What follows belongs to an exercise in optimizing a design on an open flow for small area; a production flow would make more cautious choices. RTL that was checked went through simulation tests only; none was proved equivalent to the original. Not every run is shown, and edits may drop behaviour that the tests do not exercise. No functional check of the RTL was part of runs 4 and 5. Power and IR drop assume default switching activity.

Run 1, critical path on the layout:
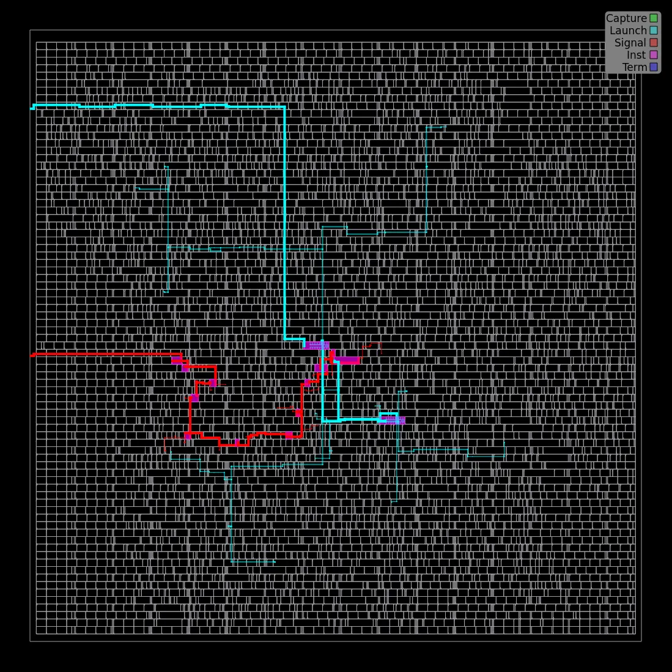
Run 1, I/O nets highlighted:
(2 px per um)
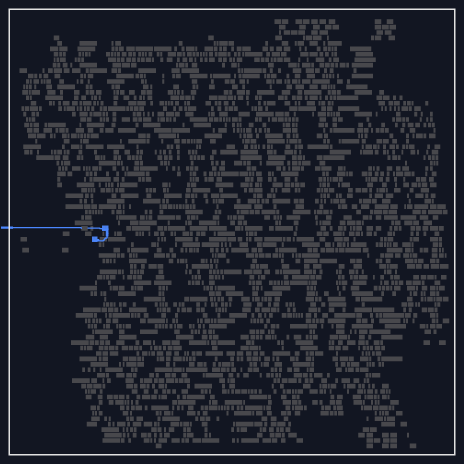
Run 1, sequential cells grouped by signal name:
(2 px per um) Other sequential cells in the stronger grey, the rest of the logic in the fainter grey.
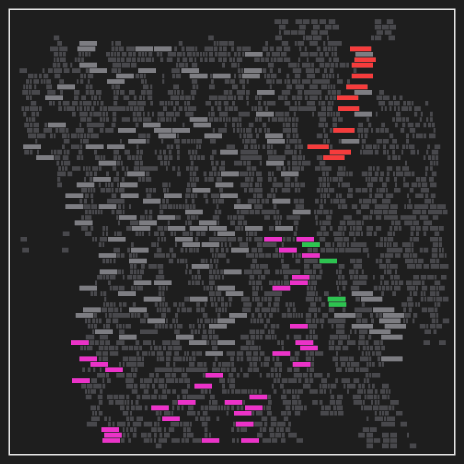
Run 1, routed metal per tile:
(1.5 px per um) 22 x 22 tiles, from white (low) to dark blue (high), scaled to the fullest tile. Values are wire area over tile area, all layers added.
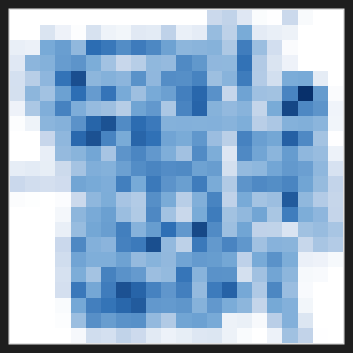
==> constraint.sdc <==
create_clock -name core_clock -period 8.0 [get_ports {clk}]
set_input_delay 1.6000 -clock core_clock [delete_from_list [all_inputs] [get_ports {clk}]]
set_output_delay 1.6000 -clock core_clock [all_outputs]
set_load 0.01 [all_outputs]
==> run.sh <==
#!/bin/bash
# synth_recipe.tcl (not shown) runs the flow's synth.tcl, then flattens the netlist and writes it again
# the make line also repeats each setting of config.mk as NAME=value (left out here)
make -C /OpenROAD-flow-scripts/flow DESIGN_CONFIG=/design/flow/config.mk WORK_HOME=/design/flow/orfs CLKGATE_MAP_FILE= SYNTH_SCRIPT=/design/flow/synth_recipe.tcl finish
==> design.v <==
module	smiley_move	(	
					input	logic	clk,
					input	logic	resetN,
					input	logic	startOfFrame,   
					input	logic	up_key,   
					input	logic	down_key,   
					input	logic	right_key,   
					input	logic	left_key,   
					input logic collision,   
					input	logic	[3:0] HitEdgeCode,  
					output	 logic signed 	[10:0]	topLeftX,  
					output	 logic signed	[10:0]	topLeftY,   
					output    logic         [1:0]    direction,
					output    logic         move   
);
parameter int INITIAL_X = 280;
parameter int INITIAL_Y = 185;
parameter int SPEED = 150;
parameter int up = 0;
parameter int down = 1;
parameter int right = 2;
parameter int left = 3;
localparam int MAX_Y_speed = 400;
const int	FIXED_POINT_MULTIPLIER	=	64;  
const int   OBJECT_WIDTH_X = 64;
const int   OBJECT_HIGHT_Y = 64;
const int	SafetyMargin =	2;
const int	x_FRAME_LEFT	=	(SafetyMargin)* FIXED_POINT_MULTIPLIER; 
const int	x_FRAME_RIGHT	=	(639 - SafetyMargin - OBJECT_WIDTH_X)* FIXED_POINT_MULTIPLIER; 
const int	y_FRAME_TOP		=	(SafetyMargin) * FIXED_POINT_MULTIPLIER;
const int	y_FRAME_BOTTOM	=	(479 -SafetyMargin - OBJECT_HIGHT_Y ) * FIXED_POINT_MULTIPLIER;  
enum  logic [2:0] {IDLE_ST,  
					MOVE_ST,  
					WAIT_FOR_EOF_ST,  
					POSITION_CHANGE_ST, 
					POSITION_LIMITS_ST  
					}  SM_PS, 
						SM_NS ;
 int Xspeed_PS,  Xspeed_NS  ;  
 int Yspeed_PS,  Yspeed_NS  ; 
 int Xposition_PS, Xposition_NS ;  
 int Yposition_PS, Yposition_NS ;  
 int direction_PS, direction_NS ;  
 always_ff @(posedge clk or negedge resetN)
		begin : fsm_sync_proc
			if (resetN == 1'b0) begin 
				SM_PS <= IDLE_ST ; 
				Xspeed_PS <= 0   ; 
				Yspeed_PS <= 0  ; 
				Xposition_PS <= 0  ; 
				Yposition_PS <= 0   ;
				direction_PS <= 0;
			end 	
			else begin 
				SM_PS  <= SM_NS ;
				Xspeed_PS   <= Xspeed_NS    ; 
				Yspeed_PS    <=   Yspeed_NS  ; 
				Xposition_PS <=  Xposition_NS    ; 
				Yposition_PS <=  Yposition_NS    ;
				direction_PS <= direction_NS  ;
			end ; 
		end  
always_comb 
begin
		 SM_NS = SM_PS  ;
		 Xspeed_NS  = Xspeed_PS ; 
		 Yspeed_NS  = Yspeed_PS  ; 
		 Xposition_NS =  Xposition_PS ; 
		 Yposition_NS  = Yposition_PS ; 
		 direction_NS = direction_PS  ;
	case(SM_PS)
		IDLE_ST: begin
		 Xspeed_NS  = SPEED ; 
		 Yspeed_NS  = SPEED  ; 
		 Xposition_NS = INITIAL_X; 
		 Yposition_NS = INITIAL_Y; 
		 if (startOfFrame) 
				SM_NS = MOVE_ST ;
	end
		MOVE_ST:  begin      
			if (up_key) begin
						Yspeed_NS = -SPEED ;
						Xspeed_NS = 0 ;
						direction_NS = up;
			end 
			else if (down_key) begin
						Yspeed_NS = SPEED ;
						Xspeed_NS = 0 ;
						direction_NS = down;
			end 
			else if (right_key) begin
						Yspeed_NS = 0 ;
						Xspeed_NS = SPEED ;
						direction_NS = right;
			end 
			else if (left_key) begin
						Yspeed_NS = 0 ;
						Xspeed_NS = -SPEED ;
						direction_NS = left;
			end 
			if (collision) begin   
					if (HitEdgeCode [2] == 1 )   
								Yposition_NS = Yposition_PS + SafetyMargin;
								Yspeed_NS = 0 ; 
					if ( HitEdgeCode [0] == 1 ) 
							Yposition_NS = Yposition_PS - SafetyMargin;
							Yspeed_NS = 0 ; 
					if (HitEdgeCode [3] == 1)   
						Xposition_NS = Xposition_PS + SafetyMargin;
						Xspeed_NS = 0 ; 
					if ( HitEdgeCode [1] == 1 )    
						Xposition_NS = Xposition_PS - SafetyMargin;
						Xspeed_NS = 0 ; 
					SM_NS = WAIT_FOR_EOF_ST ; 
				end 	
			if (startOfFrame) 
						SM_NS = POSITION_CHANGE_ST ; 
		end 
		WAIT_FOR_EOF_ST: begin   
			if (startOfFrame) 
				SM_NS = POSITION_CHANGE_ST ; 
		end 
 		POSITION_CHANGE_ST : begin   
			 Xposition_NS =  Xposition_PS + Xspeed_PS; 
			 Yposition_NS  = Yposition_PS + Yspeed_PS ;
				SM_NS = POSITION_LIMITS_ST ; 
		end
		POSITION_LIMITS_ST : begin   
				 if (Xposition_PS < x_FRAME_LEFT ) 
						begin  
							Xposition_NS = x_FRAME_LEFT; 
							if (Xspeed_PS < 0 )  
									Xspeed_NS = 0- Xspeed_PS ;  
						end ; 
				 if (Xposition_PS > x_FRAME_RIGHT) 
						begin  
							Xposition_NS = x_FRAME_RIGHT; 
							if (Xspeed_PS > 0 )  
									Xspeed_NS = 0- Xspeed_PS ;  
						end ; 
				if (Yposition_PS < y_FRAME_TOP ) 
						begin  
							Yposition_NS = y_FRAME_TOP; 
							if (Yspeed_PS < 0 )  
									Yspeed_NS = 0- Yspeed_PS ;  
						end ; 
				 if (Yposition_PS > y_FRAME_BOTTOM) 
						begin  
							Yposition_NS = y_FRAME_BOTTOM; 
							if (Yspeed_PS > 0 )  
									Yspeed_NS = 0- Yspeed_PS ;  
						end ;
			SM_NS = MOVE_ST ; 
		end
endcase   
end		
assign 	topLeftX = Xposition_PS / FIXED_POINT_MULTIPLIER ;    
assign 	topLeftY = Yposition_PS / FIXED_POINT_MULTIPLIER ;
assign   direction = direction_PS;    
assign	move = ( Yspeed_PS != 0 ||  Xspeed_PS != 0) ;
endmodule	
module	square_object	(	
					input		logic	clk,
					input		logic	resetN,
					input 	logic signed	[10:0] pixelX, 
					input 	logic signed	[10:0] pixelY,
					input 	logic signed	[10:0] topLeftX,  
					input 	logic	signed [10:0] topLeftY,    
					output 	logic	[10:0] offsetX, 
					output 	logic	[10:0] offsetY,
					output	logic	drawingRequest,  
					output	logic	[7:0]	 RGBout  
);
parameter  int OBJECT_WIDTH_X = 100;
parameter  int OBJECT_HEIGHT_Y = 100;
parameter  logic [7:0] OBJECT_COLOR = 8'h5b ; 
localparam logic [7:0] TRANSPARENT_ENCODING = 8'hFF ; 
int rightX ;  
int bottomY ;
logic insideBracket ; 
assign rightX	= (topLeftX + OBJECT_WIDTH_X);
assign bottomY	= (topLeftY + OBJECT_HEIGHT_Y);
assign	insideBracket  = 	 ( (pixelX  >= topLeftX) &&  (pixelX < rightX)  
						   && (pixelY  >= topLeftY) &&  (pixelY < bottomY) )  ;  
always_ff@(posedge clk or negedge resetN)
begin
	if(!resetN) begin
		RGBout			<=	8'b0;
		drawingRequest	<=	1'b0;
	end
	else begin 
	      RGBout <= TRANSPARENT_ENCODING ;  
			drawingRequest <= 1'b0 ; 
			offsetX	<= 0;  
			offsetY	<= 0;  
		if (insideBracket)  
		begin 
			RGBout  <= OBJECT_COLOR ;	 
			drawingRequest <= 1'b1 ;
			offsetX	<= (pixelX - topLeftX);  
			offsetY	<= (pixelY - topLeftY);
		end 
	end
end 
endmodule 
module	smileyBitMap	(	
					input	logic	clk,
					input	logic	resetN,
					input logic	[10:0] offsetX, 
					input logic	[10:0] offsetY,
					input	logic	InsideRectangle,  
					input    logic [1:0] direction,
					output	logic	drawingRequest,  
					output	logic	[7:0] RGBout,   
					output	logic	[3:0] HitEdgeCode  
 ) ;
localparam  int OBJECT_NUMBER_OF_Y_BITS = 5;   
localparam  int OBJECT_NUMBER_OF_X_BITS = 5;   
localparam  int OBJECT_HEIGHT_Y = 1 <<  OBJECT_NUMBER_OF_Y_BITS ;
localparam  int OBJECT_WIDTH_X = 1 <<  OBJECT_NUMBER_OF_X_BITS;
localparam  int OBJECT_HEIGHT_Y_DIVIDER = OBJECT_NUMBER_OF_Y_BITS - 2;  
localparam  int OBJECT_WIDTH_X_DIVIDER =  OBJECT_NUMBER_OF_X_BITS - 2;
localparam  int UP = 0;
localparam  int DOWN = 1;
localparam  int RIGHT = 2;
localparam  int LEFT = 3;
localparam logic [7:0] TRANSPARENT_ENCODING = 8'hFF ; 
wire logic[0:31][0:31][7:0] object_colors = {
	{8'hff,8'hff,8'hff,8'hff,8'hff,8'hff,8'hff,8'hff,8'hff,8'hff,8'hff,8'hff,8'hff,8'hff,8'hfc,8'hfc,8'hfc,8'hfc,8'hfc,8'hfe,8'hff,8'hff,8'hff,8'hff,8'hff,8'hff,8'hff,8'hff,8'hff,8'hff,8'hff,8'hff},
	{8'hff,8'hff,8'hff,8'hff,8'hff,8'hff,8'hff,8'hff,8'hff,8'hff,8'hfe,8'hfc,8'hfc,8'hfc,8'hfc,8'hfc,8'hfc,8'hfc,8'hfc,8'hfc,8'hfc,8'hfc,8'hfc,8'hff,8'hff,8'hff,8'hff,8'hff,8'hff,8'hff,8'hff,8'hff},
	{8'hff,8'hff,8'hff,8'hff,8'hff,8'hff,8'hff,8'hff,8'hfc,8'hfc,8'hfc,8'hfc,8'hfc,8'hfc,8'hfc,8'hfc,8'hfc,8'hfc,8'hfc,8'hfc,8'hfc,8'hfc,8'hfc,8'hfc,8'hfc,8'hff,8'hff,8'hff,8'hff,8'hff,8'hff,8'hff},
	{8'hff,8'hff,8'hff,8'hff,8'hff,8'hff,8'hff,8'hfc,8'hfc,8'hfc,8'hfc,8'hfc,8'hfc,8'hfc,8'hfc,8'hfc,8'hfc,8'hfc,8'hfc,8'hfc,8'hfc,8'hfc,8'hfc,8'hfc,8'hfc,8'hfc,8'hfc,8'hff,8'hff,8'hff,8'hff,8'hff},
	{8'hff,8'hff,8'hff,8'hff,8'hff,8'hfd,8'hfc,8'hfc,8'hfc,8'hfc,8'hfc,8'hfc,8'hfc,8'hfc,8'hfc,8'hfc,8'hfc,8'hfc,8'hfc,8'hfc,8'hfc,8'hfc,8'hfc,8'hfc,8'hfc,8'hfc,8'hfc,8'hfc,8'hff,8'hff,8'hff,8'hff},
	{8'hff,8'hff,8'hff,8'hff,8'hfd,8'hfc,8'hfc,8'hfc,8'hfc,8'hfc,8'hfc,8'hfc,8'hfc,8'hfc,8'hfc,8'hfc,8'hfc,8'hfc,8'hfc,8'hfc,8'hfc,8'hfc,8'hfc,8'hfc,8'hfc,8'hfc,8'hfc,8'hfc,8'hfc,8'hff,8'hff,8'hff},
	{8'hff,8'hff,8'hff,8'hff,8'hfc,8'hfc,8'hfc,8'hfc,8'hfc,8'hfc,8'hfc,8'hfc,8'hfc,8'hfc,8'hfc,8'hfc,8'hfc,8'hfc,8'hfc,8'hfc,8'hfc,8'hfc,8'hfc,8'hfc,8'hfc,8'hfc,8'hfc,8'hfc,8'hfc,8'hfc,8'hff,8'hff},
	{8'hff,8'hff,8'hff,8'hfc,8'hfc,8'hfc,8'hfc,8'hfc,8'hfc,8'hfc,8'hfc,8'hfc,8'hfc,8'hfc,8'hfc,8'hfc,8'hfc,8'hfc,8'hfc,8'hfc,8'hfc,8'hfc,8'hfc,8'hfc,8'hfc,8'hfc,8'hfc,8'hfc,8'hfc,8'hfc,8'hfc,8'hff},
	{8'hff,8'hff,8'hfc,8'hfc,8'hfc,8'hfc,8'hfc,8'hfc,8'hfc,8'hfc,8'hfc,8'hfc,8'hfc,8'hfc,8'hfc,8'hfc,8'hfc,8'hfc,8'hfc,8'hfc,8'hfc,8'hfc,8'hfc,8'hfc,8'hfc,8'hfc,8'hfc,8'hfc,8'hfc,8'hfc,8'hfc,8'hff},
	{8'hff,8'hff,8'hfc,8'hfc,8'hfc,8'hfc,8'hfc,8'hfc,8'hfc,8'hfc,8'hfc,8'hfc,8'hfc,8'hfc,8'hfc,8'hfc,8'hfc,8'hfc,8'hfc,8'hfc,8'hfc,8'hfc,8'hfc,8'hfc,8'hfc,8'hfc,8'hfc,8'hfc,8'hfc,8'hfc,8'hfd,8'hff},
	{8'hff,8'hfc,8'hfc,8'hfc,8'hfc,8'hfc,8'hfc,8'hfc,8'hfc,8'hfc,8'hfc,8'hfc,8'hfc,8'hfc,8'hfc,8'hfc,8'hfc,8'hfc,8'hfc,8'hfc,8'hfc,8'hfc,8'hfc,8'hfc,8'hfc,8'hfc,8'hfc,8'hfc,8'hfd,8'hff,8'hff,8'hff},
	{8'hff,8'hfc,8'hfc,8'hfc,8'hfc,8'hfc,8'hfc,8'hfc,8'hfc,8'hfc,8'hfc,8'hfc,8'hfc,8'hfc,8'hfc,8'hfc,8'hfc,8'hfc,8'hfc,8'hfc,8'hfc,8'hfc,8'hfc,8'hfc,8'hfc,8'hfc,8'hff,8'hff,8'hff,8'hff,8'hff,8'hff},
	{8'hff,8'hfc,8'hfc,8'hfc,8'hfc,8'hfc,8'hfc,8'hfc,8'hfc,8'hfc,8'hfc,8'hfc,8'hfc,8'hfc,8'hfc,8'hfc,8'hfc,8'hfc,8'hfc,8'hfc,8'hfc,8'hfc,8'hfc,8'hfc,8'hff,8'hff,8'hff,8'hff,8'hff,8'hff,8'hff,8'hff},
	{8'hfc,8'hfc,8'hfc,8'hfc,8'hfc,8'hfc,8'hfc,8'hfc,8'hfc,8'hfc,8'hfc,8'hfc,8'hfc,8'hfc,8'hfc,8'hfc,8'hfc,8'hfc,8'hfc,8'hfc,8'hfc,8'hfc,8'hff,8'hff,8'hff,8'hff,8'hff,8'hff,8'hff,8'hff,8'hff,8'hff},
	{8'hfc,8'hfc,8'hfc,8'hfc,8'hfc,8'hfc,8'hfc,8'hfc,8'hfc,8'hfc,8'hfc,8'hfc,8'hfc,8'hfc,8'hfc,8'hfc,8'hfc,8'hfc,8'hfc,8'hfc,8'hff,8'hff,8'hff,8'hff,8'hff,8'hff,8'hff,8'hff,8'hff,8'hff,8'hff,8'hff},
	{8'hfc,8'hfc,8'hfc,8'hfc,8'hfc,8'hfc,8'hfc,8'hfc,8'hfc,8'hfc,8'hfc,8'hfc,8'hfc,8'hfc,8'hfc,8'hfc,8'hfc,8'hfc,8'hff,8'hff,8'hff,8'hff,8'hff,8'hff,8'hff,8'hff,8'hff,8'hff,8'hff,8'hff,8'hff,8'hff},
	{8'hfc,8'hfc,8'hfc,8'hfc,8'hfc,8'hfc,8'hfc,8'hfc,8'hfc,8'hfc,8'hfc,8'hfc,8'hfc,8'hfc,8'hfc,8'hfc,8'hfc,8'hfc,8'hff,8'hff,8'hff,8'hff,8'hff,8'hff,8'hff,8'hff,8'hff,8'hff,8'hff,8'hff,8'hff,8'hff},
	{8'hfc,8'hfc,8'hfc,8'hfc,8'hfc,8'hfc,8'hfc,8'hfc,8'hfc,8'hfc,8'hfc,8'hfc,8'hfc,8'hfc,8'hfc,8'hfc,8'hfc,8'hfc,8'hfc,8'hfc,8'hff,8'hff,8'hff,8'hff,8'hff,8'hff,8'hff,8'hff,8'hff,8'hff,8'hff,8'hff},
	{8'hfc,8'hfc,8'hfc,8'hfc,8'hfc,8'hfc,8'hfc,8'hfc,8'hfc,8'hfc,8'hfc,8'hfc,8'hfc,8'hfc,8'hfc,8'hfc,8'hfc,8'hfc,8'hfc,8'hfc,8'hfc,8'hfc,8'hff,8'hff,8'hff,8'hff,8'hff,8'hff,8'hff,8'hff,8'hff,8'hff},
	{8'hff,8'hfc,8'hfc,8'hfc,8'hfc,8'hfc,8'hfc,8'hfc,8'hfc,8'hfc,8'hfc,8'hfc,8'hfc,8'hfc,8'hfc,8'hfc,8'hfc,8'hfc,8'hfc,8'hfc,8'hfc,8'hfc,8'hfc,8'hfc,8'hff,8'hff,8'hff,8'hff,8'hff,8'hff,8'hff,8'hff},
	{8'hff,8'hfc,8'hfc,8'hfc,8'hfc,8'hfc,8'hfc,8'hfc,8'hfc,8'hfc,8'hfc,8'hfc,8'hfc,8'hfc,8'hfc,8'hfc,8'hfc,8'hfc,8'hfc,8'hfc,8'hfc,8'hfc,8'hfc,8'hfc,8'hfc,8'hfc,8'hff,8'hff,8'hff,8'hff,8'hff,8'hff},
	{8'hff,8'hfc,8'hfc,8'hfc,8'hfc,8'hfc,8'hfc,8'hfc,8'hfc,8'hfc,8'hfc,8'hfc,8'hfc,8'hfc,8'hfc,8'hfc,8'hfc,8'hfc,8'hfc,8'hfc,8'hfc,8'hfc,8'hfc,8'hfc,8'hfc,8'hfc,8'hfc,8'hfc,8'hff,8'hff,8'hff,8'hff},
	{8'hff,8'hff,8'hfc,8'hfc,8'hfc,8'hfc,8'hfc,8'hfc,8'hfc,8'hfc,8'hfc,8'hfc,8'hfc,8'hfc,8'hfc,8'hfc,8'hfc,8'hfc,8'hfc,8'hfc,8'hfc,8'hfc,8'hfc,8'hfc,8'hfc,8'hfc,8'hfc,8'hfc,8'hfc,8'hfc,8'hff,8'hff},
	{8'hff,8'hff,8'hfc,8'hfc,8'hfc,8'hfc,8'hfc,8'hfc,8'hfc,8'hfc,8'hfc,8'hfc,8'hfc,8'hfc,8'hfc,8'hfc,8'hfc,8'hfc,8'hfc,8'hfc,8'hfc,8'hfc,8'hfc,8'hfc,8'hfc,8'hfc,8'hfc,8'hfc,8'hfc,8'hfc,8'hfc,8'hff},
	{8'hff,8'hff,8'hff,8'hfc,8'hfc,8'hfc,8'hfc,8'hfc,8'hfc,8'hfc,8'hfc,8'hfc,8'hfc,8'hfc,8'hfc,8'hfc,8'hfc,8'hfc,8'hfc,8'hfc,8'hfc,8'hfc,8'hfc,8'hfc,8'hfc,8'hfc,8'hfc,8'hfc,8'hfc,8'hfc,8'hfc,8'hff},
	{8'hff,8'hff,8'hff,8'hfd,8'hfc,8'hfc,8'hfc,8'hfc,8'hfc,8'hfc,8'hfc,8'hfc,8'hfc,8'hfc,8'hfc,8'hfc,8'hfc,8'hfc,8'hfc,8'hfc,8'hfc,8'hfc,8'hfc,8'hfc,8'hfc,8'hfc,8'hfc,8'hfc,8'hfc,8'hfc,8'hff,8'hff},
	{8'hff,8'hff,8'hff,8'hff,8'hfc,8'hfc,8'hfc,8'hfc,8'hfc,8'hfc,8'hfc,8'hfc,8'hfc,8'hfc,8'hfc,8'hfc,8'hfc,8'hfc,8'hfc,8'hfc,8'hfc,8'hfc,8'hfc,8'hfc,8'hfc,8'hfc,8'hfc,8'hfc,8'hfc,8'hff,8'hff,8'hff},
	{8'hff,8'hff,8'hff,8'hff,8'hff,8'hfc,8'hfc,8'hfc,8'hfc,8'hfc,8'hfc,8'hfc,8'hfc,8'hfc,8'hfc,8'hfc,8'hfc,8'hfc,8'hfc,8'hfc,8'hfc,8'hfc,8'hfc,8'hfc,8'hfc,8'hfc,8'hfc,8'hfc,8'hff,8'hff,8'hff,8'hff},
	{8'hff,8'hff,8'hff,8'hff,8'hff,8'hff,8'hff,8'hfc,8'hfc,8'hfc,8'hfc,8'hfc,8'hfc,8'hfc,8'hfc,8'hfc,8'hfc,8'hfc,8'hfc,8'hfc,8'hfc,8'hfc,8'hfc,8'hfc,8'hfc,8'hfc,8'hfc,8'hff,8'hff,8'hff,8'hff,8'hff},
	{8'hff,8'hff,8'hff,8'hff,8'hff,8'hff,8'hff,8'hff,8'hfc,8'hfc,8'hfc,8'hfc,8'hfc,8'hfc,8'hfc,8'hfc,8'hfc,8'hfc,8'hfc,8'hfc,8'hfc,8'hfc,8'hfc,8'hfc,8'hfc,8'hff,8'hff,8'hff,8'hff,8'hff,8'hff,8'hff},
	{8'hff,8'hff,8'hff,8'hff,8'hff,8'hff,8'hff,8'hff,8'hff,8'hff,8'hfc,8'hfc,8'hfc,8'hfc,8'hfc,8'hfc,8'hfc,8'hfc,8'hfc,8'hfc,8'hfc,8'hfc,8'hfc,8'hff,8'hff,8'hff,8'hff,8'hff,8'hff,8'hff,8'hff,8'hff},
	{8'hff,8'hff,8'hff,8'hff,8'hff,8'hff,8'hff,8'hff,8'hff,8'hff,8'hff,8'hff,8'hff,8'hfd,8'hfc,8'hfc,8'hfc,8'hfc,8'hfc,8'hfc,8'hff,8'hff,8'hff,8'hff,8'hff,8'hff,8'hff,8'hff,8'hff,8'hff,8'hff,8'hff}};
wire logic [0:3] [0:3] [3:0] hit_colors = 
		  {16'hC446,     
			16'h8C62,    
			16'h8932,
			16'h9113};
always_ff@(posedge clk or negedge resetN)
begin
	if(!resetN) begin
		HitEdgeCode <= 4'h0;
		RGBout <= 8'h00;
	end
	else begin
		RGBout <= TRANSPARENT_ENCODING ;  
		HitEdgeCode <= 4'h0;
		if (InsideRectangle == 1'b1 ) 
		begin  
			HitEdgeCode <= hit_colors[offsetY >> OBJECT_HEIGHT_Y_DIVIDER][offsetX >> OBJECT_WIDTH_X_DIVIDER];	 
			case(direction)
				UP: RGBout <= object_colors[offsetX][OBJECT_HEIGHT_Y-offsetY -1];
				DOWN: RGBout <= object_colors[offsetX][offsetY];
				RIGHT: RGBout <= object_colors[offsetY][offsetX];
				LEFT: RGBout <= object_colors[offsetY][OBJECT_WIDTH_X-offsetX -1];
			endcase
		end  	
	end
end
assign drawingRequest = (RGBout != TRANSPARENT_ENCODING ) ? 1'b1 : 1'b0 ;  
endmodule
module	Smiley_Block_T	(
					input	logic	clk,
					input	logic	resetN,
					input	logic	startOfFrame,
					input	logic	[10:0] pixelX,
					input	logic	[10:0] pixelY,
					input	logic	collision,
					input	logic	up_key,
					input	logic	down_key,
					input	logic	right_key,
					input	logic	left_key,
					output	logic	smileyDR,
					output	logic	[7:0] smileyRGB,
					output	logic	move,
					output	logic	[10:0] topLeftX,
					output	logic	[10:0] topLeftY
);
logic	[10:0] offsetX;
logic	[10:0] offsetY;
logic	insideRect;
logic	[7:0] squareRGB;
logic	[1:0] direction;
logic	[3:0] HitEdgeCode;
smiley_move #(
	.INITIAL_X(280),
	.INITIAL_Y(185),
	.SPEED(40),
	.up(0),
	.down(1),
	.right(2),
	.left(3)
) inst (
	.clk(clk),
	.resetN(resetN),
	.startOfFrame(startOfFrame),
	.up_key(up_key),
	.down_key(down_key),
	.right_key(right_key),
	.left_key(left_key),
	.collision(collision),
	.HitEdgeCode(HitEdgeCode),
	.topLeftX(topLeftX),
	.topLeftY(topLeftY),
	.direction(direction),
	.move(move)
);
square_object #(
	.OBJECT_WIDTH_X(32),
	.OBJECT_HEIGHT_Y(32),
	.OBJECT_COLOR(8'h00)
) inst6 (
	.clk(clk),
	.resetN(resetN),
	.pixelX(pixelX),
	.pixelY(pixelY),
	.topLeftX(topLeftX),
	.topLeftY(topLeftY),
	.offsetX(offsetX),
	.offsetY(offsetY),
	.drawingRequest(insideRect),
	.RGBout(squareRGB)
);
smileyBitMap inst1 (
	.clk(clk),
	.resetN(resetN),
	.offsetX(offsetX),
	.offsetY(offsetY),
	.InsideRectangle(insideRect),
	.direction(direction),
	.drawingRequest(smileyDR),
	.RGBout(smileyRGB),
	.HitEdgeCode(HitEdgeCode)
);
endmodule
==> config.mk <==
export PLATFORM = sky130hd
export DESIGN_NAME = Smiley_Block_T
export DESIGN_NICKNAME = Smiley_Block_T
export VERILOG_FILES = /design/flow/design.v
export SDC_FILE = /design/flow/constraint.sdc
export NUM_CORES = 4
export LEC_CHECK = 0
export CAP_MARGIN = 20
export CORE_MARGIN = 2
export CORE_UTILIZATION = 40
export SLEW_MARGIN = 20
==> impl_metrics.ini, run 1 <==
[die]
pin_count = 62
start_util_pct = 40.7
die_h_um = 222
dieArea_sq_mm = 0.0493
std_cell_rows = 79
die_w_um = 222

[placement]
place.port_buffers = 61
dp_hpwl_um = 43700
place_congestion = 0.907
dpl-instance-area_sq_mm = 0.0202

[pwr]
power_frac_comb_pct = 67.4
leakage_uw = 0.00940
total_power_uw = 7420
internal_power_uw = 3440
irDropWorstVdd_v = 0.000218
powerComb_uw = 5000
p_clk_share_pct = 12.0
powerDensity_mw_per_mm2 = 357
seqPwrFrac_pct = 20.7
switching_power_uw = 3980
pg_seq_uw = 1530

[yosys]
yosys.area_share.simple_pct = 19.3
synth_fa_ha_area_share_pct = 14.4
syn-cell-area_sq_mm = 0.0190
muxShareOfSynthArea_pct = 1.56
synth_seq_cells = 163
synthArstFlopShare_pct = 86.5
syn_area_per_cell_sq_um = 7.70
yosysUniqueCellTypes = 90
synth_top_family_by_area = compound AO/OA/AOI/OAI gates
ys.flop_type = dfrtp_1
yosys_warnings = 3
synth-edff-count = 22
synth_compound_area_share_pct = 28.2
synth_xor_area_share_pct = 9.95
syn_inst = 2470

[timing]
worstMarginPinSlew_ns = 0.961
period_share_pct = 69.5
whs_ns = 0.554
worst_clock_skew_ns = 0.0149
setup_viol_count_final = 0
timing.fmax_mhz = 180
rsz0062_at_grt = no

[global_routing]
grt_use_met3_pct = 2.90
grt_pass1_vias = 17600
antenna_found_initial = 0
grt_pass1_wl_um = 93400
grtUsageMet2_pct = 39.8
grt.busiest_layer = met2

[critical_path]
cpMostUsedCell = or3_1
arrival_ns = 3.96
max_stage_delay_ns = 0.51
crit_chain = inv_1, ha_1, nand3_1, nor2_1, and3_1, nand2_1, or3_1, or4_1, or3_1, or2_1, clkdlybuf4s50_1
start_kind = flip-flop
cpMaxStageDelayCell = clkdlybuf4s50_1
cp_top_family = simple AND/OR/NAND/NOR gates

[clocking]
h-tree-depth = 4
cts_tree = done
cts_resized = 0
cts_setup_buffers = 0
cts_buffers = 17
insertion_delay_ns = 0.47
root_buffer = clkbuf_16

[detailed_routing]
wl_um = 57800
vias = 18400
detail-route-antenna-nets = 0
dr.pass1.iters = 6
viasPerCell = 5.96

[finish]
drive_above_1_share_pct = 4.14
n_fill_cell = 4614
multi_input_area_sq_mm = 0.0140
final_cell_mix = o21ai_0 (254), nand2_1 (242), a21oi_1 (240)
mostFrequentLayoutCell = o21ai_0
final_nets = 2715
register_area_sq_mm = 0.00419
syn_to_final_growth_pct = 9.43

[status]
outcome = finished clean

[flow_run]
drv_cap = 0
-- 'critical path on the layout' (at the start) --
TNS Setup: 0 ns
min cycle time layout: 5.56 ns
fin cells: 3,093
Final Util: 44.5%

-- 'I/O nets highlighted' (at the start) --
colour	port	direction	end cells	buffers	wire
blue	up_key	input	5	1	61.8 um

-- 'sequential cells grouped by signal name' (at the start) --
colour	name in the netlist	placed flops
red	inst6.offsetY	11
magenta	inst.Xposition_PS	32
green	inst1.HitEdgeCode	4

-- 'routed metal per tile' (at the start) --
mean over tiles	0.18
fullest tile	0.50
tiles over half the peak	33%
nearly empty tiles	16%

run 1: synthesized netlist by cell type, types with 31 or more instances:
| cell | n |
|---|---|
| o21ai_0 | 254 |
| nand2_1 | 243 |
| a21oi_1 | 241 |
| ha_1 | 201 |
| nor2_1 | 192 |
| xnor2_1 | 147 |
| dfrtp_1 | 141 |
| inv_1 | 120 |
| clkbuf_1 | 84 |
| a21o_1 | 78 |
| nor3_1 | 78 |
| xor2_1 | 69 |
| nand3_1 | 59 |
| nand2b_1 | 37 |
| nor4_1 | 31 |
run 1: final timing paths:
path / startpoint / end / slack (ns) / depth (start not counted)
min in group asynchronous: resetN / inst.Yposition_PS[25]$_DFFE_PN0P_ / 1.08 / 1
worst max-delay path: inst.Xspeed_PS[1]$_DFFE_PN0P_ / move / 2.44 / 11
worst min-delay path: inst.Xspeed_PS[23]$_DFFE_PN0P_ / inst.Xspeed_PS[23]$_DFFE_PN0P_ / 0.55 / 2
worst min register to register: inst.Xspeed_PS[23]$_DFFE_PN0P_ / inst.Xspeed_PS[23]$_DFFE_PN0P_ / 0.55 / 2
max in group asynchronous: resetN / inst.SM_PS[1]$_DFFE_PN0P_ / 5.44 / 2
worst max register to register: inst.Yspeed_PS[8]$_DFFE_PN0P_ / inst.Yspeed_PS[23]$_DFFE_PN0P_ / 3.16 / 16
run 1: cell type report:
cell class,count,share of cell area (%)
Clock buffer,18,2.16
Timing Repair Buffer,85,3.84
Sequential cell,163,20.1
Multi-Input combinational cell,2085,67.2
Inverter,121,2.18
Clock inverter,14,0.788
Tap cell,607,3.65
run 1: state kept, by name, summed over array words and instances, names as in the netlist:
register,cells
inst6.drawingRequest,1
inst.Yspeed_PS,32
inst1.RGBout,3
inst1.HitEdgeCode,4
inst6.offsetY,11
inst.Xposition_PS,32
inst6.offsetX,11
inst.Xspeed_PS,32
inst.direction_PS,2
inst.Yposition_PS,32
inst.SM_PS,3
run 1: tightest hold or removal path: stages (launching register included):
cell	delay, ns
dfrtp_1	0.39
nand2_1	0.06
o21ai_0	0.07
run 1: routing by layer:
layer | share of wire, % | vias up
met4 | 2.5 | 0
met5 | 0 | -
met3 | 4.1 | 90
met2 | 47 | 476
li1 | - | 9072
met1 | 46 | 8783
run 1: through the flow:
step,worst slack (ns),cells
6_report,2.44,3093
5_1_grt,2.21,3093
4_1_cts,2.43,3093
3_5_place_dp,2.91,3061
3_3_place_gp,3.02,3060
2_1_floorplan,3.77,2470
==> run 2: a larger rewrite; changed files in full <==
==> design.v <==
module	Smiley_Block_T	(
					input	logic	clk,
					input	logic	resetN,
					input	logic	startOfFrame,
					input	logic	[10:0] pixelX,
					input	logic	[10:0] pixelY,
					input	logic	collision,
					input	logic	up_key,
					input	logic	down_key,
					input	logic	right_key,
					input	logic	left_key,
					output	logic	smileyDR,
					output	logic	[7:0] smileyRGB,
					output	logic	move,
					output	logic	[10:0] topLeftX,
					output	logic	[10:0] topLeftY
);
localparam logic [2:0] IDLE0 = 3'd0, IDLE1 = 3'd1, MOVE = 3'd2, WAITF = 3'd3,
                       PCHG = 3'd4, PLIM = 3'd5;
logic [2:0]  state, state_n;
logic [15:1] xpos, xpos_n;       
logic [14:0] ypos, ypos_n;       
logic [15:6] xpos_h;             
logic [5:1]  xpos_l;             
logic [14:6] ypos_h;
logic [5:0]  ypos_l;
assign xpos = {xpos_h, xpos_l};
assign ypos = {ypos_h, ypos_l};
logic        xnz, xneg, ynz, yneg;       
logic        xnz_n, xneg_n, ynz_n, yneg_n;
logic [1:0]  dir, dir_n;         
logic        inbox;             
logic [4:0]  offx, offy;         
logic [1:0]  rgb;                
logic [3:0]  hit;                
logic        started;            
assign started = (state != IDLE0);
logic [15:1] xadd;
logic [14:0] yadd;
logic        xlo, xhi, ylo, yhi;
always_comb begin
	xadd = '0;
	yadd = '0;
	if (state == PCHG) begin
		if (xnz) xadd = xneg ? -15'sd20 : 15'sd20;
		if (ynz) yadd = yneg ? -15'sd40 : 15'sd40;
	end else if (state == MOVE && collision) begin
		if (hit[1])      xadd = -15'sd1;
		else if (hit[3]) xadd = 15'sd1;
		if (hit[0])      yadd = -15'sd2;
		else if (hit[2]) yadd = 15'sd2;
	end
end
assign xlo = (xpos[15:7] == 9'd0);                                   
assign xhi = xpos[15] & (&xpos[11:8]) & xpos[6] & (|xpos[5:1]);      
assign ylo = (ypos[14:7] == 8'd0);                                   
assign yhi = ypos[14] & ypos[13] & (&ypos[10:8]) & ypos[6] & (|ypos[5:0]);  
always_comb begin
	state_n = state;
	xpos_n  = xpos + xadd;
	ypos_n  = ypos + yadd;
	xnz_n = xnz; xneg_n = xneg; ynz_n = ynz; yneg_n = yneg;
	dir_n = dir;
	case (state)
	IDLE0, IDLE1: begin
		xpos_n = 15'd140;    
		ypos_n = 15'd185;
		xnz_n = 1'b1; xneg_n = 1'b0; ynz_n = 1'b1; yneg_n = 1'b0;
		state_n = startOfFrame ? MOVE : IDLE1;
	end
	MOVE: begin
		if (up_key) begin
			ynz_n = 1'b1; yneg_n = 1'b1; xnz_n = 1'b0; dir_n = 2'd0;
		end else if (down_key) begin
			ynz_n = 1'b1; yneg_n = 1'b0; xnz_n = 1'b0; dir_n = 2'd1;
		end else if (right_key) begin
			xnz_n = 1'b1; xneg_n = 1'b0; ynz_n = 1'b0; dir_n = 2'd2;
		end else if (left_key) begin
			xnz_n = 1'b1; xneg_n = 1'b1; ynz_n = 1'b0; dir_n = 2'd3;
		end
		if (collision) begin
			xnz_n = 1'b0; ynz_n = 1'b0;
			state_n = WAITF;
		end
		if (startOfFrame) state_n = PCHG;
	end
	WAITF: if (startOfFrame) state_n = PCHG;
	PCHG: state_n = PLIM;
	PLIM: begin
		if (xlo) begin xpos_n = 15'd64;    xneg_n = 1'b0; end    
		if (xhi) begin xpos_n = 15'd18336; xneg_n = 1'b1; end    
		if (ylo) begin ypos_n = 15'd128;   yneg_n = 1'b0; end
		if (yhi) begin ypos_n = 15'd26432; yneg_n = 1'b1; end
		state_n = MOVE;
	end
	default: state_n = IDLE0;
	endcase
end
always_ff @(posedge clk or negedge resetN)
	if (!resetN) begin
		state <= IDLE0;
		dir   <= 2'd0;
		xpos_h <= '0;
		ypos_h <= '0;
	end else begin
		state <= state_n;
		dir   <= dir_n;
		xpos_h <= xpos_n[15:6];
		ypos_h <= ypos_n[14:6];
	end
always_ff @(posedge clk) begin
	xpos_l <= xpos_n[5:1];
	ypos_l <= ypos_n[5:0];
	xnz <= xnz_n; xneg <= xneg_n; ynz <= ynz_n; yneg <= yneg_n;
end
assign topLeftX = {1'b0, xpos[15:6]};
assign topLeftY = {2'b0, ypos[14:6]};
assign move     = started & (xnz | ynz);
logic [11:0] dx, dy;
assign dx = {pixelX[10], pixelX} - {2'b0, xpos[15:6]};
assign dy = {pixelY[10], pixelY} - {3'b0, ypos[14:6]};
always_ff @(posedge clk or negedge resetN)
	if (!resetN) inbox <= 1'b0;
	else         inbox <= (dx[11:5] == 7'd0) && (dy[11:5] == 7'd0);
always_ff @(posedge clk) begin
	offx <= dx[4:0];
	offy <= dy[4:0];
end
logic [4:0] row, col;
always_comb begin
	case (dir)
	2'd0: begin row = offx; col = ~offy; end
	2'd1: begin row = offx; col = offy;  end
	2'd2: begin row = offy; col = offx;  end
	default: begin row = offy; col = ~offx; end
	endcase
end
logic [4:0] l1, r1, l0, r0;
always_comb
	case (row)
	5'd0: l1 = 5'd14;
	5'd1: l1 = 5'd11;
	5'd2: l1 = 5'd8;
	5'd3: l1 = 5'd7;
	5'd4: l1 = 5'd5;
	5'd5: l1 = 5'd4;
	5'd6: l1 = 5'd4;
	5'd7: l1 = 5'd3;
	5'd8: l1 = 5'd2;
	5'd9: l1 = 5'd2;
	5'd10: l1 = 5'd1;
	5'd11: l1 = 5'd1;
	5'd12: l1 = 5'd1;
	5'd13: l1 = 5'd0;
	5'd14: l1 = 5'd0;
	5'd15: l1 = 5'd0;
	5'd16: l1 = 5'd0;
	5'd17: l1 = 5'd0;
	5'd18: l1 = 5'd0;
	5'd19: l1 = 5'd1;
	5'd20: l1 = 5'd1;
	5'd21: l1 = 5'd1;
	5'd22: l1 = 5'd2;
	5'd23: l1 = 5'd2;
	5'd24: l1 = 5'd3;
	5'd25: l1 = 5'd3;
	5'd26: l1 = 5'd4;
	5'd27: l1 = 5'd5;
	5'd28: l1 = 5'd7;
	5'd29: l1 = 5'd8;
	5'd30: l1 = 5'd10;
	5'd31: l1 = 5'd13;
	endcase
always_comb
	case (row)
	5'd0: r1 = 5'd18;
	5'd1: r1 = 5'd22;
	5'd2: r1 = 5'd24;
	5'd3: r1 = 5'd26;
	5'd4: r1 = 5'd27;
	5'd5: r1 = 5'd28;
	5'd6: r1 = 5'd29;
	5'd7: r1 = 5'd30;
	5'd8: r1 = 5'd30;
	5'd9: r1 = 5'd30;
	5'd10: r1 = 5'd28;
	5'd11: r1 = 5'd25;
	5'd12: r1 = 5'd23;
	5'd13: r1 = 5'd21;
	5'd14: r1 = 5'd19;
	5'd15: r1 = 5'd17;
	5'd16: r1 = 5'd17;
	5'd17: r1 = 5'd19;
	5'd18: r1 = 5'd21;
	5'd19: r1 = 5'd23;
	5'd20: r1 = 5'd25;
	5'd21: r1 = 5'd27;
	5'd22: r1 = 5'd29;
	5'd23: r1 = 5'd30;
	5'd24: r1 = 5'd30;
	5'd25: r1 = 5'd29;
	5'd26: r1 = 5'd28;
	5'd27: r1 = 5'd27;
	5'd28: r1 = 5'd26;
	5'd29: r1 = 5'd24;
	5'd30: r1 = 5'd22;
	5'd31: r1 = 5'd19;
	endcase
always_comb
	case (row)
	5'd0: l0 = 5'd14;
	5'd1: l0 = 5'd10;
	5'd2: l0 = 5'd8;
	5'd3: l0 = 5'd7;
	5'd4: l0 = 5'd6;
	5'd5: l0 = 5'd5;
	5'd6: l0 = 5'd4;
	5'd7: l0 = 5'd3;
	5'd8: l0 = 5'd2;
	5'd9: l0 = 5'd2;
	5'd10: l0 = 5'd1;
	5'd11: l0 = 5'd1;
	5'd12: l0 = 5'd1;
	5'd13: l0 = 5'd0;
	5'd14: l0 = 5'd0;
	5'd15: l0 = 5'd0;
	5'd16: l0 = 5'd0;
	5'd17: l0 = 5'd0;
	5'd18: l0 = 5'd0;
	5'd19: l0 = 5'd1;
	5'd20: l0 = 5'd1;
	5'd21: l0 = 5'd1;
	5'd22: l0 = 5'd2;
	5'd23: l0 = 5'd2;
	5'd24: l0 = 5'd3;
	5'd25: l0 = 5'd4;
	5'd26: l0 = 5'd4;
	5'd27: l0 = 5'd5;
	5'd28: l0 = 5'd7;
	5'd29: l0 = 5'd8;
	5'd30: l0 = 5'd10;
	5'd31: l0 = 5'd14;
	endcase
always_comb
	case (row)
	5'd0: r0 = 5'd19;
	5'd1: r0 = 5'd22;
	5'd2: r0 = 5'd24;
	5'd3: r0 = 5'd26;
	5'd4: r0 = 5'd27;
	5'd5: r0 = 5'd28;
	5'd6: r0 = 5'd29;
	5'd7: r0 = 5'd30;
	5'd8: r0 = 5'd30;
	5'd9: r0 = 5'd29;
	5'd10: r0 = 5'd27;
	5'd11: r0 = 5'd25;
	5'd12: r0 = 5'd23;
	5'd13: r0 = 5'd21;
	5'd14: r0 = 5'd19;
	5'd15: r0 = 5'd17;
	5'd16: r0 = 5'd17;
	5'd17: r0 = 5'd19;
	5'd18: r0 = 5'd21;
	5'd19: r0 = 5'd23;
	5'd20: r0 = 5'd25;
	5'd21: r0 = 5'd27;
	5'd22: r0 = 5'd29;
	5'd23: r0 = 5'd30;
	5'd24: r0 = 5'd30;
	5'd25: r0 = 5'd29;
	5'd26: r0 = 5'd28;
	5'd27: r0 = 5'd27;
	5'd28: r0 = 5'd26;
	5'd29: r0 = 5'd24;
	5'd30: r0 = 5'd22;
	5'd31: r0 = 5'd19;
	endcase
function automatic logic ge5(input logic [4:0] a, input logic [4:0] b);
	logic g;
	g = 1'b1;
	for (int i = 0; i < 5; i++)
		g = (a[i] & ~b[i]) | ((a[i] | ~b[i]) & g);
	ge5 = g;
endfunction
logic [1:0] pix;
assign pix[1] = ~(ge5(col, l1) & ge5(r1, col));
assign pix[0] = ~(ge5(col, l0) & ge5(r0, col));
logic [3:0] hit_lut;
always_comb begin
	case ({offy[4:3], offx[4:3]})
	4'h0: hit_lut = 4'hC; 4'h1: hit_lut = 4'h4; 4'h2: hit_lut = 4'h4; 4'h3: hit_lut = 4'h6;
	4'h4: hit_lut = 4'h8; 4'h5: hit_lut = 4'hC; 4'h6: hit_lut = 4'h6; 4'h7: hit_lut = 4'h2;
	4'h8: hit_lut = 4'h8; 4'h9: hit_lut = 4'h9; 4'hA: hit_lut = 4'h3; 4'hB: hit_lut = 4'h2;
	4'hC: hit_lut = 4'h9; 4'hD: hit_lut = 4'h1; 4'hE: hit_lut = 4'h1; default: hit_lut = 4'h3;
	endcase
end
always_ff @(posedge clk or negedge resetN)
	if (!resetN) rgb <= 2'b00;
	else         rgb <= inbox ? pix : 2'b11;
always_ff @(posedge clk)
	hit <= inbox ? hit_lut : 4'h0;
assign smileyRGB = {{6{started}}, rgb};
assign smileyDR  = ~(started & rgb[1] & rgb[0]);
endmodule
==> config.mk <==
export PLATFORM = sky130hd
export DESIGN_NAME = Smiley_Block_T
export DESIGN_NICKNAME = Smiley_Block_T
export VERILOG_FILES = /design/flow/design.v
export SDC_FILE = /design/flow/constraint.sdc
export NUM_CORES = 4
export LEC_CHECK = 0
export CAP_MARGIN = 20
export CORE_MARGIN = 2
export CORE_UTILIZATION = 65
export SLEW_MARGIN = 20
Run 2, I/O nets highlighted:
(6 px per um)
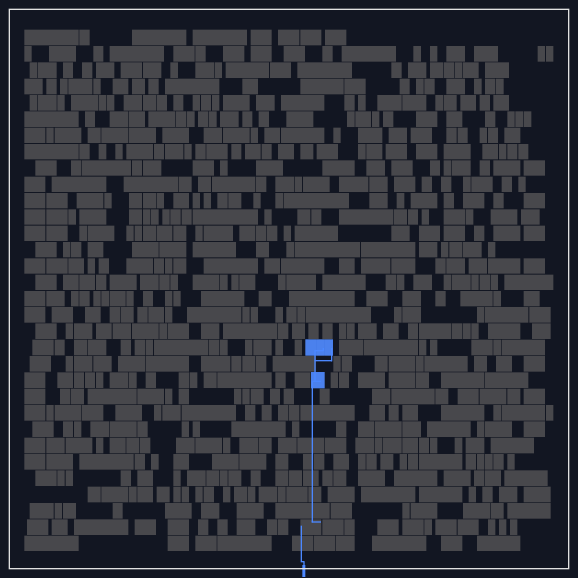
colour	port	direction	end cells	buffers	wire
blue	up_key	input	4	1	44.9 um

Run 2, critical path on the layout:
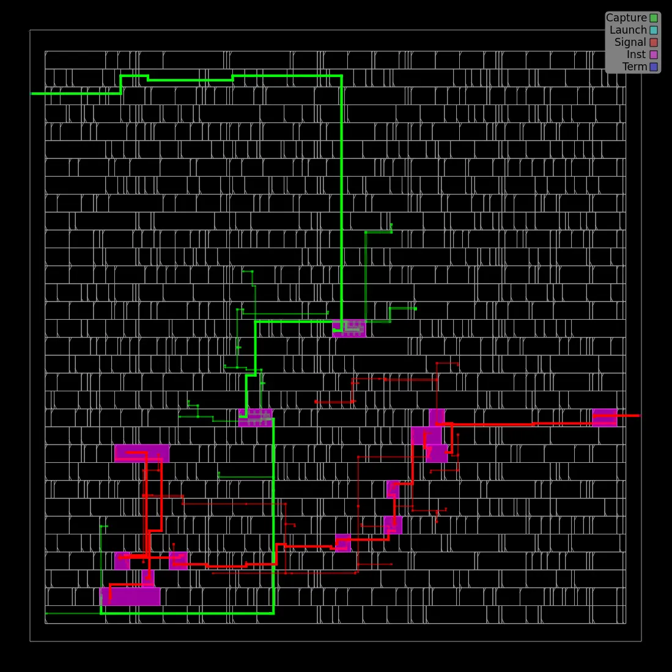
Final Util: 74.2%
min cycle time layout: 4.48 ns
final worst slack: 3.52 ns
fin cells: 748

==> impl_metrics.ini, run 2 <==
[status]
outcome = finished clean

[pwr]
leakage_uw = 0.00259
powerDensity_mw_per_mm2 = 377
irDropWorstVdd_v = 0.000156

[detailed_routing]
vias = 4589
wl_um = 12800
dr.pass1.iters = 5
detail-route-antenna-nets = 0
viasPerCell = 6.14

[yosys]
syn_area_per_cell_sq_um = 8.31
synth_seq_cells = 56
synth-edff-count = 5
synth_xor_area_share_pct = 7.85
yosys_warnings = 1
yosysUniqueCellTypes = 70
muxShareOfSynthArea_pct = 3.79
yosys.area_share.simple_pct = 15.6
synth_common_cells = ha_1 (53), inv_1 (53), nand2_1 (52), a21oi_1 (48)
syn-cell-area_sq_mm = 0.00515
ys.flop_type = dfrtp_1
synth_top_family_by_area = compound AO/OA/AOI/OAI gates
synth_fa_ha_area_share_pct = 16.3
synth_compound_area_share_pct = 21.2

[finish]
syn_to_final_growth_pct = 10.8
top_regs = xpos_h: 10 flops, ypos_h: 9 flops, ypos_l: 6 flops
final_nets = 732
final_cell_mix = clkdlybuf4s50_1 (58), inv_1 (53), ha_1 (53)
drive_above_1_share_pct = 4.95
multi_input_area_sq_mm = 0.00334
regMostFlops = xpos_h
register_area_sq_mm = 0.00131
n_fill_cell = 634
mostFrequentLayoutCell = clkdlybuf4s50_1

[clocking]
insertion_delay_ns = 0.31
postCtsHoldBufs = 0
root_buffer = clkbuf_8
cts_resized = 0
h-tree-depth = 2
cts_tree = done
cts_buffers = 5

[placement]
place.port_buffers = 58
place_congestion = 0.890

[timing]
timing.fmax_mhz = 223
rsz0062_at_grt = no
setup_viol_count_final = 0
worst_clock_skew_ns = 0.00892
period_share_pct = 56.0
final.setup.tns_ns = 0
whs_ns = 0.582
worstMarginPinSlew_ns = 0.917
report.final.slew_viol_count = 0

[global_routing]
grt_pass1_wl_um = 21200
antenna_found_initial = 0
grt_pass1_vias = 4433

[critical_path]
cpMostUsedCell = a31oi_1
worstSetupStartpoint = collision
rr_startpoint = state[2]$_DFFE_PN0P_
timing.rr.end = xpos_h[15]$_DFF_PN0_
start_kind = primary input
arrival_ns = 4.71
worst-r2r-cell-count = 10
crit_end = xpos_h[15]$_DFF_PN0_
max_stage_delay_ns = 0.61
r2r_slack_ns = 4.03
crit_chain = clkdlybuf4s50_1, and3_1, a31o_2, ha_1, a21oi_1, o21bai_1, a31oi_1, o211ai_1, a31oi_1, xnor3_1, o21ai_0
worst-path-stages = 11
cpMaxStageDelayCell = clkdlybuf4s50_1

[die]
pin_count = 62
dieArea_sq_mm = 0.00865
start_util_pct = 66.9

[flow_run]
drv_cap = 0
Run 2, routed metal per tile:
(4 px per um) 19 x 19 tiles, from white (low) to dark blue (high), scaled to the fullest tile. Values are wire area over tile area, all layers added.
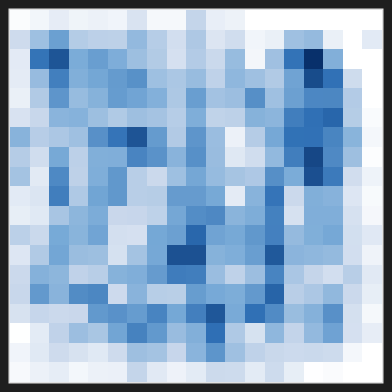
mean over tiles	0.24
nearly empty tiles	5.0%
tiles over half the peak	28%

run 2: kinds of logic after synthesis:
logic type | after synthesis
and+or+nand+nor | 168
AOI/OAI and AO/OA | 172
other | 1
buffers and inverters | 97
adders and majority gates | 66
DFF | 56
xor gates and xnor gates | 43
muxes | 16
run 2: metrics by stage:
stage | total power (uW) | utilization, % | setup slack (ns) | std cells | area (sq um)
2_1_floorplan | 1620 | - | 4.22 | 621 | 5150
3_3_place_gp | 1900 | 72.6 | 3.47 | 740 | 5580
3_5_place_dp | 1920 | 72.6 | 3.30 | 740 | 5580
4_1_cts | 2130 | 74.2 | 3.61 | 748 | 5700
5_1_grt | 2320 | 74.2 | 3.29 | 748 | 5700
6_report | 2150 | 74.2 | 3.52 | 748 | 5700
run 2: per-layer routing:
layer	global-route usage (%)	share of wire [%]	vias up
li1	-	-	2215
met1	41.8	44	2158
met2	51.5	48	190
met3	4.03	6.1	26
met4	8.46	1.9	0
met5	0	0	-
run 2: final cells by class:
class	count	area share [%]
Sequential cell	56	22.9
Multi-Input combinational cell	468	58.6
Tap cell	102	2.24
Clock buffer	8	2.15
Inverter	54	3.64
Timing Repair Buffer	60	10.4
run 2: worst min path at each step:
stage	start	cells past startpoint	slack [ns]	to
finish	offy[4]$_DFF_P_	1	0.58	hit[0]$_SDFF_PN0_
global route	offy[4]$_DFF_P_	1	0.59	hit[0]$_SDFF_PN0_
CTS	offy[4]$_DFF_P_	1	0.58	hit[0]$_SDFF_PN0_
detailed placement	offy[4]$_DFF_P_	1	0.56	hit[0]$_SDFF_PN0_
global placement	offy[4]$_DFF_P_	1	0.55	hit[0]$_SDFF_PN0_
floorplan	offy[4]$_DFF_P_	1	0.49	hit[0]$_SDFF_PN0_
run 2: worst register-to-register path, cell delays in order (launching register included):
cell and delay, ns:
dfrtp_1 0.75, nor3b_1 0.80, a31o_2 0.46, ha_1 0.33, a21oi_1 0.22, o21bai_1 0.12, a31oi_1 0.36, o211ai_1 0.14
a31oi_1 0.26, xnor3_1 0.28, o21ai_0 0.17
run 2: power by group:
part	total, uW	internal [uW]	switching, uW
logic	1440	625	811
clock network	198	100	98.1
registers	516	376	140
==> inputs of run 3 (changes only) <==
==> flow/run.sh (new file) <==
#!/bin/bash
# Own layout flow: the standard layout (standard.sh), with two changes:
#  - synthesis maps the logic with an area-oriented ABC script (flow/area.abc)
#    and without adder-cell extraction; registers are mapped as in the
#    standard synthesis (flow/synth_area.tcl sources synth_recipe.tcl's steps);
#  - port buffers use the smallest buffer cell (buf_1);
#  - clock tree synthesis without dummy loads, from the smaller clock buffers.
# Each tool's output is in orfs/logs; make's own output is in flow_make.log.
set -euo pipefail
W=$(pwd)
export AREA_ABC_SCRIPT=$W/flow/area.abc
bash standard.sh SYNTH_SCRIPT=$W/flow/synth_area.tcl \
  "BUFFER_PORTS_ARGS=-buffer_cell sky130_fd_sc_hd__buf_1" \
  "CTS_ARGS=-sink_clustering_enable -repair_clock_nets -dont_use_dummy_load -buf_list {sky130_fd_sc_hd__clkbuf_4 sky130_fd_sc_hd__clkbuf_8}" \
  finish > $W/flow_make.log 2>&1
==> flow/area.abc (new file) <==
strash
&get -n
&deepsyn -J 50 -T 120 -S 1
&put
dch -f
amap
topo
==> flow/synth_area.tcl (new file) <==
# The standard flow's synthesis (synth_recipe.tcl) with an area-oriented ABC script in place of
# ORFS's, and without the full/half adder cell extraction. Registers are
# mapped exactly as in the standard synthesis (ABC only remaps the logic).
proc synth {args} { yosys synth -nofsm -noshare {*}$args }
proc extract_fa {args} { }
proc abc {args} {
  set i [lsearch -exact $args -script]
  if { $i >= 0 } { set args [lreplace $args $i [expr {$i + 1}] -script $::env(AREA_ABC_SCRIPT)] }
  set i [lsearch -exact $args -D]
  if { $i >= 0 } { set args [lreplace $args $i [expr {$i + 1}]] }
  yosys abc {*}$args
}
source $::env(SCRIPTS_DIR)/synth.tcl
# left out here: clear keep_hierarchy, flatten, clean up, hide names made inside functions, write 1_2_yosys.v
==> standard.sh (new file) <==
#!/bin/bash
# synth_recipe.tcl (not shown) runs the flow's synth.tcl, then flattens the netlist and writes it again
# the make line also repeats each setting of config.mk as NAME=value (left out here)
make -C /OpenROAD-flow-scripts/flow DESIGN_CONFIG=/design/flow/config.mk WORK_HOME=/design/flow/orfs CLKGATE_MAP_FILE= SYNTH_SCRIPT=/design/flow/synth_recipe.tcl "${@:-finish}"
removed: run.sh
Run 3, cell density map:
(4 px per um) 8 x 8 tiles, from white (low) to dark blue (high), 0 to 100% covered.
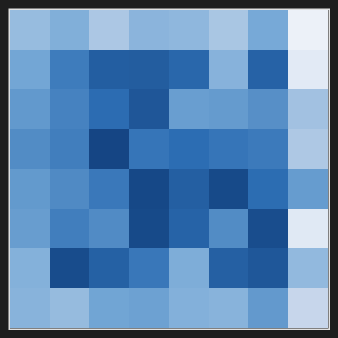
emptiest ninth of the die	top right
fullest tile	92%
mean over tiles	60%

Run 3, critical path on the layout:
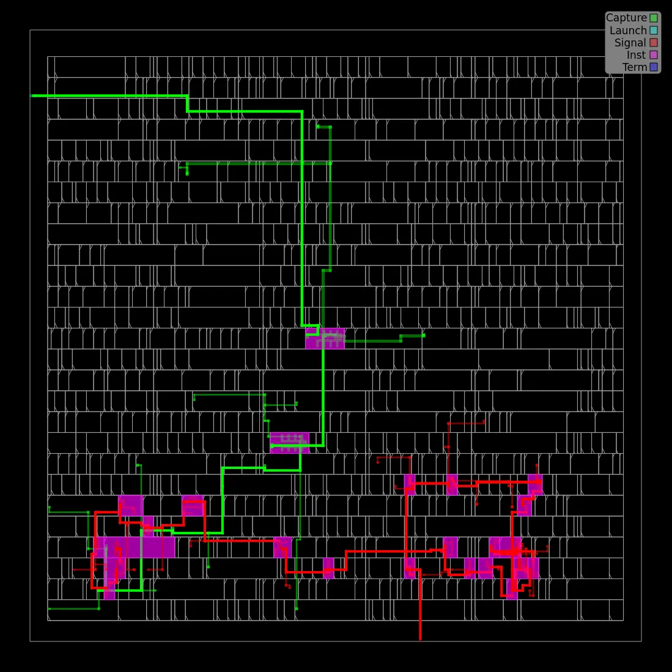
min cycle time layout: 4.82 ns
final worst slack: 3.18 ns
fin cells: 645
Final Util: 70.9%

==> impl_metrics.ini, run 3 <==
[status]
outcome = finished clean

[finish]
fin_area_sq_mm = 0.00391
mostFrequentLayoutCell = nor2_1
top_regs = xpos_h: 10 flops, ypos_h: 9 flops, ypos_l: 6 flops
final_cell_mix = nor2_1 (112), clkinv_1 (69), buf_1 (58)
regMostFlops = xpos_h
n_antenna_cell = 0
drive_above_1_share_pct = 1.22
syn_to_final_growth_pct = 5.08
largest_reg_flops = 10
final_nets = 605

[detailed_routing]
viasPerCell = 5.84
detail-route-antenna-nets = 0
highest_layer = met4
wl_met2_um = 4110
wl_met3_um = 462
wl_um = 8700
dr.pass1.iters = 6
drc_errors = 0
drt_iter0_drc = 206
drt-met1-wl_um = 3940

[timing]
report.final.slew_viol_count = 0
setup_viol_count_final = 0
worstMarginPinSlew_ns = 0.836
rsz0062_at_grt = no
timing.fmax_mhz = 207
worst_clock_skew_ns = 0.0296
final-hold-violation-count = 0
period_share_pct = 60.2
final.setup.tns_ns = 0
slew_headroom_pct = 44.3
whs_ns = 0.466

[pwr]
seqPwrFrac_pct = 29.5
switching_power_uw = 812
power_frac_comb_pct = 61.5
leakage_uw = 0.00144
internal_power_uw = 764
irDropWorstVdd_v = 0.000205
p_clk_share_pct = 9.0
p_sw_share_pct = 51.5
powerDensity_mw_per_mm2 = 403

[critical_path]
start_kind = primary input
critPathRequiredTime_ns = 8.22
arrival_ns = 5.04
crit_fanout = 6
max_stage_delay_ns = 0.42
cp_top_family = compound AO/OA/AOI/OAI gates
cpMaxStageDelayCell = nor4_1
end_kind = flip-flop
crit_type = in -> reg
crit_buf_inv = 5
crit_chain = buf_1, nand2_1, clkinv_1, o21ai_0, o21ai_0, nand2_1, nand2_1, o211ai_1, o21ai_0, nand2_1, o21ai_0, clkinv_1, nor3_1, clkinv_1, nor4_1, a22oi_1, clkinv_1, o221ai_1, nor2_1, nor2_1, a211oi_1

[die]
start_util_pct = 67.5
pin_count = 62
die_h_um = 79.6
die_w_um = 79.6
std_cell_rows = 27
core_region_area_sq_mm = 0.00551
dieArea_sq_mm = 0.00634

[yosys]
yosysUniqueCellTypes = 41
synth_top_area_share_pct = 18.2
yosysTopAreaCell = dfrtp_1
syn_area_per_cell_sq_um = 6.96
synth_seq_cells = 56
yosys-top-cells-area = dfrtp_1 (18%), dfxtp_1 (13%), nor2_1 (11%)
syn-cell-area_sq_mm = 0.00372
synth-edff-count = 5
synth-seq-area-share_pct = 35.1
synthArstFlopShare_pct = 48.2
synth_most_common_cell = nor2_1
syn_inst = 534
ys.flop_type = dfrtp_1
synth_common_cells = nor2_1 (112), clkinv_1 (69), nand2_1 (56), o21ai_0 (49), a21oi_1 (35)
yosys_warnings = 1

[clocking]
path_clk_slew_ns = 0.10
cts_tree = done
root_buffer = clkbuf_8
insertion_delay_ns = 0.31
cts_sinks = 56
clockBufferDepth = 2
cts_buffers = 5
cts_setup_buffers = 0
cts_resized = 0
postCtsHoldBufs = 0
h-tree-depth = 2

[global_routing]
grt_max_degree = 28
grt_pass1_wl_um = 14700
antenna_found_initial = 0
grt_overflow = 0
grt_pass1_vias = 3330

[flow_run]
drv_cap = 0

[placement]
dp_hpwl_um = 6860
place_congestion = 0.904
dpl-instance-area_sq_mm = 0.00384
place.port_buffers = 58
post-place-ws_ns = 2.99

[min_path]
hp-class = reg -> reg
Run 3, routed metal per tile:
(4 px per um) 16 x 16 tiles, from white (low) to dark blue (high), scaled to the fullest tile. Values are wire area over tile area, all layers added.
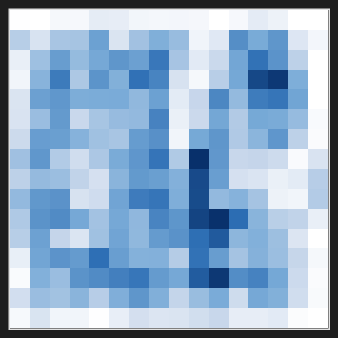
gr usage total: 29.1%
Vias: 3,765
Routed WL per cell: 13.5 um

run 3: final cells by class:
| cell class | instances | area [sq um] |
|---|---|---|
| flip-flops and latches | 56 | 1310 |
| repair buffers | 60 | 233 |
| fillers | 470 | 1600 |
| clock buffers | 5 | 68.8 |
| multi-input cells | 383 | 1950 |
| well taps | 72 | 90.1 |
| inverters | 69 | 259 |
run 3: worst paths after layout:
| path | start | end | slack, ns | cells after the start |
|---|---|---|---|---|
| min in group asynchronous | resetN | xpos_h[14]$_DFF_PN0_ | 1.28 | 2 |
| setup reg to reg | state[2]$_DFFE_PN0P_ | xpos_h[15]$_DFF_PN0_ | 3.68 | 23 |
| hold reg to reg | offy[4]$_DFF_P_ | hit[2]$_SDFF_PP0_ | 0.47 | 1 |
| setup / recovery | collision | xpos_h[15]$_DFF_PN0_ | 3.18 | 21 |
| hold / removal | offy[4]$_DFF_P_ | hit[2]$_SDFF_PP0_ | 0.47 | 1 |
| max in group asynchronous | resetN | ypos_h[6]$_DFF_PN0_ | 6.42 | 2 |
run 3: cells by family after synthesis:
family / synth area share [%]
DFF: 35.1
and+or+nand+nor: 24.4
xor gates and xnor gates: 0.236
buffers and inverters: 12.6
other: 0.101
AOI/OAI and AO/OA: 27.5
run 3: stage by stage:
| stage | cells | util (%) | power (uW) |
|---|---|---|---|
| finish | 645 | 70.9 | 1580 |
| global placement | 640 | 69.7 | 1400 |
| CTS | 645 | 70.9 | 1560 |
| global route | 645 | 70.9 | 1730 |
| detailed placement | 640 | 69.7 | 1420 |
| floorplan | 536 | - | 1230 |
run 3: layer usage:
| metal | global-route usage, % | up-vias |
|---|---|---|
| met5 | 0 | - |
| met2 | 48.8 | 131 |
| met4 | 9.83 | 0 |
| met1 | 37.7 | 1680 |
| met3 | 5.32 | 16 |
| li1 | - | 1938 |
run 3: power groups by stage:
stage          sequential (uW)  clock, uW  combinational, uW
2_1_floorplan              446          0                788
3_3_place_gp               467          0                930
3_5_place_dp               468          0                952
4_1_cts                    462        144                956
5_1_grt                    479        154               1100
6_report                   465        142                969
run 3: worst register-to-register path, delay by kind of cell (launching register included):
| family | cells | cell delay [ns] |
|---|---|---|
| compound gates | 8 | 1.41 |
| buf+inv | 5 | 0.64 |
| flops | 1 | 0.43 |
| simple gates | 10 | 1.74 |
==> inputs of run 4 (changes only) <==
--- a/design.v
+++ b/design.v
@@ -29,10 +29,10 @@
 logic        xnz, xneg, ynz, yneg;       
 logic        xnz_n, xneg_n, ynz_n, yneg_n;
 logic [1:0]  dir, dir_n;         
-logic        inbox;             
+logic        inbox;              
 logic [4:0]  offx, offy;         
-logic [1:0]  rgb;                
-logic [3:0]  hit;                
+logic [1:0]  rgb1, rgb;          
+logic [3:0]  hit1, hit;          
 logic        started;            
 assign started = (state != IDLE0);
 logic [15:1] xadd;
@@ -119,16 +119,12 @@
 logic [11:0] dx, dy;
 assign dx = {pixelX[10], pixelX} - {2'b0, xpos[15:6]};
 assign dy = {pixelY[10], pixelY} - {3'b0, ypos[14:6]};
-always_ff @(posedge clk or negedge resetN)
-	if (!resetN) inbox <= 1'b0;
-	else         inbox <= (dx[11:5] == 7'd0) && (dy[11:5] == 7'd0);
-always_ff @(posedge clk) begin
-	offx <= dx[4:0];
-	offy <= dy[4:0];
-end
+assign inbox = (dx[11:5] == 7'd0) && (dy[11:5] == 7'd0);
+assign offx = dx[4:0];
+assign offy = dy[4:0];
 logic [4:0] row, col;
 always_comb begin
-	case (dir)
+	case (dir_n)
 	2'd0: begin row = offx; col = ~offy; end
 	2'd1: begin row = offx; col = offy;  end
 	2'd2: begin row = offy; col = offx;  end
@@ -296,10 +292,17 @@
 	endcase
 end
 always_ff @(posedge clk or negedge resetN)
-	if (!resetN) rgb <= 2'b00;
-	else         rgb <= inbox ? pix : 2'b11;
+	if (!resetN) begin
+		rgb1 <= 2'b11;
+		hit1 <= 4'h0;
+		rgb  <= 2'b00;
+	end else begin
+		rgb1 <= inbox ? pix : 2'b11;
+		hit1 <= inbox ? hit_lut : 4'h0;
+		rgb  <= rgb1;
+	end
 always_ff @(posedge clk)
-	hit <= inbox ? hit_lut : 4'h0;
+	hit <= hit1;
 assign smileyRGB = {{6{started}}, rgb};
 assign smileyDR  = ~(started & rgb[1] & rgb[0]);
 endmodule
Run 4, sequential cells grouped by signal name:
(8 px per um) Other sequential cells in the stronger grey, the rest of the logic in the fainter grey.
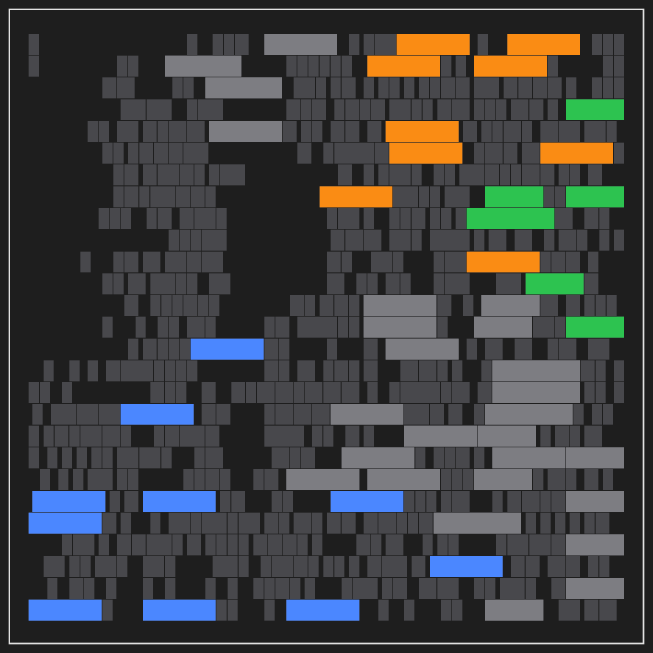
colour	name in the netlist	placed flops
blue	xpos_h	10
green	ypos_l	6
orange	ypos_h	9
not coloured	26

Run 4, routed metal per tile:
(4 px per um) 16 x 16 tiles, from white (low) to dark blue (high), scaled to the fullest tile. Values are wire area over tile area, all layers added.
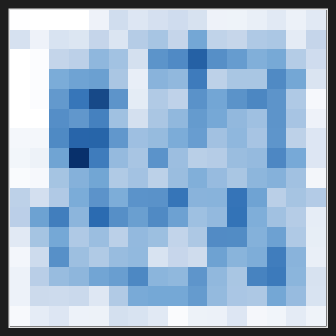
nearly empty tiles	4.7%
mean over tiles	0.27
emptiest ninth of the die	top left

==> impl_metrics.ini, run 4 <==
[yosys]
syn_area_per_cell_sq_um = 6.88
yosysUniqueCellTypes = 39
ys.flop_type = dfrtp_1
synth-edff-count = 5
synth_seq_cells = 51
synthArstFlopShare_pct = 62.7
syn_inst = 533
synth_most_common_cell = nor2_1

[min_path]
hp-class = reg -> reg
whs_endpoint = hit[0]$_DFF_P_
holdCritStartpoint = hit1[0]$_DFF_PN0_

[die]
die_w_um = 79.1
pin_count = 62
die_h_um = 79.1
std_cell_rows = 27
core_region_area_sq_mm = 0.00547

[finish]
instances_no_fill = 642
top_regs = xpos_h: 10 flops, ypos_h: 9 flops, ypos_l: 6 flops
drive_above_1_share_pct = 1.40
multi_input_area_sq_mm = 0.00193
syn_to_final_growth_pct = 4.78
register_area_sq_mm = 0.00123

[global_routing]
grt_overflow = 0
grt_usage_pct = 34.3
grt_max_degree = 33
antenna_found_initial = 0

[timing]
worst_clock_skew_ns = 0.0227
period_share_pct = 71.9
final.setup.tns_ns = 0
period_minus_slack_ns = 5.75
final-hold-violation-count = 0
slew_headroom_pct = 40.3
worstMarginPinSlew_ns = 0.887

[critical_path]
arrival_ns = 5.95
rr_startpoint = state[2]$_DFFE_PN0P_
timing.rr.end = rgb1[0]$_DFF_PN1_
start_kind = primary input

[detailed_routing]
drt_iter0_drc = 391
vias = 4007
viasPerCell = 6.24
wl_um = 10300
dr.pass1.iters = 6
drc_errors = 0
detail-route-antenna-nets = 0

[clocking]
postCtsHoldBufs = 0
insertion_delay_ns = 0.31
cts_setup_buffers = 0
cts_buffers = 5

[pwr]
irDropWorstVdd_v = 0.000233
leakage_uw = 0.00140

[status]
outcome = finished clean

[placement]
placedCellCount = 637
Run 4, critical path on the layout:
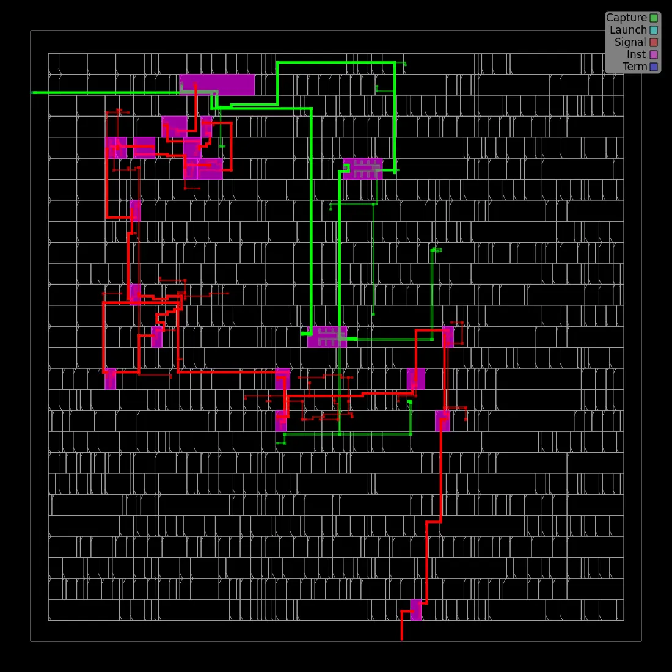
Final Util: 70.2%
final worst slack: 2.25 ns

run 4: critical path, stage by stage:
cell,delay [ns]
buf_1,0.11
o21ai_0,0.27
clkinv_1,0.15
o22ai_1,0.54
clkinv_1,0.45
o21ai_0,0.81
clkinv_1,0.38
nor2_1,0.29
nor2_1,0.11
nand2_1,0.11
nand2_1,0.06
nor2_1,0.13
o21a_1,0.15
nor3_1,0.05
a221oi_1,0.35
clkinv_1,0.11
a31oi_1,0.16
o221ai_1,0.13
run 4: worst max-delay path by stage:
stage,end,slack [ns],start
2_1_floorplan,rgb1[0]$_DFF_PN1_,3.07,left_key
3_3_place_gp,rgb1[0]$_DFF_PN1_,2.22,left_key
3_5_place_dp,rgb1[0]$_DFF_PN1_,2.20,right_key
4_1_cts,rgb1[0]$_DFF_PN1_,2.40,right_key
5_1_grt,rgb1[0]$_DFF_PN1_,1.91,right_key
6_report,rgb1[0]$_DFF_PN1_,2.25,right_key
run 4: metrics by stage:
step / worst slack, ns / cell area [sq um] / hold WS [ns] / power (uW) / utilization [%]
2_1_floorplan: 3.07 / 3670 / 0.324 / 1280 / -
3_3_place_gp: 2.22 / 3770 / 0.325 / 1510 / 68.9
3_5_place_dp: 2.20 / 3770 / 0.335 / 1510 / 68.9
4_1_cts: 2.40 / 3840 / 0.341 / 1650 / 70.2
5_1_grt: 1.91 / 3840 / 0.357 / 1840 / 70.2
6_report: 2.25 / 3840 / 0.334 / 1700 / 70.2
run 4: logic make-up after synthesis:
group / synth area share, %
DFF: 33.7
buffers and inverters: 14.0
AOI/OAI and AO/OA: 30.2
and+or+nand+nor: 22.0
other: 0.102
run 4: layer usage:
layer	track usage (%)	share of wire (%)	vias up
met4	17.1	3.5	0
met2	57.8	48	225
li1	-	-	1928
met1	43.1	42	1817
met5	0	0	-
met3	4.89	7.3	37
run 4: area by class of cell:
type | count | area share, %
multi-input cells | 375 | 50.1
flip-flops and latches | 51 | 32.1
inverters | 81 | 7.92
repair buffers | 58 | 5.70
well taps | 72 | 2.35
clock buffers | 5 | 1.79
run 4: report_power, final:
| part | internal (uW) | total (uW) | switching [uW] |
|---|---|---|---|
| Combinational | 361 | 1170 | 805 |
| Clock | 56.7 | 137 | 80.4 |
| Sequential | 330 | 394 | 64.0 |
| Total | 748 | 1700 | 949 |
==> inputs of run 5 (changes only) <==
--- a/flow/run.sh
+++ b/flow/run.sh
@@ -11,5 +11,5 @@
 export AREA_ABC_SCRIPT=$W/flow/area.abc
 bash standard.sh SYNTH_SCRIPT=$W/flow/synth_area.tcl \
   "BUFFER_PORTS_ARGS=-buffer_cell sky130_fd_sc_hd__buf_1" \
-  "CTS_ARGS=-sink_clustering_enable -repair_clock_nets -dont_use_dummy_load -buf_list {sky130_fd_sc_hd__clkbuf_4 sky130_fd_sc_hd__clkbuf_8}" \
+  "CTS_ARGS=-sink_clustering_enable -sink_clustering_size 64 -sink_clustering_max_diameter 300 -repair_clock_nets -dont_use_dummy_load -buf_list {sky130_fd_sc_hd__clkbuf_16}" \
   finish > $W/flow_make.log 2>&1
Run 5, I/O nets highlighted:
(8 px per um)
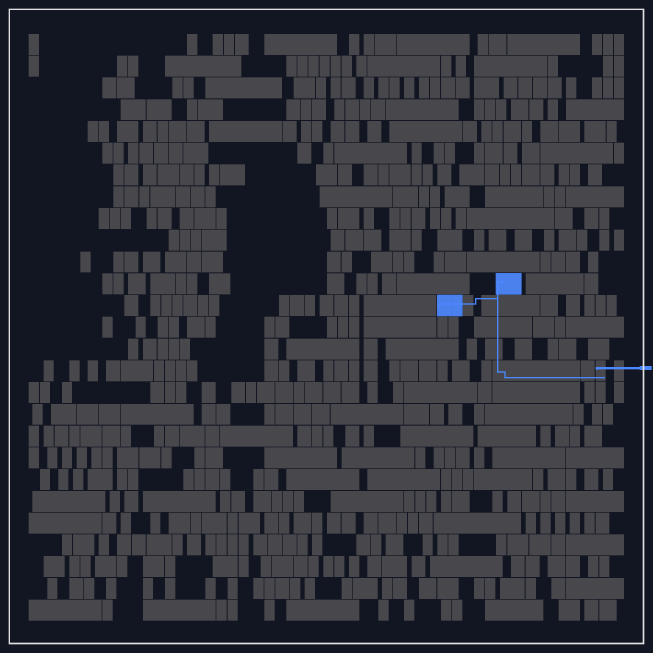
colour	port	direction	end cells	buffers	wire
blue	up_key	input	3	1	40.3 um

Run 5, routed metal per tile:
(4 px per um) 16 x 16 tiles, from white (low) to dark blue (high), scaled to the fullest tile. Values are wire area over tile area, all layers added.
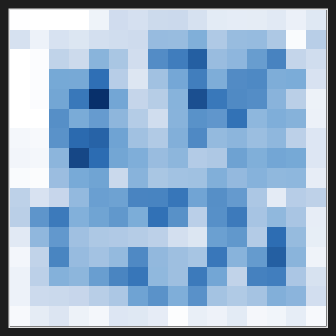
Vias: 4,067
Routed WL: 10,300 um
Routed WL per cell: 16.1 um

==> impl_metrics.ini, run 5 <==
[status]
outcome = finished clean

[yosys]
syn_area_per_cell_sq_um = 6.88
yosysTopAreaCell = dfrtp_1
synth_seq_cells = 51
syn_inst = 533
yosys-top-cells-area = dfrtp_1 (20%), nor2_1 (11%), clkinv_1 (8.3%)
yosysUniqueCellTypes = 39
synth_common_cells = nor2_1 (104), clkinv_1 (81), o21ai_0 (56), nand2_1 (48), a21oi_1 (33)
synth-seq-area-share_pct = 33.7
synth_top_area_share_pct = 20.5
ys.flop_type = dfrtp_1
syn-cell-area_sq_mm = 0.00367
yosys_warnings = 1
synthArstFlopShare_pct = 62.7

[global_routing]
grt_pass1_wl_um = 17000
antenna_found_initial = 0
grt_usage_pct = 34.4
grt_max_degree = 33
grt_overflow = 0
grt_pass1_vias = 3647

[placement]
placedCellCount = 637
place.port_buffers = 58
dp_hpwl_um = 7980
place_congestion = 1.03

[pwr]
leakage_uw = 0.00142
p_clk_share_pct = 11.2
powerDensity_mw_per_mm2 = 451
switching_power_uw = 955
seqPwrFrac_pct = 22.5
p_sw_share_pct = 54.3
power_frac_comb_pct = 66.3

[critical_path]
timing.rr.end = rgb1[0]$_DFF_PN1_
r2r_slack_ns = 2.93
critPathRequiredTime_ns = 8.19
crit_type = in -> reg
cpMostUsedCell = clkinv_1
worst-r2r-cell-count = 19
end_kind = flip-flop
crit_chain = buf_1, o21ai_0, clkinv_1, o22ai_1, clkinv_1, o21ai_0, clkinv_1, nor2_1, nor2_1, nand2_1, nand2_1, nor2_1, o21a_1, nor3_1, a221oi_1, clkinv_1, a31oi_1, o221ai_1
start_kind = primary input
rr_startpoint = state[2]$_DFFE_PN0P_
arrival_ns = 5.93
crit_fanout = 12
max_stage_delay_ns = 0.80
cpMaxStageDelayCell = o21ai_0

[detailed_routing]
detail-route-antenna-nets = 0
drt_iter0_drc = 370
dr.pass1.iters = 7
drc_errors = 0
viasPerCell = 6.33

[die]
pin_count = 62
die_w_um = 79.1
dieArea_sq_mm = 0.00626
std_cell_rows = 27
start_util_pct = 67.0
die_h_um = 79.1
core_region_area_sq_mm = 0.00547

[timing]
period_minus_slack_ns = 5.75
final-hold-violation-count = 0
worst_clock_skew_ns = 0.0125
rsz0062_at_grt = no
setup_viol_count_final = 0
final.setup.tns_ns = 0
slew_headroom_pct = 41.5
period_share_pct = 71.8
whs_ns = 0.340
report.final.slew_viol_count = 0
timing.fmax_mhz = 174

[min_path]
whs_endpoint = hit[0]$_DFF_P_
min_delay_path_depth = 0
holdCritStartpoint = hit1[0]$_DFF_PN0_
hp-class = reg -> reg

[finish]
n_antenna_cell = 0
final_cell_mix = nor2_1 (104), clkinv_1 (81), buf_1 (57)
n_fill_cell = 441
mostFrequentLayoutCell = nor2_1
register_area_sq_mm = 0.00123
fin_util_pct = 71.2
regMostFlops = xpos_h
instances_no_fill = 642
drive_above_1_share_pct = 1.40
largest_reg_flops = 10
syn_to_final_growth_pct = 6.31
multi_input_area_sq_mm = 0.00193
final_nets = 602

[clocking]
clockBufferDepth = 2
postCtsHoldBufs = 0
cts_sinks = 51
cts_buffers = 5
h-tree-depth = 2
insertion_delay_ns = 0.29
cts_tree = done
root_buffer = clkbuf_16

[flow_run]
drv_cap = 0
Run 5, sequential cells grouped by signal name:
(8 px per um) Other sequential cells in the stronger grey, the rest of the logic in the fainter grey.
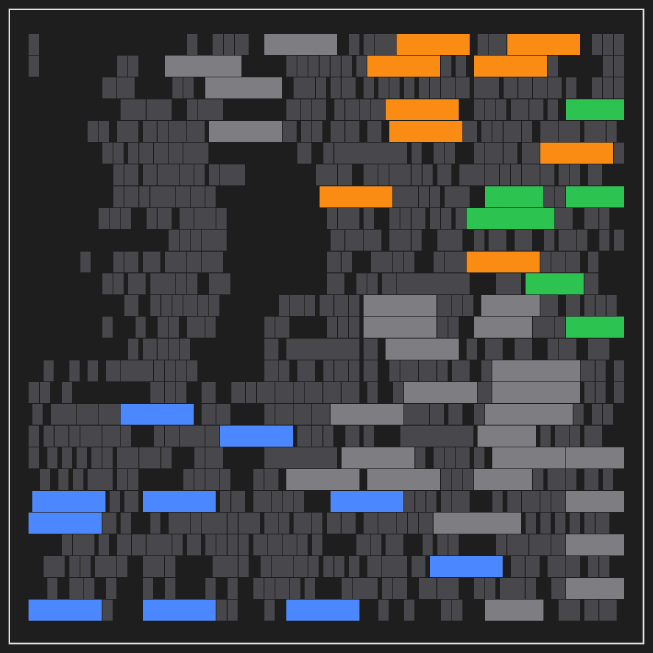
colour	name in the netlist	placed flops
blue	xpos_h	10
orange	ypos_h	9
green	ypos_l	6
not coloured	26

==> run 5: through the flow <==
stage | power (uW) | worst slack [ns] | instance area, sq um
after floorplan | 1280 | 3.07 | 3670
after global placement | 1510 | 2.22 | 3770
after detailed placement | 1510 | 2.20 | 3770
after CTS | 1710 | 2.40 | 3900
after global routing | 1900 | 1.88 | 3900
final | 1760 | 2.25 | 3900
==> run 5: power by group through the flow <==
stage	clock (uW)	sequential (uW)	combinational (uW)
6_report	196	396	1160
5_1_grt	206	404	1290
4_1_cts	196	392	1120
3_5_place_dp	0	397	1110
3_3_place_gp	0	394	1120
2_1_floorplan	0	380	896
==> run 5: critical path: cells and delay by family <==
| kind | cells | cell delay (ns) |
|---|---|---|
| buf+inv | 5 | 1.21 |
| simple gates | 6 | 0.73 |
| compound gates | 7 | 2.40 |
==> run 5: final cells by class <==
class	count	area share, %
Sequential cell	51	31.7
Clock buffer	5	3.21
Inverter	81	7.80
Multi-Input combinational cell	375	49.4
Tap cell	72	2.31
Timing Repair Buffer	58	5.62
==> run 5: worst max path at each step <==
stage,startpoint,endpoint,slack (ns),depth (start not counted)
final,right_key,rgb1[0]$_DFF_PN1_,2.25,18
after global routing,right_key,rgb1[0]$_DFF_PN1_,1.88,15
after CTS,right_key,rgb1[0]$_DFF_PN1_,2.40,18
after detailed placement,right_key,rgb1[0]$_DFF_PN1_,2.20,18
after global placement,left_key,rgb1[0]$_DFF_PN1_,2.22,18
after floorplan,left_key,rgb1[0]$_DFF_PN1_,3.07,17
==> run 5: kinds of logic (layout without fill, tap and decap cells) <==
group	count (synthesis)	in the layout	share of synthesized area [%]
DFF	51	51	33.7
and+or+nand+nor	194	194	22.0
other	1	3	0.102
AOI/OAI and AO/OA	178	178	30.2
buffers and inverters	109	144	14.0
==> run 5: layer usage <==
layer  vias to the layer above  share of wire (%)  global-route usage, %
met5                         -                  0                      0
met4                         0                3.5                   14.3
met3                        47                9.0                   6.36
met2                       258                 48                   57.8
met1                      1837                 40                   43.7
li1                       1925                  -                      -
==> inputs of run 6 (changes only) <==
--- a/design.v
+++ b/design.v
@@ -29,10 +29,10 @@
 logic        xnz, xneg, ynz, yneg;       
 logic        xnz_n, xneg_n, ynz_n, yneg_n;
 logic [1:0]  dir, dir_n;         
-logic        inbox;              
+logic        inbox;             
 logic [4:0]  offx, offy;         
-logic [1:0]  rgb1, rgb;          
-logic [3:0]  hit1, hit;          
+logic [1:0]  rgb;                
+logic [3:0]  hit;                
 logic        started;            
 assign started = (state != IDLE0);
 logic [15:1] xadd;
@@ -119,12 +119,16 @@
 logic [11:0] dx, dy;
 assign dx = {pixelX[10], pixelX} - {2'b0, xpos[15:6]};
 assign dy = {pixelY[10], pixelY} - {3'b0, ypos[14:6]};
-assign inbox = (dx[11:5] == 7'd0) && (dy[11:5] == 7'd0);
-assign offx = dx[4:0];
-assign offy = dy[4:0];
+always_ff @(posedge clk or negedge resetN)
+	if (!resetN) inbox <= 1'b0;
+	else         inbox <= (dx[11:5] == 7'd0) && (dy[11:5] == 7'd0);
+always_ff @(posedge clk) begin
+	offx <= dx[4:0];
+	offy <= dy[4:0];
+end
 logic [4:0] row, col;
 always_comb begin
-	case (dir_n)
+	case (dir)
 	2'd0: begin row = offx; col = ~offy; end
 	2'd1: begin row = offx; col = offy;  end
 	2'd2: begin row = offy; col = offx;  end
@@ -292,17 +296,10 @@
 	endcase
 end
 always_ff @(posedge clk or negedge resetN)
-	if (!resetN) begin
-		rgb1 <= 2'b11;
-		hit1 <= 4'h0;
-		rgb  <= 2'b00;
-	end else begin
-		rgb1 <= inbox ? pix : 2'b11;
-		hit1 <= inbox ? hit_lut : 4'h0;
-		rgb  <= rgb1;
-	end
+	if (!resetN) rgb <= 2'b00;
+	else         rgb <= inbox ? pix : 2'b11;
 always_ff @(posedge clk)
-	hit <= hit1;
+	hit <= inbox ? hit_lut : 4'h0;
 assign smileyRGB = {{6{started}}, rgb};
 assign smileyDR  = ~(started & rgb[1] & rgb[0]);
 endmodule
==> flow/run.sh (replaced) <==
#!/bin/bash
# Own layout flow: the standard layout (standard.sh), with two changes:
#  - synthesis maps the logic with an area-oriented ABC script (flow/area.abc)
#    and without adder-cell extraction; registers are mapped as in the
#    standard synthesis (flow/synth_area.tcl sources synth_recipe.tcl's steps);
#  - port buffers use the smallest buffer cell (buf_1).
# Each tool's output is in orfs/logs; make's own output is in flow_make.log.
set -euo pipefail
W=$(pwd)
export AREA_ABC_SCRIPT=$W/flow/area.abc
bash standard.sh SYNTH_SCRIPT=$W/flow/synth_area.tcl \
  "BUFFER_PORTS_ARGS=-buffer_cell sky130_fd_sc_hd__buf_1" finish > $W/flow_make.log 2>&1
Run 6, routed metal per tile:
(4 px per um) 16 x 16 tiles, from white (low) to dark blue (high), scaled to the fullest tile. Values are wire area over tile area, all layers added.
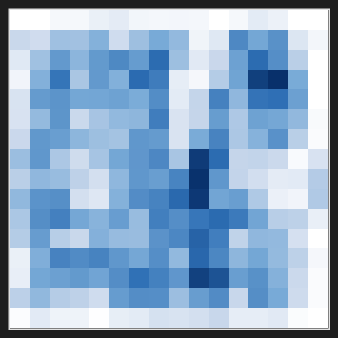
tiles over half the peak	39%
nearly empty tiles	4.7%
fullest tile	0.56
mean over tiles	0.22

Run 6, sequential cells grouped by signal name:
(8 px per um) Other sequential cells in the stronger grey, the rest of the logic in the fainter grey.
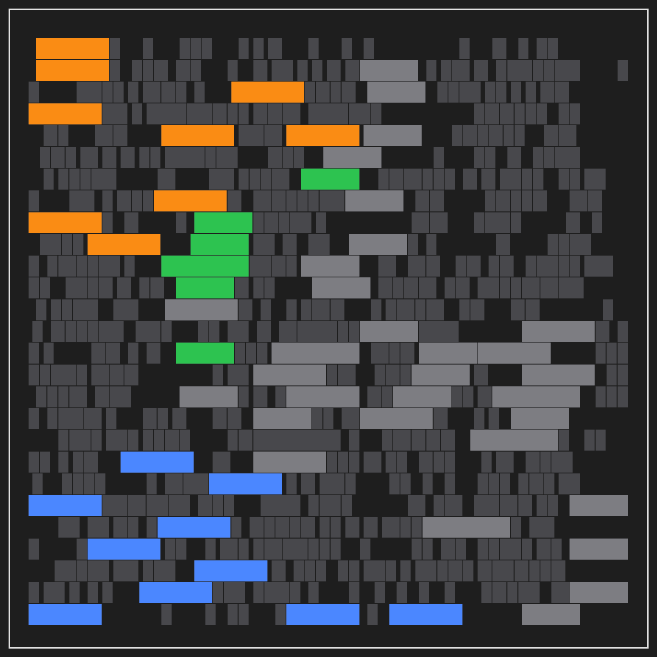
colour	name in the netlist	placed flops
orange	ypos_h	9
green	ypos_l	6
blue	xpos_h	10

==> impl_metrics.ini, run 6 <==
[yosys]
syn-cell-area_sq_mm = 0.00372
synth_common_cells = nor2_1 (112), clkinv_1 (69), nand2_1 (56), o21ai_0 (49), a21oi_1 (35)
synth_seq_cells = 56
syn_area_per_cell_sq_um = 6.96
ys.flop_type = dfrtp_1
yosys-top-cells-area = dfrtp_1 (18%), dfxtp_1 (13%), nor2_1 (11%)
yosys_warnings = 1
syn_inst = 534
synth_most_common_cell = nor2_1
yosysTopAreaCell = dfrtp_1

[detailed_routing]
wl_um = 8740
drc_errors = 0
viasPerCell = 5.83
dr.pass1.iters = 5
drt_iter0_drc = 182

[pwr]
p_clk_share_pct = 12.0
internal_power_uw = 809
top_power_group = combinational logic
total_power_uw = 1630
leakage_uw = 0.00146
p_sw_share_pct = 50.4
irDropWorstVdd_v = 0.000206
power_frac_comb_pct = 59.5
pg_seq_uw = 466

[global_routing]
grt_overflow = 0
grt_use_met3_pct = 5.09
antenna_found_initial = 0
grt_usage_pct = 29.2
grtUsageMet2_pct = 48.7
met1_usage_pct = 38.0
grt_pass1_wl_um = 14700

[status]
outcome = finished clean

[critical_path]
timing.rr.end = xpos_h[15]$_DFF_PN0_
critPathRequiredTime_ns = 8.23
max_stage_delay_ns = 0.41
crit_buf_inv = 5
cpMaxStageDelayCell = nor4_1
crit_chain = buf_1, nand2_1, clkinv_1, o21ai_0, o21ai_0, nand2_1, nand2_1, o211ai_1, o21ai_0, nand2_1, o21ai_0, clkinv_1, nor3_1, clkinv_1, nor4_1, a22oi_1, clkinv_1, o221ai_1, nor2_1, nor2_1, a211oi_1
start_kind = primary input
worst-r2r-cell-count = 23
crit_fanout = 6
arrival_ns = 5.05
cp_top_family = compound AO/OA/AOI/OAI gates

[timing]
timing.fmax_mhz = 207
rsz0062_at_grt = no
whs_ns = 0.477
final.setup.tns_ns = 0
slew_headroom_pct = 44.3
layout_setup_ws_ns = 3.18
final-hold-violation-count = 0

[finish]
largest_reg_flops = 10
final_cell_mix = nor2_1 (112), clkinv_1 (69), buf_1 (58)
mostFrequentLayoutCell = nor2_1
drive_above_1_share_pct = 1.74
top_regs = xpos_h: 10 flops, ypos_h: 9 flops, ypos_l: 6 flops
final_nets = 605
regMostFlops = xpos_h
instances_no_fill = 648

[clocking]
insertion_delay_ns = 0.32
cts_tree = done
cts_setup_buffers = 0
postCtsHoldBufs = 0
root_buffer = clkbuf_8
cts_resized = 0

[min_path]
min_delay_path_depth = 1
holdCritStartpoint = offx[4]$_DFF_P_

[die]
die_h_um = 79.6
dieArea_sq_mm = 0.00634
std_cell_rows = 27
core_region_area_sq_mm = 0.00551

[flow_run]
drv_cap = 0

[placement]
place_congestion = 0.904
place.port_buffers = 58
dp_hpwl_um = 6860
Run 6, I/O nets highlighted:
(8 px per um)
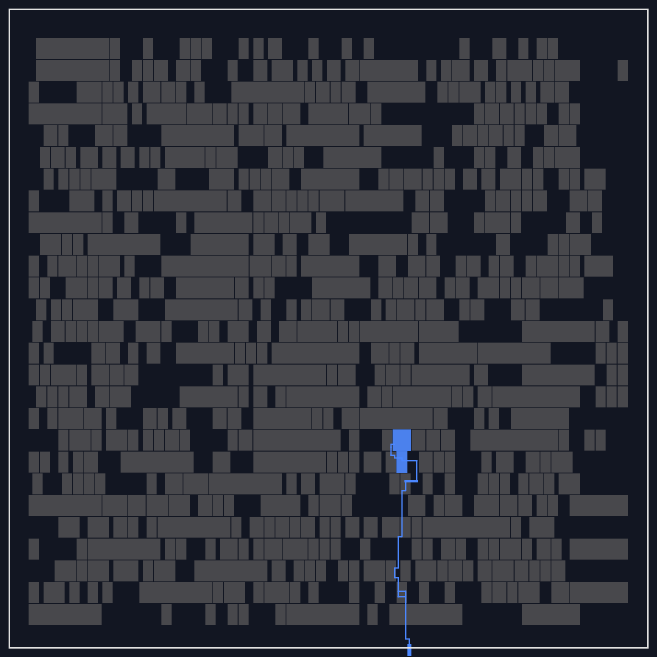
colour	port	direction	end cells	buffers	wire
blue	up_key	input	2	1	34.9 um

==> run 6: changes by cell type in the layout (fill, tap and decap cells not counted), sizes merged, moves of 4 or more <==
cell / change
dfxtp: +10
o22ai: -7
clkinv: -11
o21ai: -7
nor2: +8
a31oi: -4
nand2: +8
==> run 6: cell families (layout without fill, tap and decap cells) <==
| group | after synthesis | in the layout | share of synthesized area, % |
|---|---|---|---|
| DFF | 56 | 56 | 35.1 |
| other | 1 | 3 | 0.101 |
| xor gates and xnor gates | 1 | 1 | 0.236 |
| and+or+nand+nor | 216 | 216 | 24.4 |
| buffers and inverters | 97 | 137 | 12.6 |
| AOI/OAI and AO/OA | 163 | 163 | 27.5 |
==> run 6: per-layer routing <==
metal / wire [um] / up-vias
met5: 0 / -
met3: 418 / 18
met4: 215 / 0
met2: 4140 / 122
li1: - / 1940
met1: 3970 / 1695
==> run 6: final cells by class <==
class	count	area, sq um
Clock buffer	6	82.6
Sequential cell	56	1310
Inverter	69	259
Tap cell	72	90.1
Multi-Input combinational cell	383	1950
Fill cell	461	1550
Clock inverter	2	38.8
Timing Repair Buffer	60	233
==> run 6: worst register-to-register path: stages (launching register included) <==
cell and delay [ns]:
dfrtp_1 0.43, clkinv_1 0.09, nand2_1 0.07, nor2_1 0.26, nand2_1 0.17, clkinv_1 0.14
o21ai_0 0.09, o21ai_0 0.30, nand2_1 0.13, nand2_1 0.10, o211ai_1 0.12, o21ai_0 0.23
nand2_1 0.10, o21ai_0 0.12, clkinv_1 0.15, nor3_1 0.28, clkinv_1 0.17, nor4_1 0.41
a22oi_1 0.19, clkinv_1 0.10, o221ai_1 0.16, nor2_1 0.17, nor2_1 0.06, a211oi_1 0.20
==> run 6: worst max-delay path by stage <==
stage / end / slack, ns / cells after the start
3_5_place_dp: xpos_h[15]$_DFF_PN0_ / 2.99 / 21
2_1_floorplan: xpos_h[15]$_DFF_PN0_ / 3.66 / 20
4_1_cts: xpos_h[15]$_DFF_PN0_ / 3.29 / 21
5_1_grt: xpos_h[15]$_DFF_PN0_ / 2.76 / 21
3_3_place_gp: xpos_h[15]$_DFF_PN0_ / 3.17 / 21
6_report: xpos_h[15]$_DFF_PN0_ / 3.18 / 21
==> run 6: stage by stage <==
stage	utilization [%]	instance area, sq um
after CTS	71.9	3960
after detailed placement	69.7	3840
final	71.9	3960
after floorplan	-	3720
after global placement	69.7	3840
after global routing	71.9	3960
==> run 7: a larger rewrite; changed files in full <==
==> design.v <==
module	Smiley_Block_T	(
					input	logic	clk,
					input	logic	resetN,
					input	logic	startOfFrame,
					input	logic	[10:0] pixelX,
					input	logic	[10:0] pixelY,
					input	logic	collision,
					input	logic	up_key,
					input	logic	down_key,
					input	logic	right_key,
					input	logic	left_key,
					output	logic	smileyDR,
					output	logic	[7:0] smileyRGB,
					output	logic	move,
					output	logic	[10:0] topLeftX,
					output	logic	[10:0] topLeftY
);
localparam logic [2:0] IDLE0 = 3'd0, IDLE1 = 3'd1, MOVE = 3'd2, WAITF = 3'd3,
                       PCHG = 3'd4, PLIM = 3'd5;
logic [2:0]  state, state_n;
logic [15:1] xpos, xpos_n;       
logic [14:0] ypos, ypos_n;       
logic [15:6] xpos_h;             
logic [5:1]  xpos_l;             
logic [14:6] ypos_h;
logic [5:0]  ypos_l;
assign xpos = {xpos_h, xpos_l};
assign ypos = {ypos_h, ypos_l};
logic        xnz, xneg, ynz, yneg;       
logic        xnz_n, xneg_n, ynz_n, yneg_n;
logic [1:0]  dir, dir_n;         
logic        inbox;              
logic [4:0]  offx, offy;         
logic [1:0]  rgb1, rgb;          
logic [3:0]  hit1, hit;          
logic        started;            
assign started = (state != IDLE0);
logic [15:1] xadd;
logic [14:0] yadd;
logic        xlo, xhi, ylo, yhi;
always_comb begin
	xadd = '0;
	yadd = '0;
	if (state == PCHG) begin
		if (xnz) xadd = xneg ? -15'sd20 : 15'sd20;
		if (ynz) yadd = yneg ? -15'sd40 : 15'sd40;
	end else if (state == MOVE && collision) begin
		if (hit[3])      xadd = -15'sd1;
		else if (hit[2]) xadd = 15'sd1;
		if (hit[1])      yadd = -15'sd2;
		else if (hit[0]) yadd = 15'sd2;
	end
end
assign xlo = (xpos[15:7] == 9'd0);                                   
assign xhi = xpos[15] & (&xpos[11:8]) & xpos[6] & (|xpos[5:1]);      
assign ylo = (ypos[14:7] == 8'd0);                                   
assign yhi = ypos[14] & ypos[13] & (&ypos[10:8]) & ypos[6] & (|ypos[5:0]);  
always_comb begin
	state_n = state;
	xpos_n  = xpos + xadd;
	ypos_n  = ypos + yadd;
	xnz_n = xnz; xneg_n = xneg; ynz_n = ynz; yneg_n = yneg;
	dir_n = dir;
	case (state)
	IDLE0, IDLE1: begin
		xpos_n[8]   = 1'b1;
		xpos_n[5:1] = 5'b01100;
		ypos_n[7]   = 1'b1;
		ypos_n[5:0] = 6'b111001;
		xnz_n = 1'b1; xneg_n = 1'b0; ynz_n = 1'b1; yneg_n = 1'b0;
		state_n = startOfFrame ? MOVE : IDLE1;
	end
	MOVE: begin
		if (up_key) begin
			ynz_n = 1'b1; yneg_n = 1'b1; xnz_n = 1'b0; dir_n = 2'd0;
		end else if (down_key) begin
			ynz_n = 1'b1; yneg_n = 1'b0; xnz_n = 1'b0; dir_n = 2'd1;
		end else if (right_key) begin
			xnz_n = 1'b1; xneg_n = 1'b0; ynz_n = 1'b0; dir_n = 2'd2;
		end else if (left_key) begin
			xnz_n = 1'b1; xneg_n = 1'b1; ynz_n = 1'b0; dir_n = 2'd3;
		end
		if (collision) begin
			xnz_n = 1'b0; ynz_n = 1'b0;
			state_n = WAITF;
		end
		if (startOfFrame) state_n = PCHG;
	end
	WAITF: if (startOfFrame) state_n = PCHG;
	PCHG: state_n = PLIM;
	PLIM: begin
		if (xlo) begin xpos_n[7:1] = 7'b1000000; xneg_n = 1'b0; end    
		if (xhi) begin xpos_n[5:1] = 5'b00000;   xneg_n = 1'b1; end    
		if (ylo) begin ypos_n[7:0] = 8'b10000000; yneg_n = 1'b0; end   
		if (yhi) begin ypos_n[5:0] = 6'b000000;  yneg_n = 1'b1; end    
		state_n = MOVE;
	end
	default: state_n = IDLE0;
	endcase
end
always_ff @(posedge clk or negedge resetN)
	if (!resetN) begin
		state <= IDLE0;
		dir   <= 2'd0;
		xpos_h <= '0;
		ypos_h <= '0;
	end else begin
		state <= state_n;
		dir   <= dir_n;
		xpos_h <= xpos_n[15:6];
		ypos_h <= ypos_n[14:6];
	end
always_ff @(posedge clk) begin
	xpos_l <= xpos_n[5:1];
	ypos_l <= ypos_n[5:0];
	xnz <= xnz_n; xneg <= xneg_n; ynz <= ynz_n; yneg <= yneg_n;
end
assign topLeftX = {1'b0, xpos[15:6]};
assign topLeftY = {2'b0, ypos[14:6]};
assign move     = started & (xnz | ynz);
logic [11:0] dx, dy;
assign dx = {pixelX[10], pixelX} - {2'b0, xpos[15:6]};
assign dy = {pixelY[10], pixelY} - {3'b0, ypos[14:6]};
assign inbox = (dx[11:5] == 7'd0) && (dy[11:5] == 7'd0);
assign offx = dx[4:0];
assign offy = dy[4:0];
logic [4:0] row, col;
always_comb begin
	case (dir_n)
	2'd0: begin row = offx; col = ~offy; end
	2'd1: begin row = offx; col = offy;  end
	2'd2: begin row = offy; col = offx;  end
	default: begin row = offy; col = ~offx; end
	endcase
end
logic [4:0] lb, rb;
always_comb
	case (row)
	5'd0: lb = 5'd14;
	5'd1: lb = 5'd10;
	5'd2: lb = 5'd8;
	5'd3: lb = 5'd7;
	5'd4: lb = 5'd5;
	5'd5: lb = 5'd4;
	5'd6: lb = 5'd4;
	5'd7: lb = 5'd3;
	5'd8: lb = 5'd2;
	5'd9: lb = 5'd2;
	5'd10: lb = 5'd1;
	5'd11: lb = 5'd1;
	5'd12: lb = 5'd1;
	5'd13: lb = 5'd0;
	5'd14: lb = 5'd0;
	5'd15: lb = 5'd0;
	5'd16: lb = 5'd0;
	5'd17: lb = 5'd0;
	5'd18: lb = 5'd0;
	5'd19: lb = 5'd1;
	5'd20: lb = 5'd1;
	5'd21: lb = 5'd1;
	5'd22: lb = 5'd2;
	5'd23: lb = 5'd2;
	5'd24: lb = 5'd3;
	5'd25: lb = 5'd3;
	5'd26: lb = 5'd4;
	5'd27: lb = 5'd5;
	5'd28: lb = 5'd7;
	5'd29: lb = 5'd8;
	5'd30: lb = 5'd10;
	5'd31: lb = 5'd13;
	endcase
always_comb
	case (row)
	5'd0: rb = 5'd19;
	5'd1: rb = 5'd22;
	5'd2: rb = 5'd24;
	5'd3: rb = 5'd26;
	5'd4: rb = 5'd27;
	5'd5: rb = 5'd28;
	5'd6: rb = 5'd29;
	5'd7: rb = 5'd30;
	5'd8: rb = 5'd30;
	5'd9: rb = 5'd30;
	5'd10: rb = 5'd28;
	5'd11: rb = 5'd25;
	5'd12: rb = 5'd23;
	5'd13: rb = 5'd21;
	5'd14: rb = 5'd19;
	5'd15: rb = 5'd17;
	5'd16: rb = 5'd17;
	5'd17: rb = 5'd19;
	5'd18: rb = 5'd21;
	5'd19: rb = 5'd23;
	5'd20: rb = 5'd25;
	5'd21: rb = 5'd27;
	5'd22: rb = 5'd29;
	5'd23: rb = 5'd30;
	5'd24: rb = 5'd30;
	5'd25: rb = 5'd29;
	5'd26: rb = 5'd28;
	5'd27: rb = 5'd27;
	5'd28: rb = 5'd26;
	5'd29: rb = 5'd24;
	5'd30: rb = 5'd22;
	5'd31: rb = 5'd19;
	endcase
function automatic logic ge5(input logic [4:0] a, input logic [4:0] b);
	logic g;
	g = 1'b1;
	for (int i = 0; i < 5; i++)
		g = (a[i] & ~b[i]) | ((a[i] | ~b[i]) & g);
	ge5 = g;
endfunction
logic inr, is1, is2;
assign inr = ge5(col, lb) & ge5(rb, col);
assign is1 = ({row,col}==10'd133) | ({row,col}==10'd164) | ({row,col}==10'd318) | ({row,col}==10'd348) | ({row,col}==10'd803) | ({row,col}==10'd1005);
assign is2 = ({row,col}==10'd19) | ({row,col}==10'd42);
logic [1:0] pix;
assign pix = {~inr | is2, ~inr | is1};
logic [3:0] hit_lut;
always_comb begin
	case ({offy[4:3], offx[4:3]})
	4'h0: hit_lut = 4'hC; 4'h1: hit_lut = 4'h4; 4'h2: hit_lut = 4'h4; 4'h3: hit_lut = 4'h6;
	4'h4: hit_lut = 4'h8; 4'h5: hit_lut = 4'hC; 4'h6: hit_lut = 4'h6; 4'h7: hit_lut = 4'h2;
	4'h8: hit_lut = 4'h8; 4'h9: hit_lut = 4'h9; 4'hA: hit_lut = 4'h3; 4'hB: hit_lut = 4'h2;
	4'hC: hit_lut = 4'h9; 4'hD: hit_lut = 4'h1; 4'hE: hit_lut = 4'h1; default: hit_lut = 4'h3;
	endcase
end
always_ff @(posedge clk or negedge resetN)
	if (!resetN) begin
		rgb1 <= 2'b11;
		hit1 <= 4'h0;
		rgb  <= 2'b00;
	end else begin
		rgb1 <= inbox ? pix : 2'b11;
		hit1 <= inbox ? {hit_lut[1], hit_lut[3] & ~hit_lut[1], hit_lut[0], hit_lut[2] & ~hit_lut[0]} : 4'h0;
		rgb  <= rgb1;
	end
always_ff @(posedge clk)
	hit <= hit1;
assign smileyRGB = {{6{started}}, rgb};
assign smileyDR  = ~(started & rgb[1] & rgb[0]);
endmodule
==> flow/run.sh <==
#!/bin/bash
# Own layout flow: the standard layout (standard.sh), with two changes:
#  - synthesis maps the logic with an area-oriented ABC script (flow/area.abc)
#    and without adder-cell extraction; registers are mapped as in the
#    standard synthesis (flow/synth_area.tcl sources synth_recipe.tcl's steps);
#  - port buffers use the smallest buffer cell (buf_1);
#  - clock tree synthesis without dummy loads, from the smaller clock buffers.
# Each tool's output is in orfs/logs; make's own output is in flow_make.log.
set -euo pipefail
W=$(pwd)
export AREA_ABC_SCRIPT=$W/flow/area.abc
bash standard.sh SYNTH_SCRIPT=$W/flow/synth_area.tcl \
  "BUFFER_PORTS_ARGS=-buffer_cell sky130_fd_sc_hd__buf_1" \
  "CTS_ARGS=-sink_clustering_enable -repair_clock_nets -dont_use_dummy_load -buf_list {sky130_fd_sc_hd__clkbuf_4 sky130_fd_sc_hd__clkbuf_8}" \
  finish > $W/flow_make.log 2>&1
Run 7, critical path on the layout:
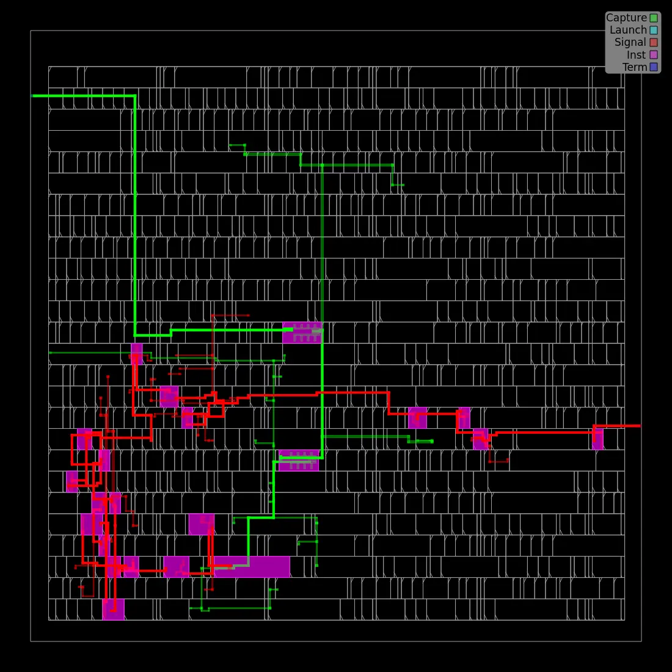
Final Util: 71.8%
final worst slack: 2.35 ns
min cycle time layout: 5.65 ns
fin cells: 628

Run 7, cell density map:
(4 px per um) 8 x 8 tiles, from white (low) to dark blue (high), 0 to 100% covered.
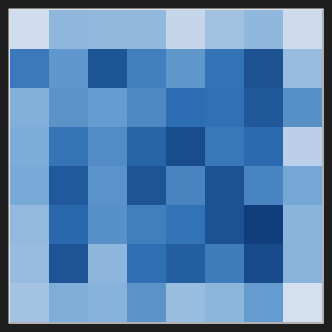
fullest tile	95%
mean over tiles	60%
densest ninth of the die	middle
tiles over 75% full	25%

==> impl_metrics.ini, run 7 <==
[status]
outcome = finished clean

[yosys]
muxShareOfSynthArea_pct = 0
syn_inst = 521
synth_most_common_cell = nor2_1
yosys_warnings = 1
syn_area_per_cell_sq_um = 6.84
synthArstFlopShare_pct = 62.7
synth_common_cells = nor2_1 (109), clkinv_1 (68), nand2_1 (56), o21ai_0 (51), a21oi_1 (46)
synth_top_family_by_area = compound AO/OA/AOI/OAI gates
synth_seq_cells = 51
synth_xor_area_share_pct = 0
ys.flop_type = dfrtp_1
synth_compound_area_share_pct = 27.9
synth_fa_ha_area_share_pct = 0
synth_top_area_share_pct = 21.1
yosysUniqueCellTypes = 39
yosysTopAreaCell = dfrtp_1
syn-cell-area_sq_mm = 0.00356
yosys-top-cells-area = dfrtp_1 (21%), nor2_1 (11%), dfxtp_1 (7.9%)
yosys.area_share.simple_pct = 24.3
synth-seq-area-share_pct = 34.6

[timing]
whs_ns = 0.349
final.setup.tns_ns = 0
final-hold-violation-count = 0
setup_viol_count_final = 0
report.final.slew_viol_count = 0
rsz0062_at_grt = no
timing.fmax_mhz = 177
worst_clock_skew_ns = 0.0149
period_share_pct = 70.6
slew_headroom_pct = 42.7

[global_routing]
antenna_found_initial = 0
grt_overflow = 0
grt_max_degree = 33
grt_pass1_vias = 3355
grt_usage_pct = 29.4
grt_pass1_wl_um = 14400

[placement]
place_congestion = 1.01
dp_hpwl_um = 6880
dpl-instance-area_sq_mm = 0.00367
place.port_buffers = 58

[die]
die_w_um = 78.0
core_region_area_sq_mm = 0.00520
die_h_um = 78.0
pin_count = 62
dieArea_sq_mm = 0.00609
std_cell_rows = 26
start_util_pct = 68.5

[pwr]
irDropWorstVdd_v = 0.000431
total_power_uw = 1780
internal_power_uw = 793
p_clk_share_pct = 7.7
p_sw_share_pct = 55.5
switching_power_uw = 988
leakage_uw = 0.00139
powerDensity_mw_per_mm2 = 477
power_frac_comb_pct = 67.5
seqPwrFrac_pct = 24.8

[finish]
fin_area_sq_mm = 0.00374
n_antenna_cell = 0
drive_above_1_share_pct = 1.43
syn_to_final_growth_pct = 4.85
regMostFlops = xpos_h
final_cell_mix = nor2_1 (109), clkinv_1 (68), buf_1 (57)
n_fill_cell = 456
final_nets = 590
top_regs = xpos_h: 10 flops, ypos_h: 9 flops, ypos_l: 6 flops
mostFrequentLayoutCell = nor2_1

[clocking]
postCtsHoldBufs = 0
h-tree-depth = 2
cts_tree = done
insertion_delay_ns = 0.30
path_clk_slew_ns = 0.09
root_buffer = clkbuf_8
cts_buffers = 5
clockBufferDepth = 2
cts_sinks = 51
cts_setup_buffers = 0
cts_resized = 0

[critical_path]
max_stage_delay_ns = 0.63
crit_chain = buf_1, o21ai_0, clkinv_1, o22ai_1, clkinv_1, o22ai_1, clkinv_1, nor2_1, clkinv_1, o21ai_0, nand2_1, o21a_1, o21ai_0, nor2_1, o21a_1, o21ai_0, nand3_1, a311oi_1, o311ai_0
end_kind = flip-flop
cpMaxStageDelayCell = o22ai_1
crit_fanout = 12
crit_type = in -> reg
cp_top_family = compound AO/OA/AOI/OAI gates
start_kind = primary input
critPathRequiredTime_ns = 8.21
crit_buf_inv = 5

[detailed_routing]
dr.pass1.iters = 6
routedWlPerCell_um = 14.0
detail-route-antenna-nets = 0
wl_um = 8780
viasPerCell = 5.88
drt_iter0_drc = 292
vias = 3692

[min_path]
hp-class = reg -> reg

[flow_run]
drv_cap = 0
Run 7, sequential cells grouped by signal name:
(8 px per um) Other sequential cells in the stronger grey, the rest of the logic in the fainter grey.
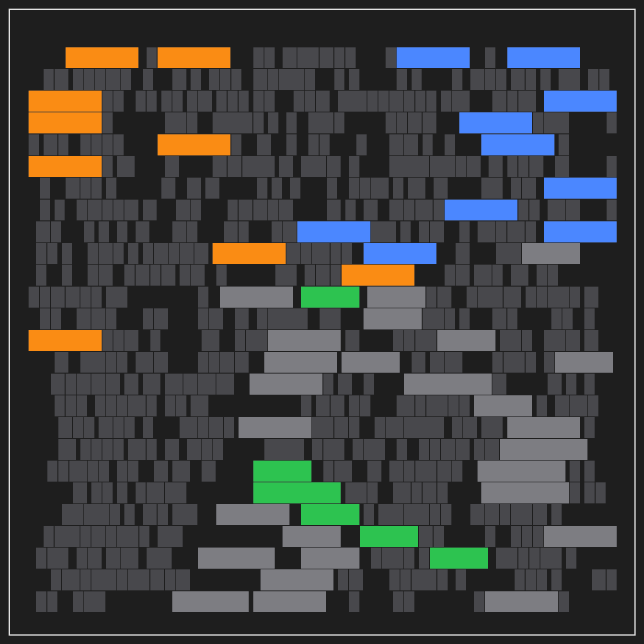
colour	name in the netlist	placed flops	where
green	ypos_l	6	bottom middle
orange	ypos_h	9	top left
blue	xpos_h	10	top right
not coloured	26

## run 7: worst paths after layout
check                                startpoint                    to  slack (ns)  cells after the start
setup reg to reg           state[1]$_DFFE_PN0P_     rgb1[0]$_DFF_PN1_        2.64                     19
hold reg to reg               hit1[0]$_DFF_PN0_        hit[0]$_DFF_P_        0.35                      0
setup / recovery                       left_key     rgb1[0]$_DFF_PN1_        2.35                     19
min in group asynchronous                resetN  state[1]$_DFFE_PN0P_        1.39                      1
hold / removal                hit1[0]$_DFF_PN0_        hit[0]$_DFF_P_        0.35                      0
max in group asynchronous                resetN  ypos_h[10]$_DFF_PN0_        6.06                      1
## run 7: routing by layer
| layer | routed length (um) | share of wire, % | up-vias | track usage (%) |
|---|---|---|---|---|
| met3 | 625 | 7.1 | 28 | 5.06 |
| li1 | - | - | 1867 | - |
| met2 | 4150 | 47 | 154 | 49.1 |
| met5 | 0 | 0 | - | 0 |
| met1 | 3760 | 43 | 1643 | 37.2 |
| met4 | 244 | 2.8 | 0 | 13.7 |
## run 7: per-stage QoR
stage | setup slack, ns | utilization, % | cells
2_1_floorplan | 2.97 | - | 523
3_3_place_gp | 2.47 | 70.5 | 623
3_5_place_dp | 2.16 | 70.5 | 623
4_1_cts | 2.48 | 71.8 | 628
5_1_grt | 1.83 | 71.8 | 628
6_report | 2.35 | 71.8 | 628
## run 7: power groups by stage
stage	Combinational [uW]	Clock [uW]	Sequential, uW
final	1200	137	442
after global routing	1330	147	455
after CTS	1170	138	440
after detailed placement	1160	0	445
after global placement	1110	0	440
after floorplan	972	0	423
## run 7: logic make-up (layout without fill, tap and decap cells)
logic type	Yosys count	count (layout)
flops	51	51
buf+inv	96	131
compound gates	164	164
other cells	1	3
simple gates	209	209
## run 7: cell type report
| type | count | area [sq um] | share of cell area (%) |
|---|---|---|---|
| repair buffers | 58 | 219 | 5.86 |
| inverters | 68 | 255 | 6.83 |
| well taps | 70 | 87.6 | 2.34 |
| flip-flops and latches | 51 | 1230 | 33.0 |
| multi-input cells | 376 | 1870 | 50.1 |
| clock buffers | 5 | 68.8 | 1.84 |
--- run 8: outline of the changes from run 7 ---
design.v: 243 -> 1190 lines; modules unchanged: 0
  Smiley_Block_T: edited, 243 -> 1190 lines
--- a/flow/run.sh
+++ b/flow/run.sh
@@ -12,4 +12,4 @@
 bash standard.sh SYNTH_SCRIPT=$W/flow/synth_area.tcl \
   "BUFFER_PORTS_ARGS=-buffer_cell sky130_fd_sc_hd__buf_1" \
-  "CTS_ARGS=-sink_clustering_enable -repair_clock_nets -dont_use_dummy_load -buf_list {sky130_fd_sc_hd__clkbuf_4 sky130_fd_sc_hd__clkbuf_8}" \
+  "CTS_ARGS=-repair_clock_nets -dont_use_dummy_load -buf_list {sky130_fd_sc_hd__clkbuf_16}" \
   finish > $W/flow_make.log 2>&1
Run 8, cell density map:
(4 px per um) 8 x 8 tiles, from white (low) to dark blue (high), 0 to 100% covered.
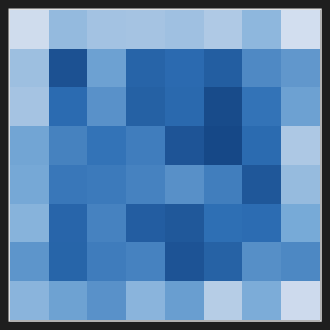
tiles over 75% full	30%
fullest tile	90%
mean over tiles	61%
densest ninth of the die	middle

Run 8, sequential cells grouped by signal name:
(8 px per um) Other sequential cells in the stronger grey, the rest of the logic in the fainter grey.
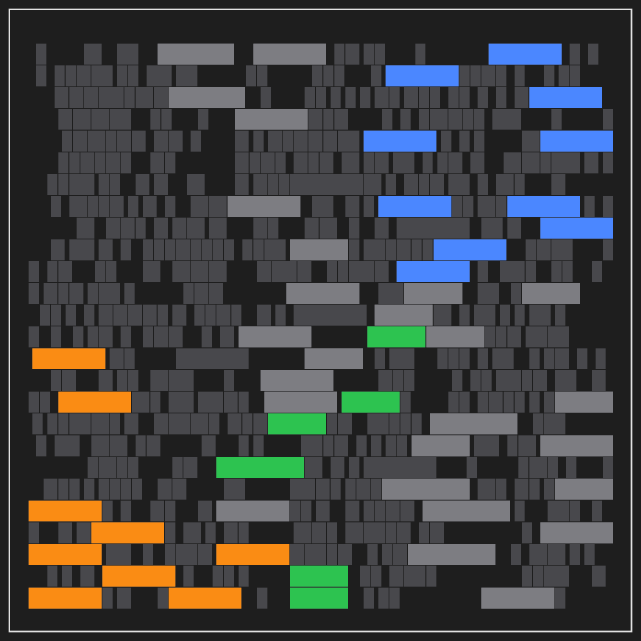
P_seq: 410 uW
Final Util: 72.5%
sequential share of cell area: 32.9%
sequential cell area: 0.00123 sq mm

==> impl_metrics.ini, run 8 <==
[status]
outcome = finished clean

[timing]
worst_clock_skew_ns = 0.0150
setup_viol_count_final = 0
layout_setup_ws_ns = 1.63
whs_ns = 0.337
final.setup.tns_ns = 0

[global_routing]
grt_pass1_wl_um = 13800
grt_max_degree = 33

[clocking]
clockBufferDepth = 2
postCtsHoldBufs = 0
cts_sinks = 51
path_clk_slew_ns = 0.06
root_buffer = clkbuf_16
cts_buffers = 5
h-tree-depth = 2

[placement]
dpl-instance-area_sq_mm = 0.00362
placedCellCount = 607

[yosys]
synth_seq_cells = 51
yosys_warnings = 1
synth-seq-area-share_pct = 35.1
ys.flop_type = dfrtp_1
synth_common_cells = nor2_1 (93), clkinv_1 (62), nand2_1 (55), o21ai_0 (51), a21oi_1 (46)
synth_most_common_cell = nor2_1
yosysUniqueCellTypes = 40
syn-cell-area_sq_mm = 0.00352

[die]
die_h_um = 77.6
start_util_pct = 68.0
dieArea_sq_mm = 0.00602

[min_path]
whs_endpoint = hit[2]$_DFF_P_
holdCritStartpoint = hit1[2]$_DFF_PN0_

[pwr]
p_clk_share_pct = 11.4
seqPwrFrac_pct = 24.0
powerDensity_mw_per_mm2 = 455
p_sw_share_pct = 53.5
irDropWorstVdd_v = 0.000452
switching_power_uw = 913

[critical_path]
rr_startpoint = state[2]$_DFFE_PN0P_
worst-r2r-cell-count = 21
crit_fanout = 13
worstSetupStartpoint = up_key
arrival_ns = 6.53
r2r_slack_ns = 2.15
start_kind = primary input

[finish]
instances_no_fill = 612
multi_input_area_sq_mm = 0.00185

[detailed_routing]
wl_um = 8720

[flow_run]
drv_cap = 0
Run 8, routed metal per tile:
(4 px per um) 16 x 16 tiles, from white (low) to dark blue (high), scaled to the fullest tile. Values are wire area over tile area, all layers added.
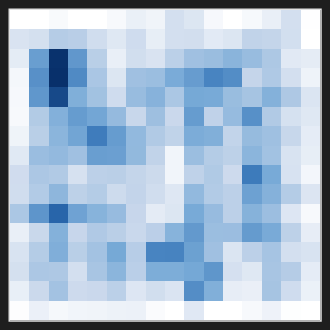
emptiest ninth of the die	bottom right
densest ninth of the die	left middle
mean over tiles	0.23

[run 8: cell count changes after synthesis, sizes merged, moves of 3 or more]
| cell | previous run | this run |
|---|---|---|
| a31oi | 2 | 6 |
| clkinv | 68 | 62 |
| nand3 | 9 | 12 |
| nand4 | 1 | 4 |
| nor2 | 109 | 93 |
| nor3 | 16 | 13 |
| o21a | 11 | 7 |
| o221ai | 7 | 4 |
| o31ai | 2 | 5 |
| or2 | 0 | 4 |
[run 8: cells by family (layout without fill, tap and decap cells)]
family                 count (synthesis)  in the layout  share of synthesized area [%]
AOI/OAI and AO/OA                    166            166                           28.5
buffers and inverters                 90            125                           12.6
DFF                                   51             51                           35.1
other                                  1              3                          0.107
and+or+nand+nor                      197            197                           23.7
[run 8: metal layers]
metal	vias to the layer above	wire, um
li1	1829	-
met1	1658	3740
met2	146	4410
met3	16	441
met4	0	125
met5	-	0
[run 8: critical path: stages]
cell and delay, ns:
buf_1 0.11, nor2_1 0.22, nor2_1 0.08, a21oi_1 0.73, clkinv_1 0.47, o22ai_1 0.47
clkinv_1 0.24, o21ai_0 0.51, clkinv_1 0.33, or2_0 0.32, a21oi_1 0.12, nor2_1 0.06
a21oi_1 0.19, o31a_1 0.19, a31oi_1 0.08, nor3_1 0.22, o41ai_1 0.11, clkinv_1 0.08
a211oi_1 0.04, o311ai_0 0.36
[run 8: layout make-up]
class                   count  area share [%]
repair buffers             58            5.84
well taps                  70            2.34
flip-flops and latches     51            32.9
multi-input cells         366            49.4
clock buffers               5            3.34
inverters                  62            6.21
[run 8: worst max-delay path by stage]
stage | end | slack, ns | cells past startpoint
after floorplan | rgb1[1]$_DFF_PN1_ | 2.56 | 19
after global placement | rgb1[1]$_DFF_PN1_ | 1.97 | 20
after detailed placement | rgb1[1]$_DFF_PN1_ | 1.52 | 20
after CTS | rgb1[1]$_DFF_PN1_ | 1.81 | 20
after global routing | rgb1[1]$_DFF_PN1_ | 1.15 | 20
final | rgb1[1]$_DFF_PN1_ | 1.63 | 20
[run 8: power by group through the flow]
stage	clock network, uW	registers [uW]	logic, uW
CTS	198	407	1070
detailed placement	0	412	1070
floorplan	0	396	889
global placement	0	410	1020
finish	194	410	1100
global route	207	420	1230
==> inputs of run 9 (changes only) <==
--- a/flow/run.sh
+++ b/flow/run.sh
@@ -11,5 +11,5 @@
 export AREA_ABC_SCRIPT=$W/flow/area.abc
 bash standard.sh SYNTH_SCRIPT=$W/flow/synth_area.tcl \
   "BUFFER_PORTS_ARGS=-buffer_cell sky130_fd_sc_hd__buf_1" \
-  "CTS_ARGS=-repair_clock_nets -dont_use_dummy_load -buf_list {sky130_fd_sc_hd__clkbuf_16}" \
+  "CTS_ARGS=-sink_clustering_enable -sink_clustering_levels 1 -sink_clustering_size 60 -sink_clustering_max_diameter 400 -repair_clock_nets -dont_use_dummy_load -buf_list {sky130_fd_sc_hd__clkbuf_8 sky130_fd_sc_hd__clkbuf_16}" \
   finish > $W/flow_make.log 2>&1
Run 9, routed metal per tile:
(4 px per um) 16 x 16 tiles, from white (low) to dark blue (high), scaled to the fullest tile. Values are wire area over tile area, all layers added.
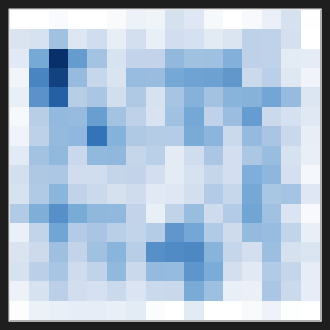
fullest tile	0.82
mean over tiles	0.23
nearly empty tiles	5.1%

Run 9, sequential cells grouped by signal name:
(8 px per um) Other sequential cells in the stronger grey, the rest of the logic in the fainter grey.
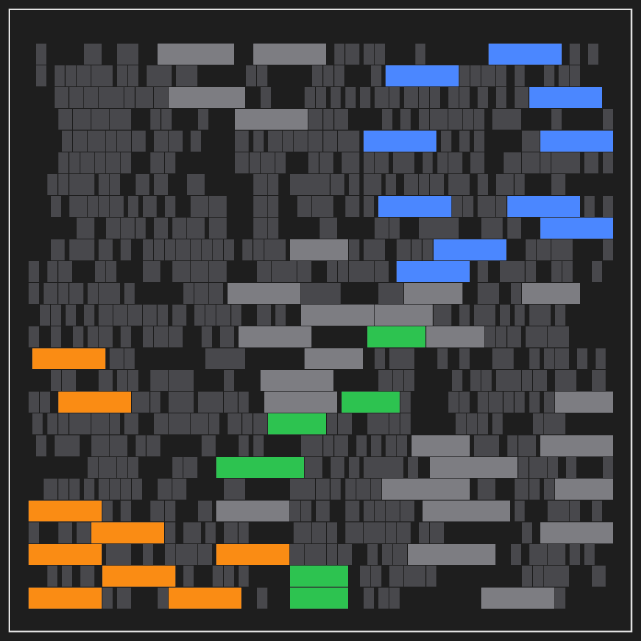
sequential share of cell area: 33.4%
Final Util: 71.4%

==> impl_metrics.ini, run 9 <==
[min_path]
whs_endpoint = hit[1]$_DFF_P_
holdCritStartpoint = hit1[1]$_DFF_PN0_
hp-class = reg -> reg

[pwr]
p_sw_share_pct = 55.0
irDropWorstVdd_v = 0.000431
switching_power_uw = 903
seqPwrFrac_pct = 25.0
powerDensity_mw_per_mm2 = 445
leakage_uw = 0.00134
internal_power_uw = 738
p_clk_share_pct = 8.1
power_frac_comb_pct = 66.9

[placement]
place_congestion = 0.975
dpl-instance-area_sq_mm = 0.00362
placedCellCount = 607
dp_hpwl_um = 6790

[yosys]
synth_common_cells = nor2_1 (93), clkinv_1 (62), nand2_1 (55), o21ai_0 (51), a21oi_1 (46)
yosys_warnings = 1
muxShareOfSynthArea_pct = 0
synth_compound_area_share_pct = 28.5
synth_most_common_cell = nor2_1
synth_seq_cells = 51
synth_fa_ha_area_share_pct = 0
synth_top_family_by_area = compound AO/OA/AOI/OAI gates
yosys.area_share.simple_pct = 23.7
syn_inst = 505
ys.flop_type = dfrtp_1
synth_xor_area_share_pct = 0
yosysUniqueCellTypes = 40

[global_routing]
antenna_found_initial = 0
grt_max_degree = 33
grt_pass1_wl_um = 13600
grt_overflow = 0

[critical_path]
rr_startpoint = state[2]$_DFFE_PN0P_
crit_type = in -> reg
cpMaxStageDelayCell = a21oi_1
crit_chain = buf_1, nor2_1, nor2_1, a21oi_1, clkinv_1, o22ai_1, clkinv_1, o21ai_0, clkinv_1, or2_0, a21oi_1, nor2_1, a21oi_1, o31a_1, a31oi_1, nor3_1, o41ai_1, clkinv_1, a211oi_1, o311ai_0
critPathRequiredTime_ns = 8.17
crit_fanout = 13
max_stage_delay_ns = 0.74

[die]
std_cell_rows = 26
pin_count = 62
start_util_pct = 68.0
dieArea_sq_mm = 0.00602
core_region_area_sq_mm = 0.00517
die_h_um = 77.6

[detailed_routing]
drt_iter0_drc = 244
dr.pass1.iters = 5
vias = 3628
detail-route-antenna-nets = 0
routedWlPerCell_um = 14.0

[timing]
timing.fmax_mhz = 157
final.setup.tns_ns = 0
period_minus_slack_ns = 6.37
slew_headroom_pct = 36.0

[finish]
final_nets = 574
final_cell_mix = nor2_1 (93), clkinv_1 (62), buf_1 (57)
regMostFlops = xpos_h
n_antenna_cell = 0
syn_to_final_growth_pct = 4.91
drive_above_1_share_pct = 1.48

[clocking]
cts_tree = done
cts_resized = 0
postCtsHoldBufs = 0
cts_buffers = 5
h-tree-depth = 2
cts_setup_buffers = 0

[flow_run]
drv_cap = 0

[status]
outcome = finished clean
Run 9, I/O nets highlighted:
(8 px per um)
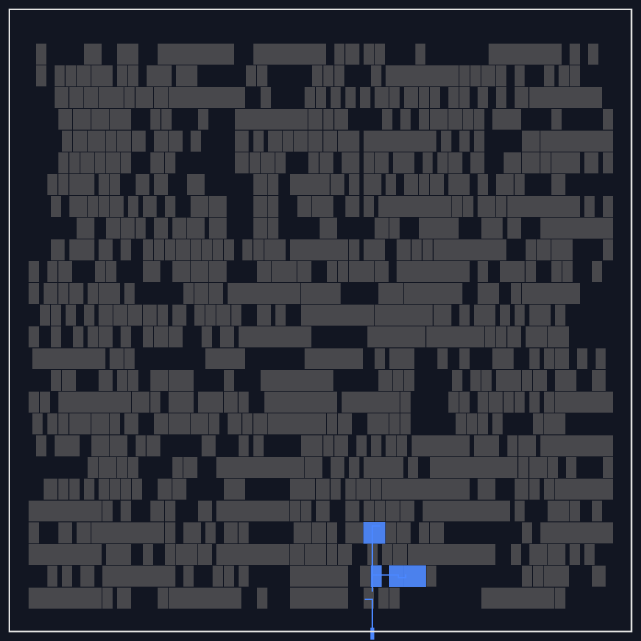
colour	port	direction	end cells	buffers	wire
blue	up_key	input	4	1	18.4 um

run 9: cell counts after synthesis:
No cell type changed its count.
run 9: final cells by class:
class,instances,area [sq um]
Fill cell,452,1480
Multi-Input combinational cell,366,1850
Clock buffer,5,68.8
Sequential cell,51,1230
Timing Repair Buffer,58,219
Tap cell,70,87.6
Inverter,62,233
run 9: cells by family after synthesis:
| family | count (synthesis) |
|---|---|
| AOI/OAI and AO/OA | 166 |
| buffers and inverters | 90 |
| DFF | 51 |
| other | 1 |
| and+or+nand+nor | 197 |
run 9: stage by stage:
stage,utilization (%),setup WS [ns]
3_5_place_dp,70.1,1.52
3_3_place_gp,70.1,1.97
5_1_grt,71.4,1.17
6_report,71.4,1.63
4_1_cts,71.4,1.82
2_1_floorplan,-,2.56
run 9: layer usage:
metal	GRT usage, %	share of wire, %
met4	8.75	1.5
met3	4.19	5.5
met5	0	0
met2	49.8	49
met1	34.5	44
run 9: worst max-delay path, delay by kind of cell:
kind                   cells  cell delay (ns)
and+or+nand+nor            5             0.89
AOI/OAI and AO/OA         10             2.81
buffers and inverters      5             1.24
run 9: power by group through the flow:
stage          Sequential, uW  Combinational (uW)  Clock, uW
2_1_floorplan             396                 889          0
3_3_place_gp              410                1020          0
3_5_place_dp              412                1070          0
4_1_cts                   407                1070        139
5_1_grt                   420                1230        148
6_report                  410                1100        133
run 9: how the worst max path moves through the flow:
stage | start | end | slack (ns)
finish | up_key | rgb1[1]$_DFF_PN1_ | 1.63
global route | up_key | rgb1[1]$_DFF_PN1_ | 1.17
CTS | up_key | rgb1[1]$_DFF_PN1_ | 1.82
detailed placement | up_key | rgb1[1]$_DFF_PN1_ | 1.52
global placement | up_key | rgb1[1]$_DFF_PN1_ | 1.97
floorplan | up_key | rgb1[1]$_DFF_PN1_ | 2.56

-- afterwards: timing with drivers on the ports --
The results above use ideal ports. As a check the final layouts listed here were re-extracted and re-timed, cells and wires unchanged. Step 1: set_driving_cell puts a clkbuf_16 on clk and a buf_2 on each other input, an assumption about the parent block. Step 2 also shifts input and output timing later by t, the mid clock arrival at the registers, as if the neighbouring blocks saw the same clock. Three values: ideal, step 1, step 2; two values: the first two.
run	shift t [ns]	setup WS [ns]	worst register clock-pin slew, ns	worst data-port slew with drivers (ns)
run 1	0.516	2.436 / 2.378 / 2.895	0.08 / 0.08	0.05
run 2	0.342	3.520 / 3.531 / 3.189	0.11 / 0.11	0.04
run 3	0.331	3.180 / 3.183 / 2.852	0.10 / 0.10	0.04
run 4	0.328	2.248 / 2.259 / 1.931	0.10 / 0.10	0.04
run 5	0.317	2.255 / 2.270 / 1.954	0.07 / 0.07	0.04
run 6	0.341	3.178 / 3.181 / 2.841	0.11 / 0.11	0.04
run 7	0.326	2.348 / 2.354 / 2.029	0.09 / 0.09	0.04
run 8	0.315	1.631 / 1.646 / 1.331	0.07 / 0.07	0.03
run 9	0.317	1.628 / 1.636 / 1.320	0.09 / 0.09	0.03
After both steps every run listed still meets setup and hold. For run 6, which loses most, drivers alone change the setup slack by +0.003 ns; drivers and shift together by -0.337 ns.
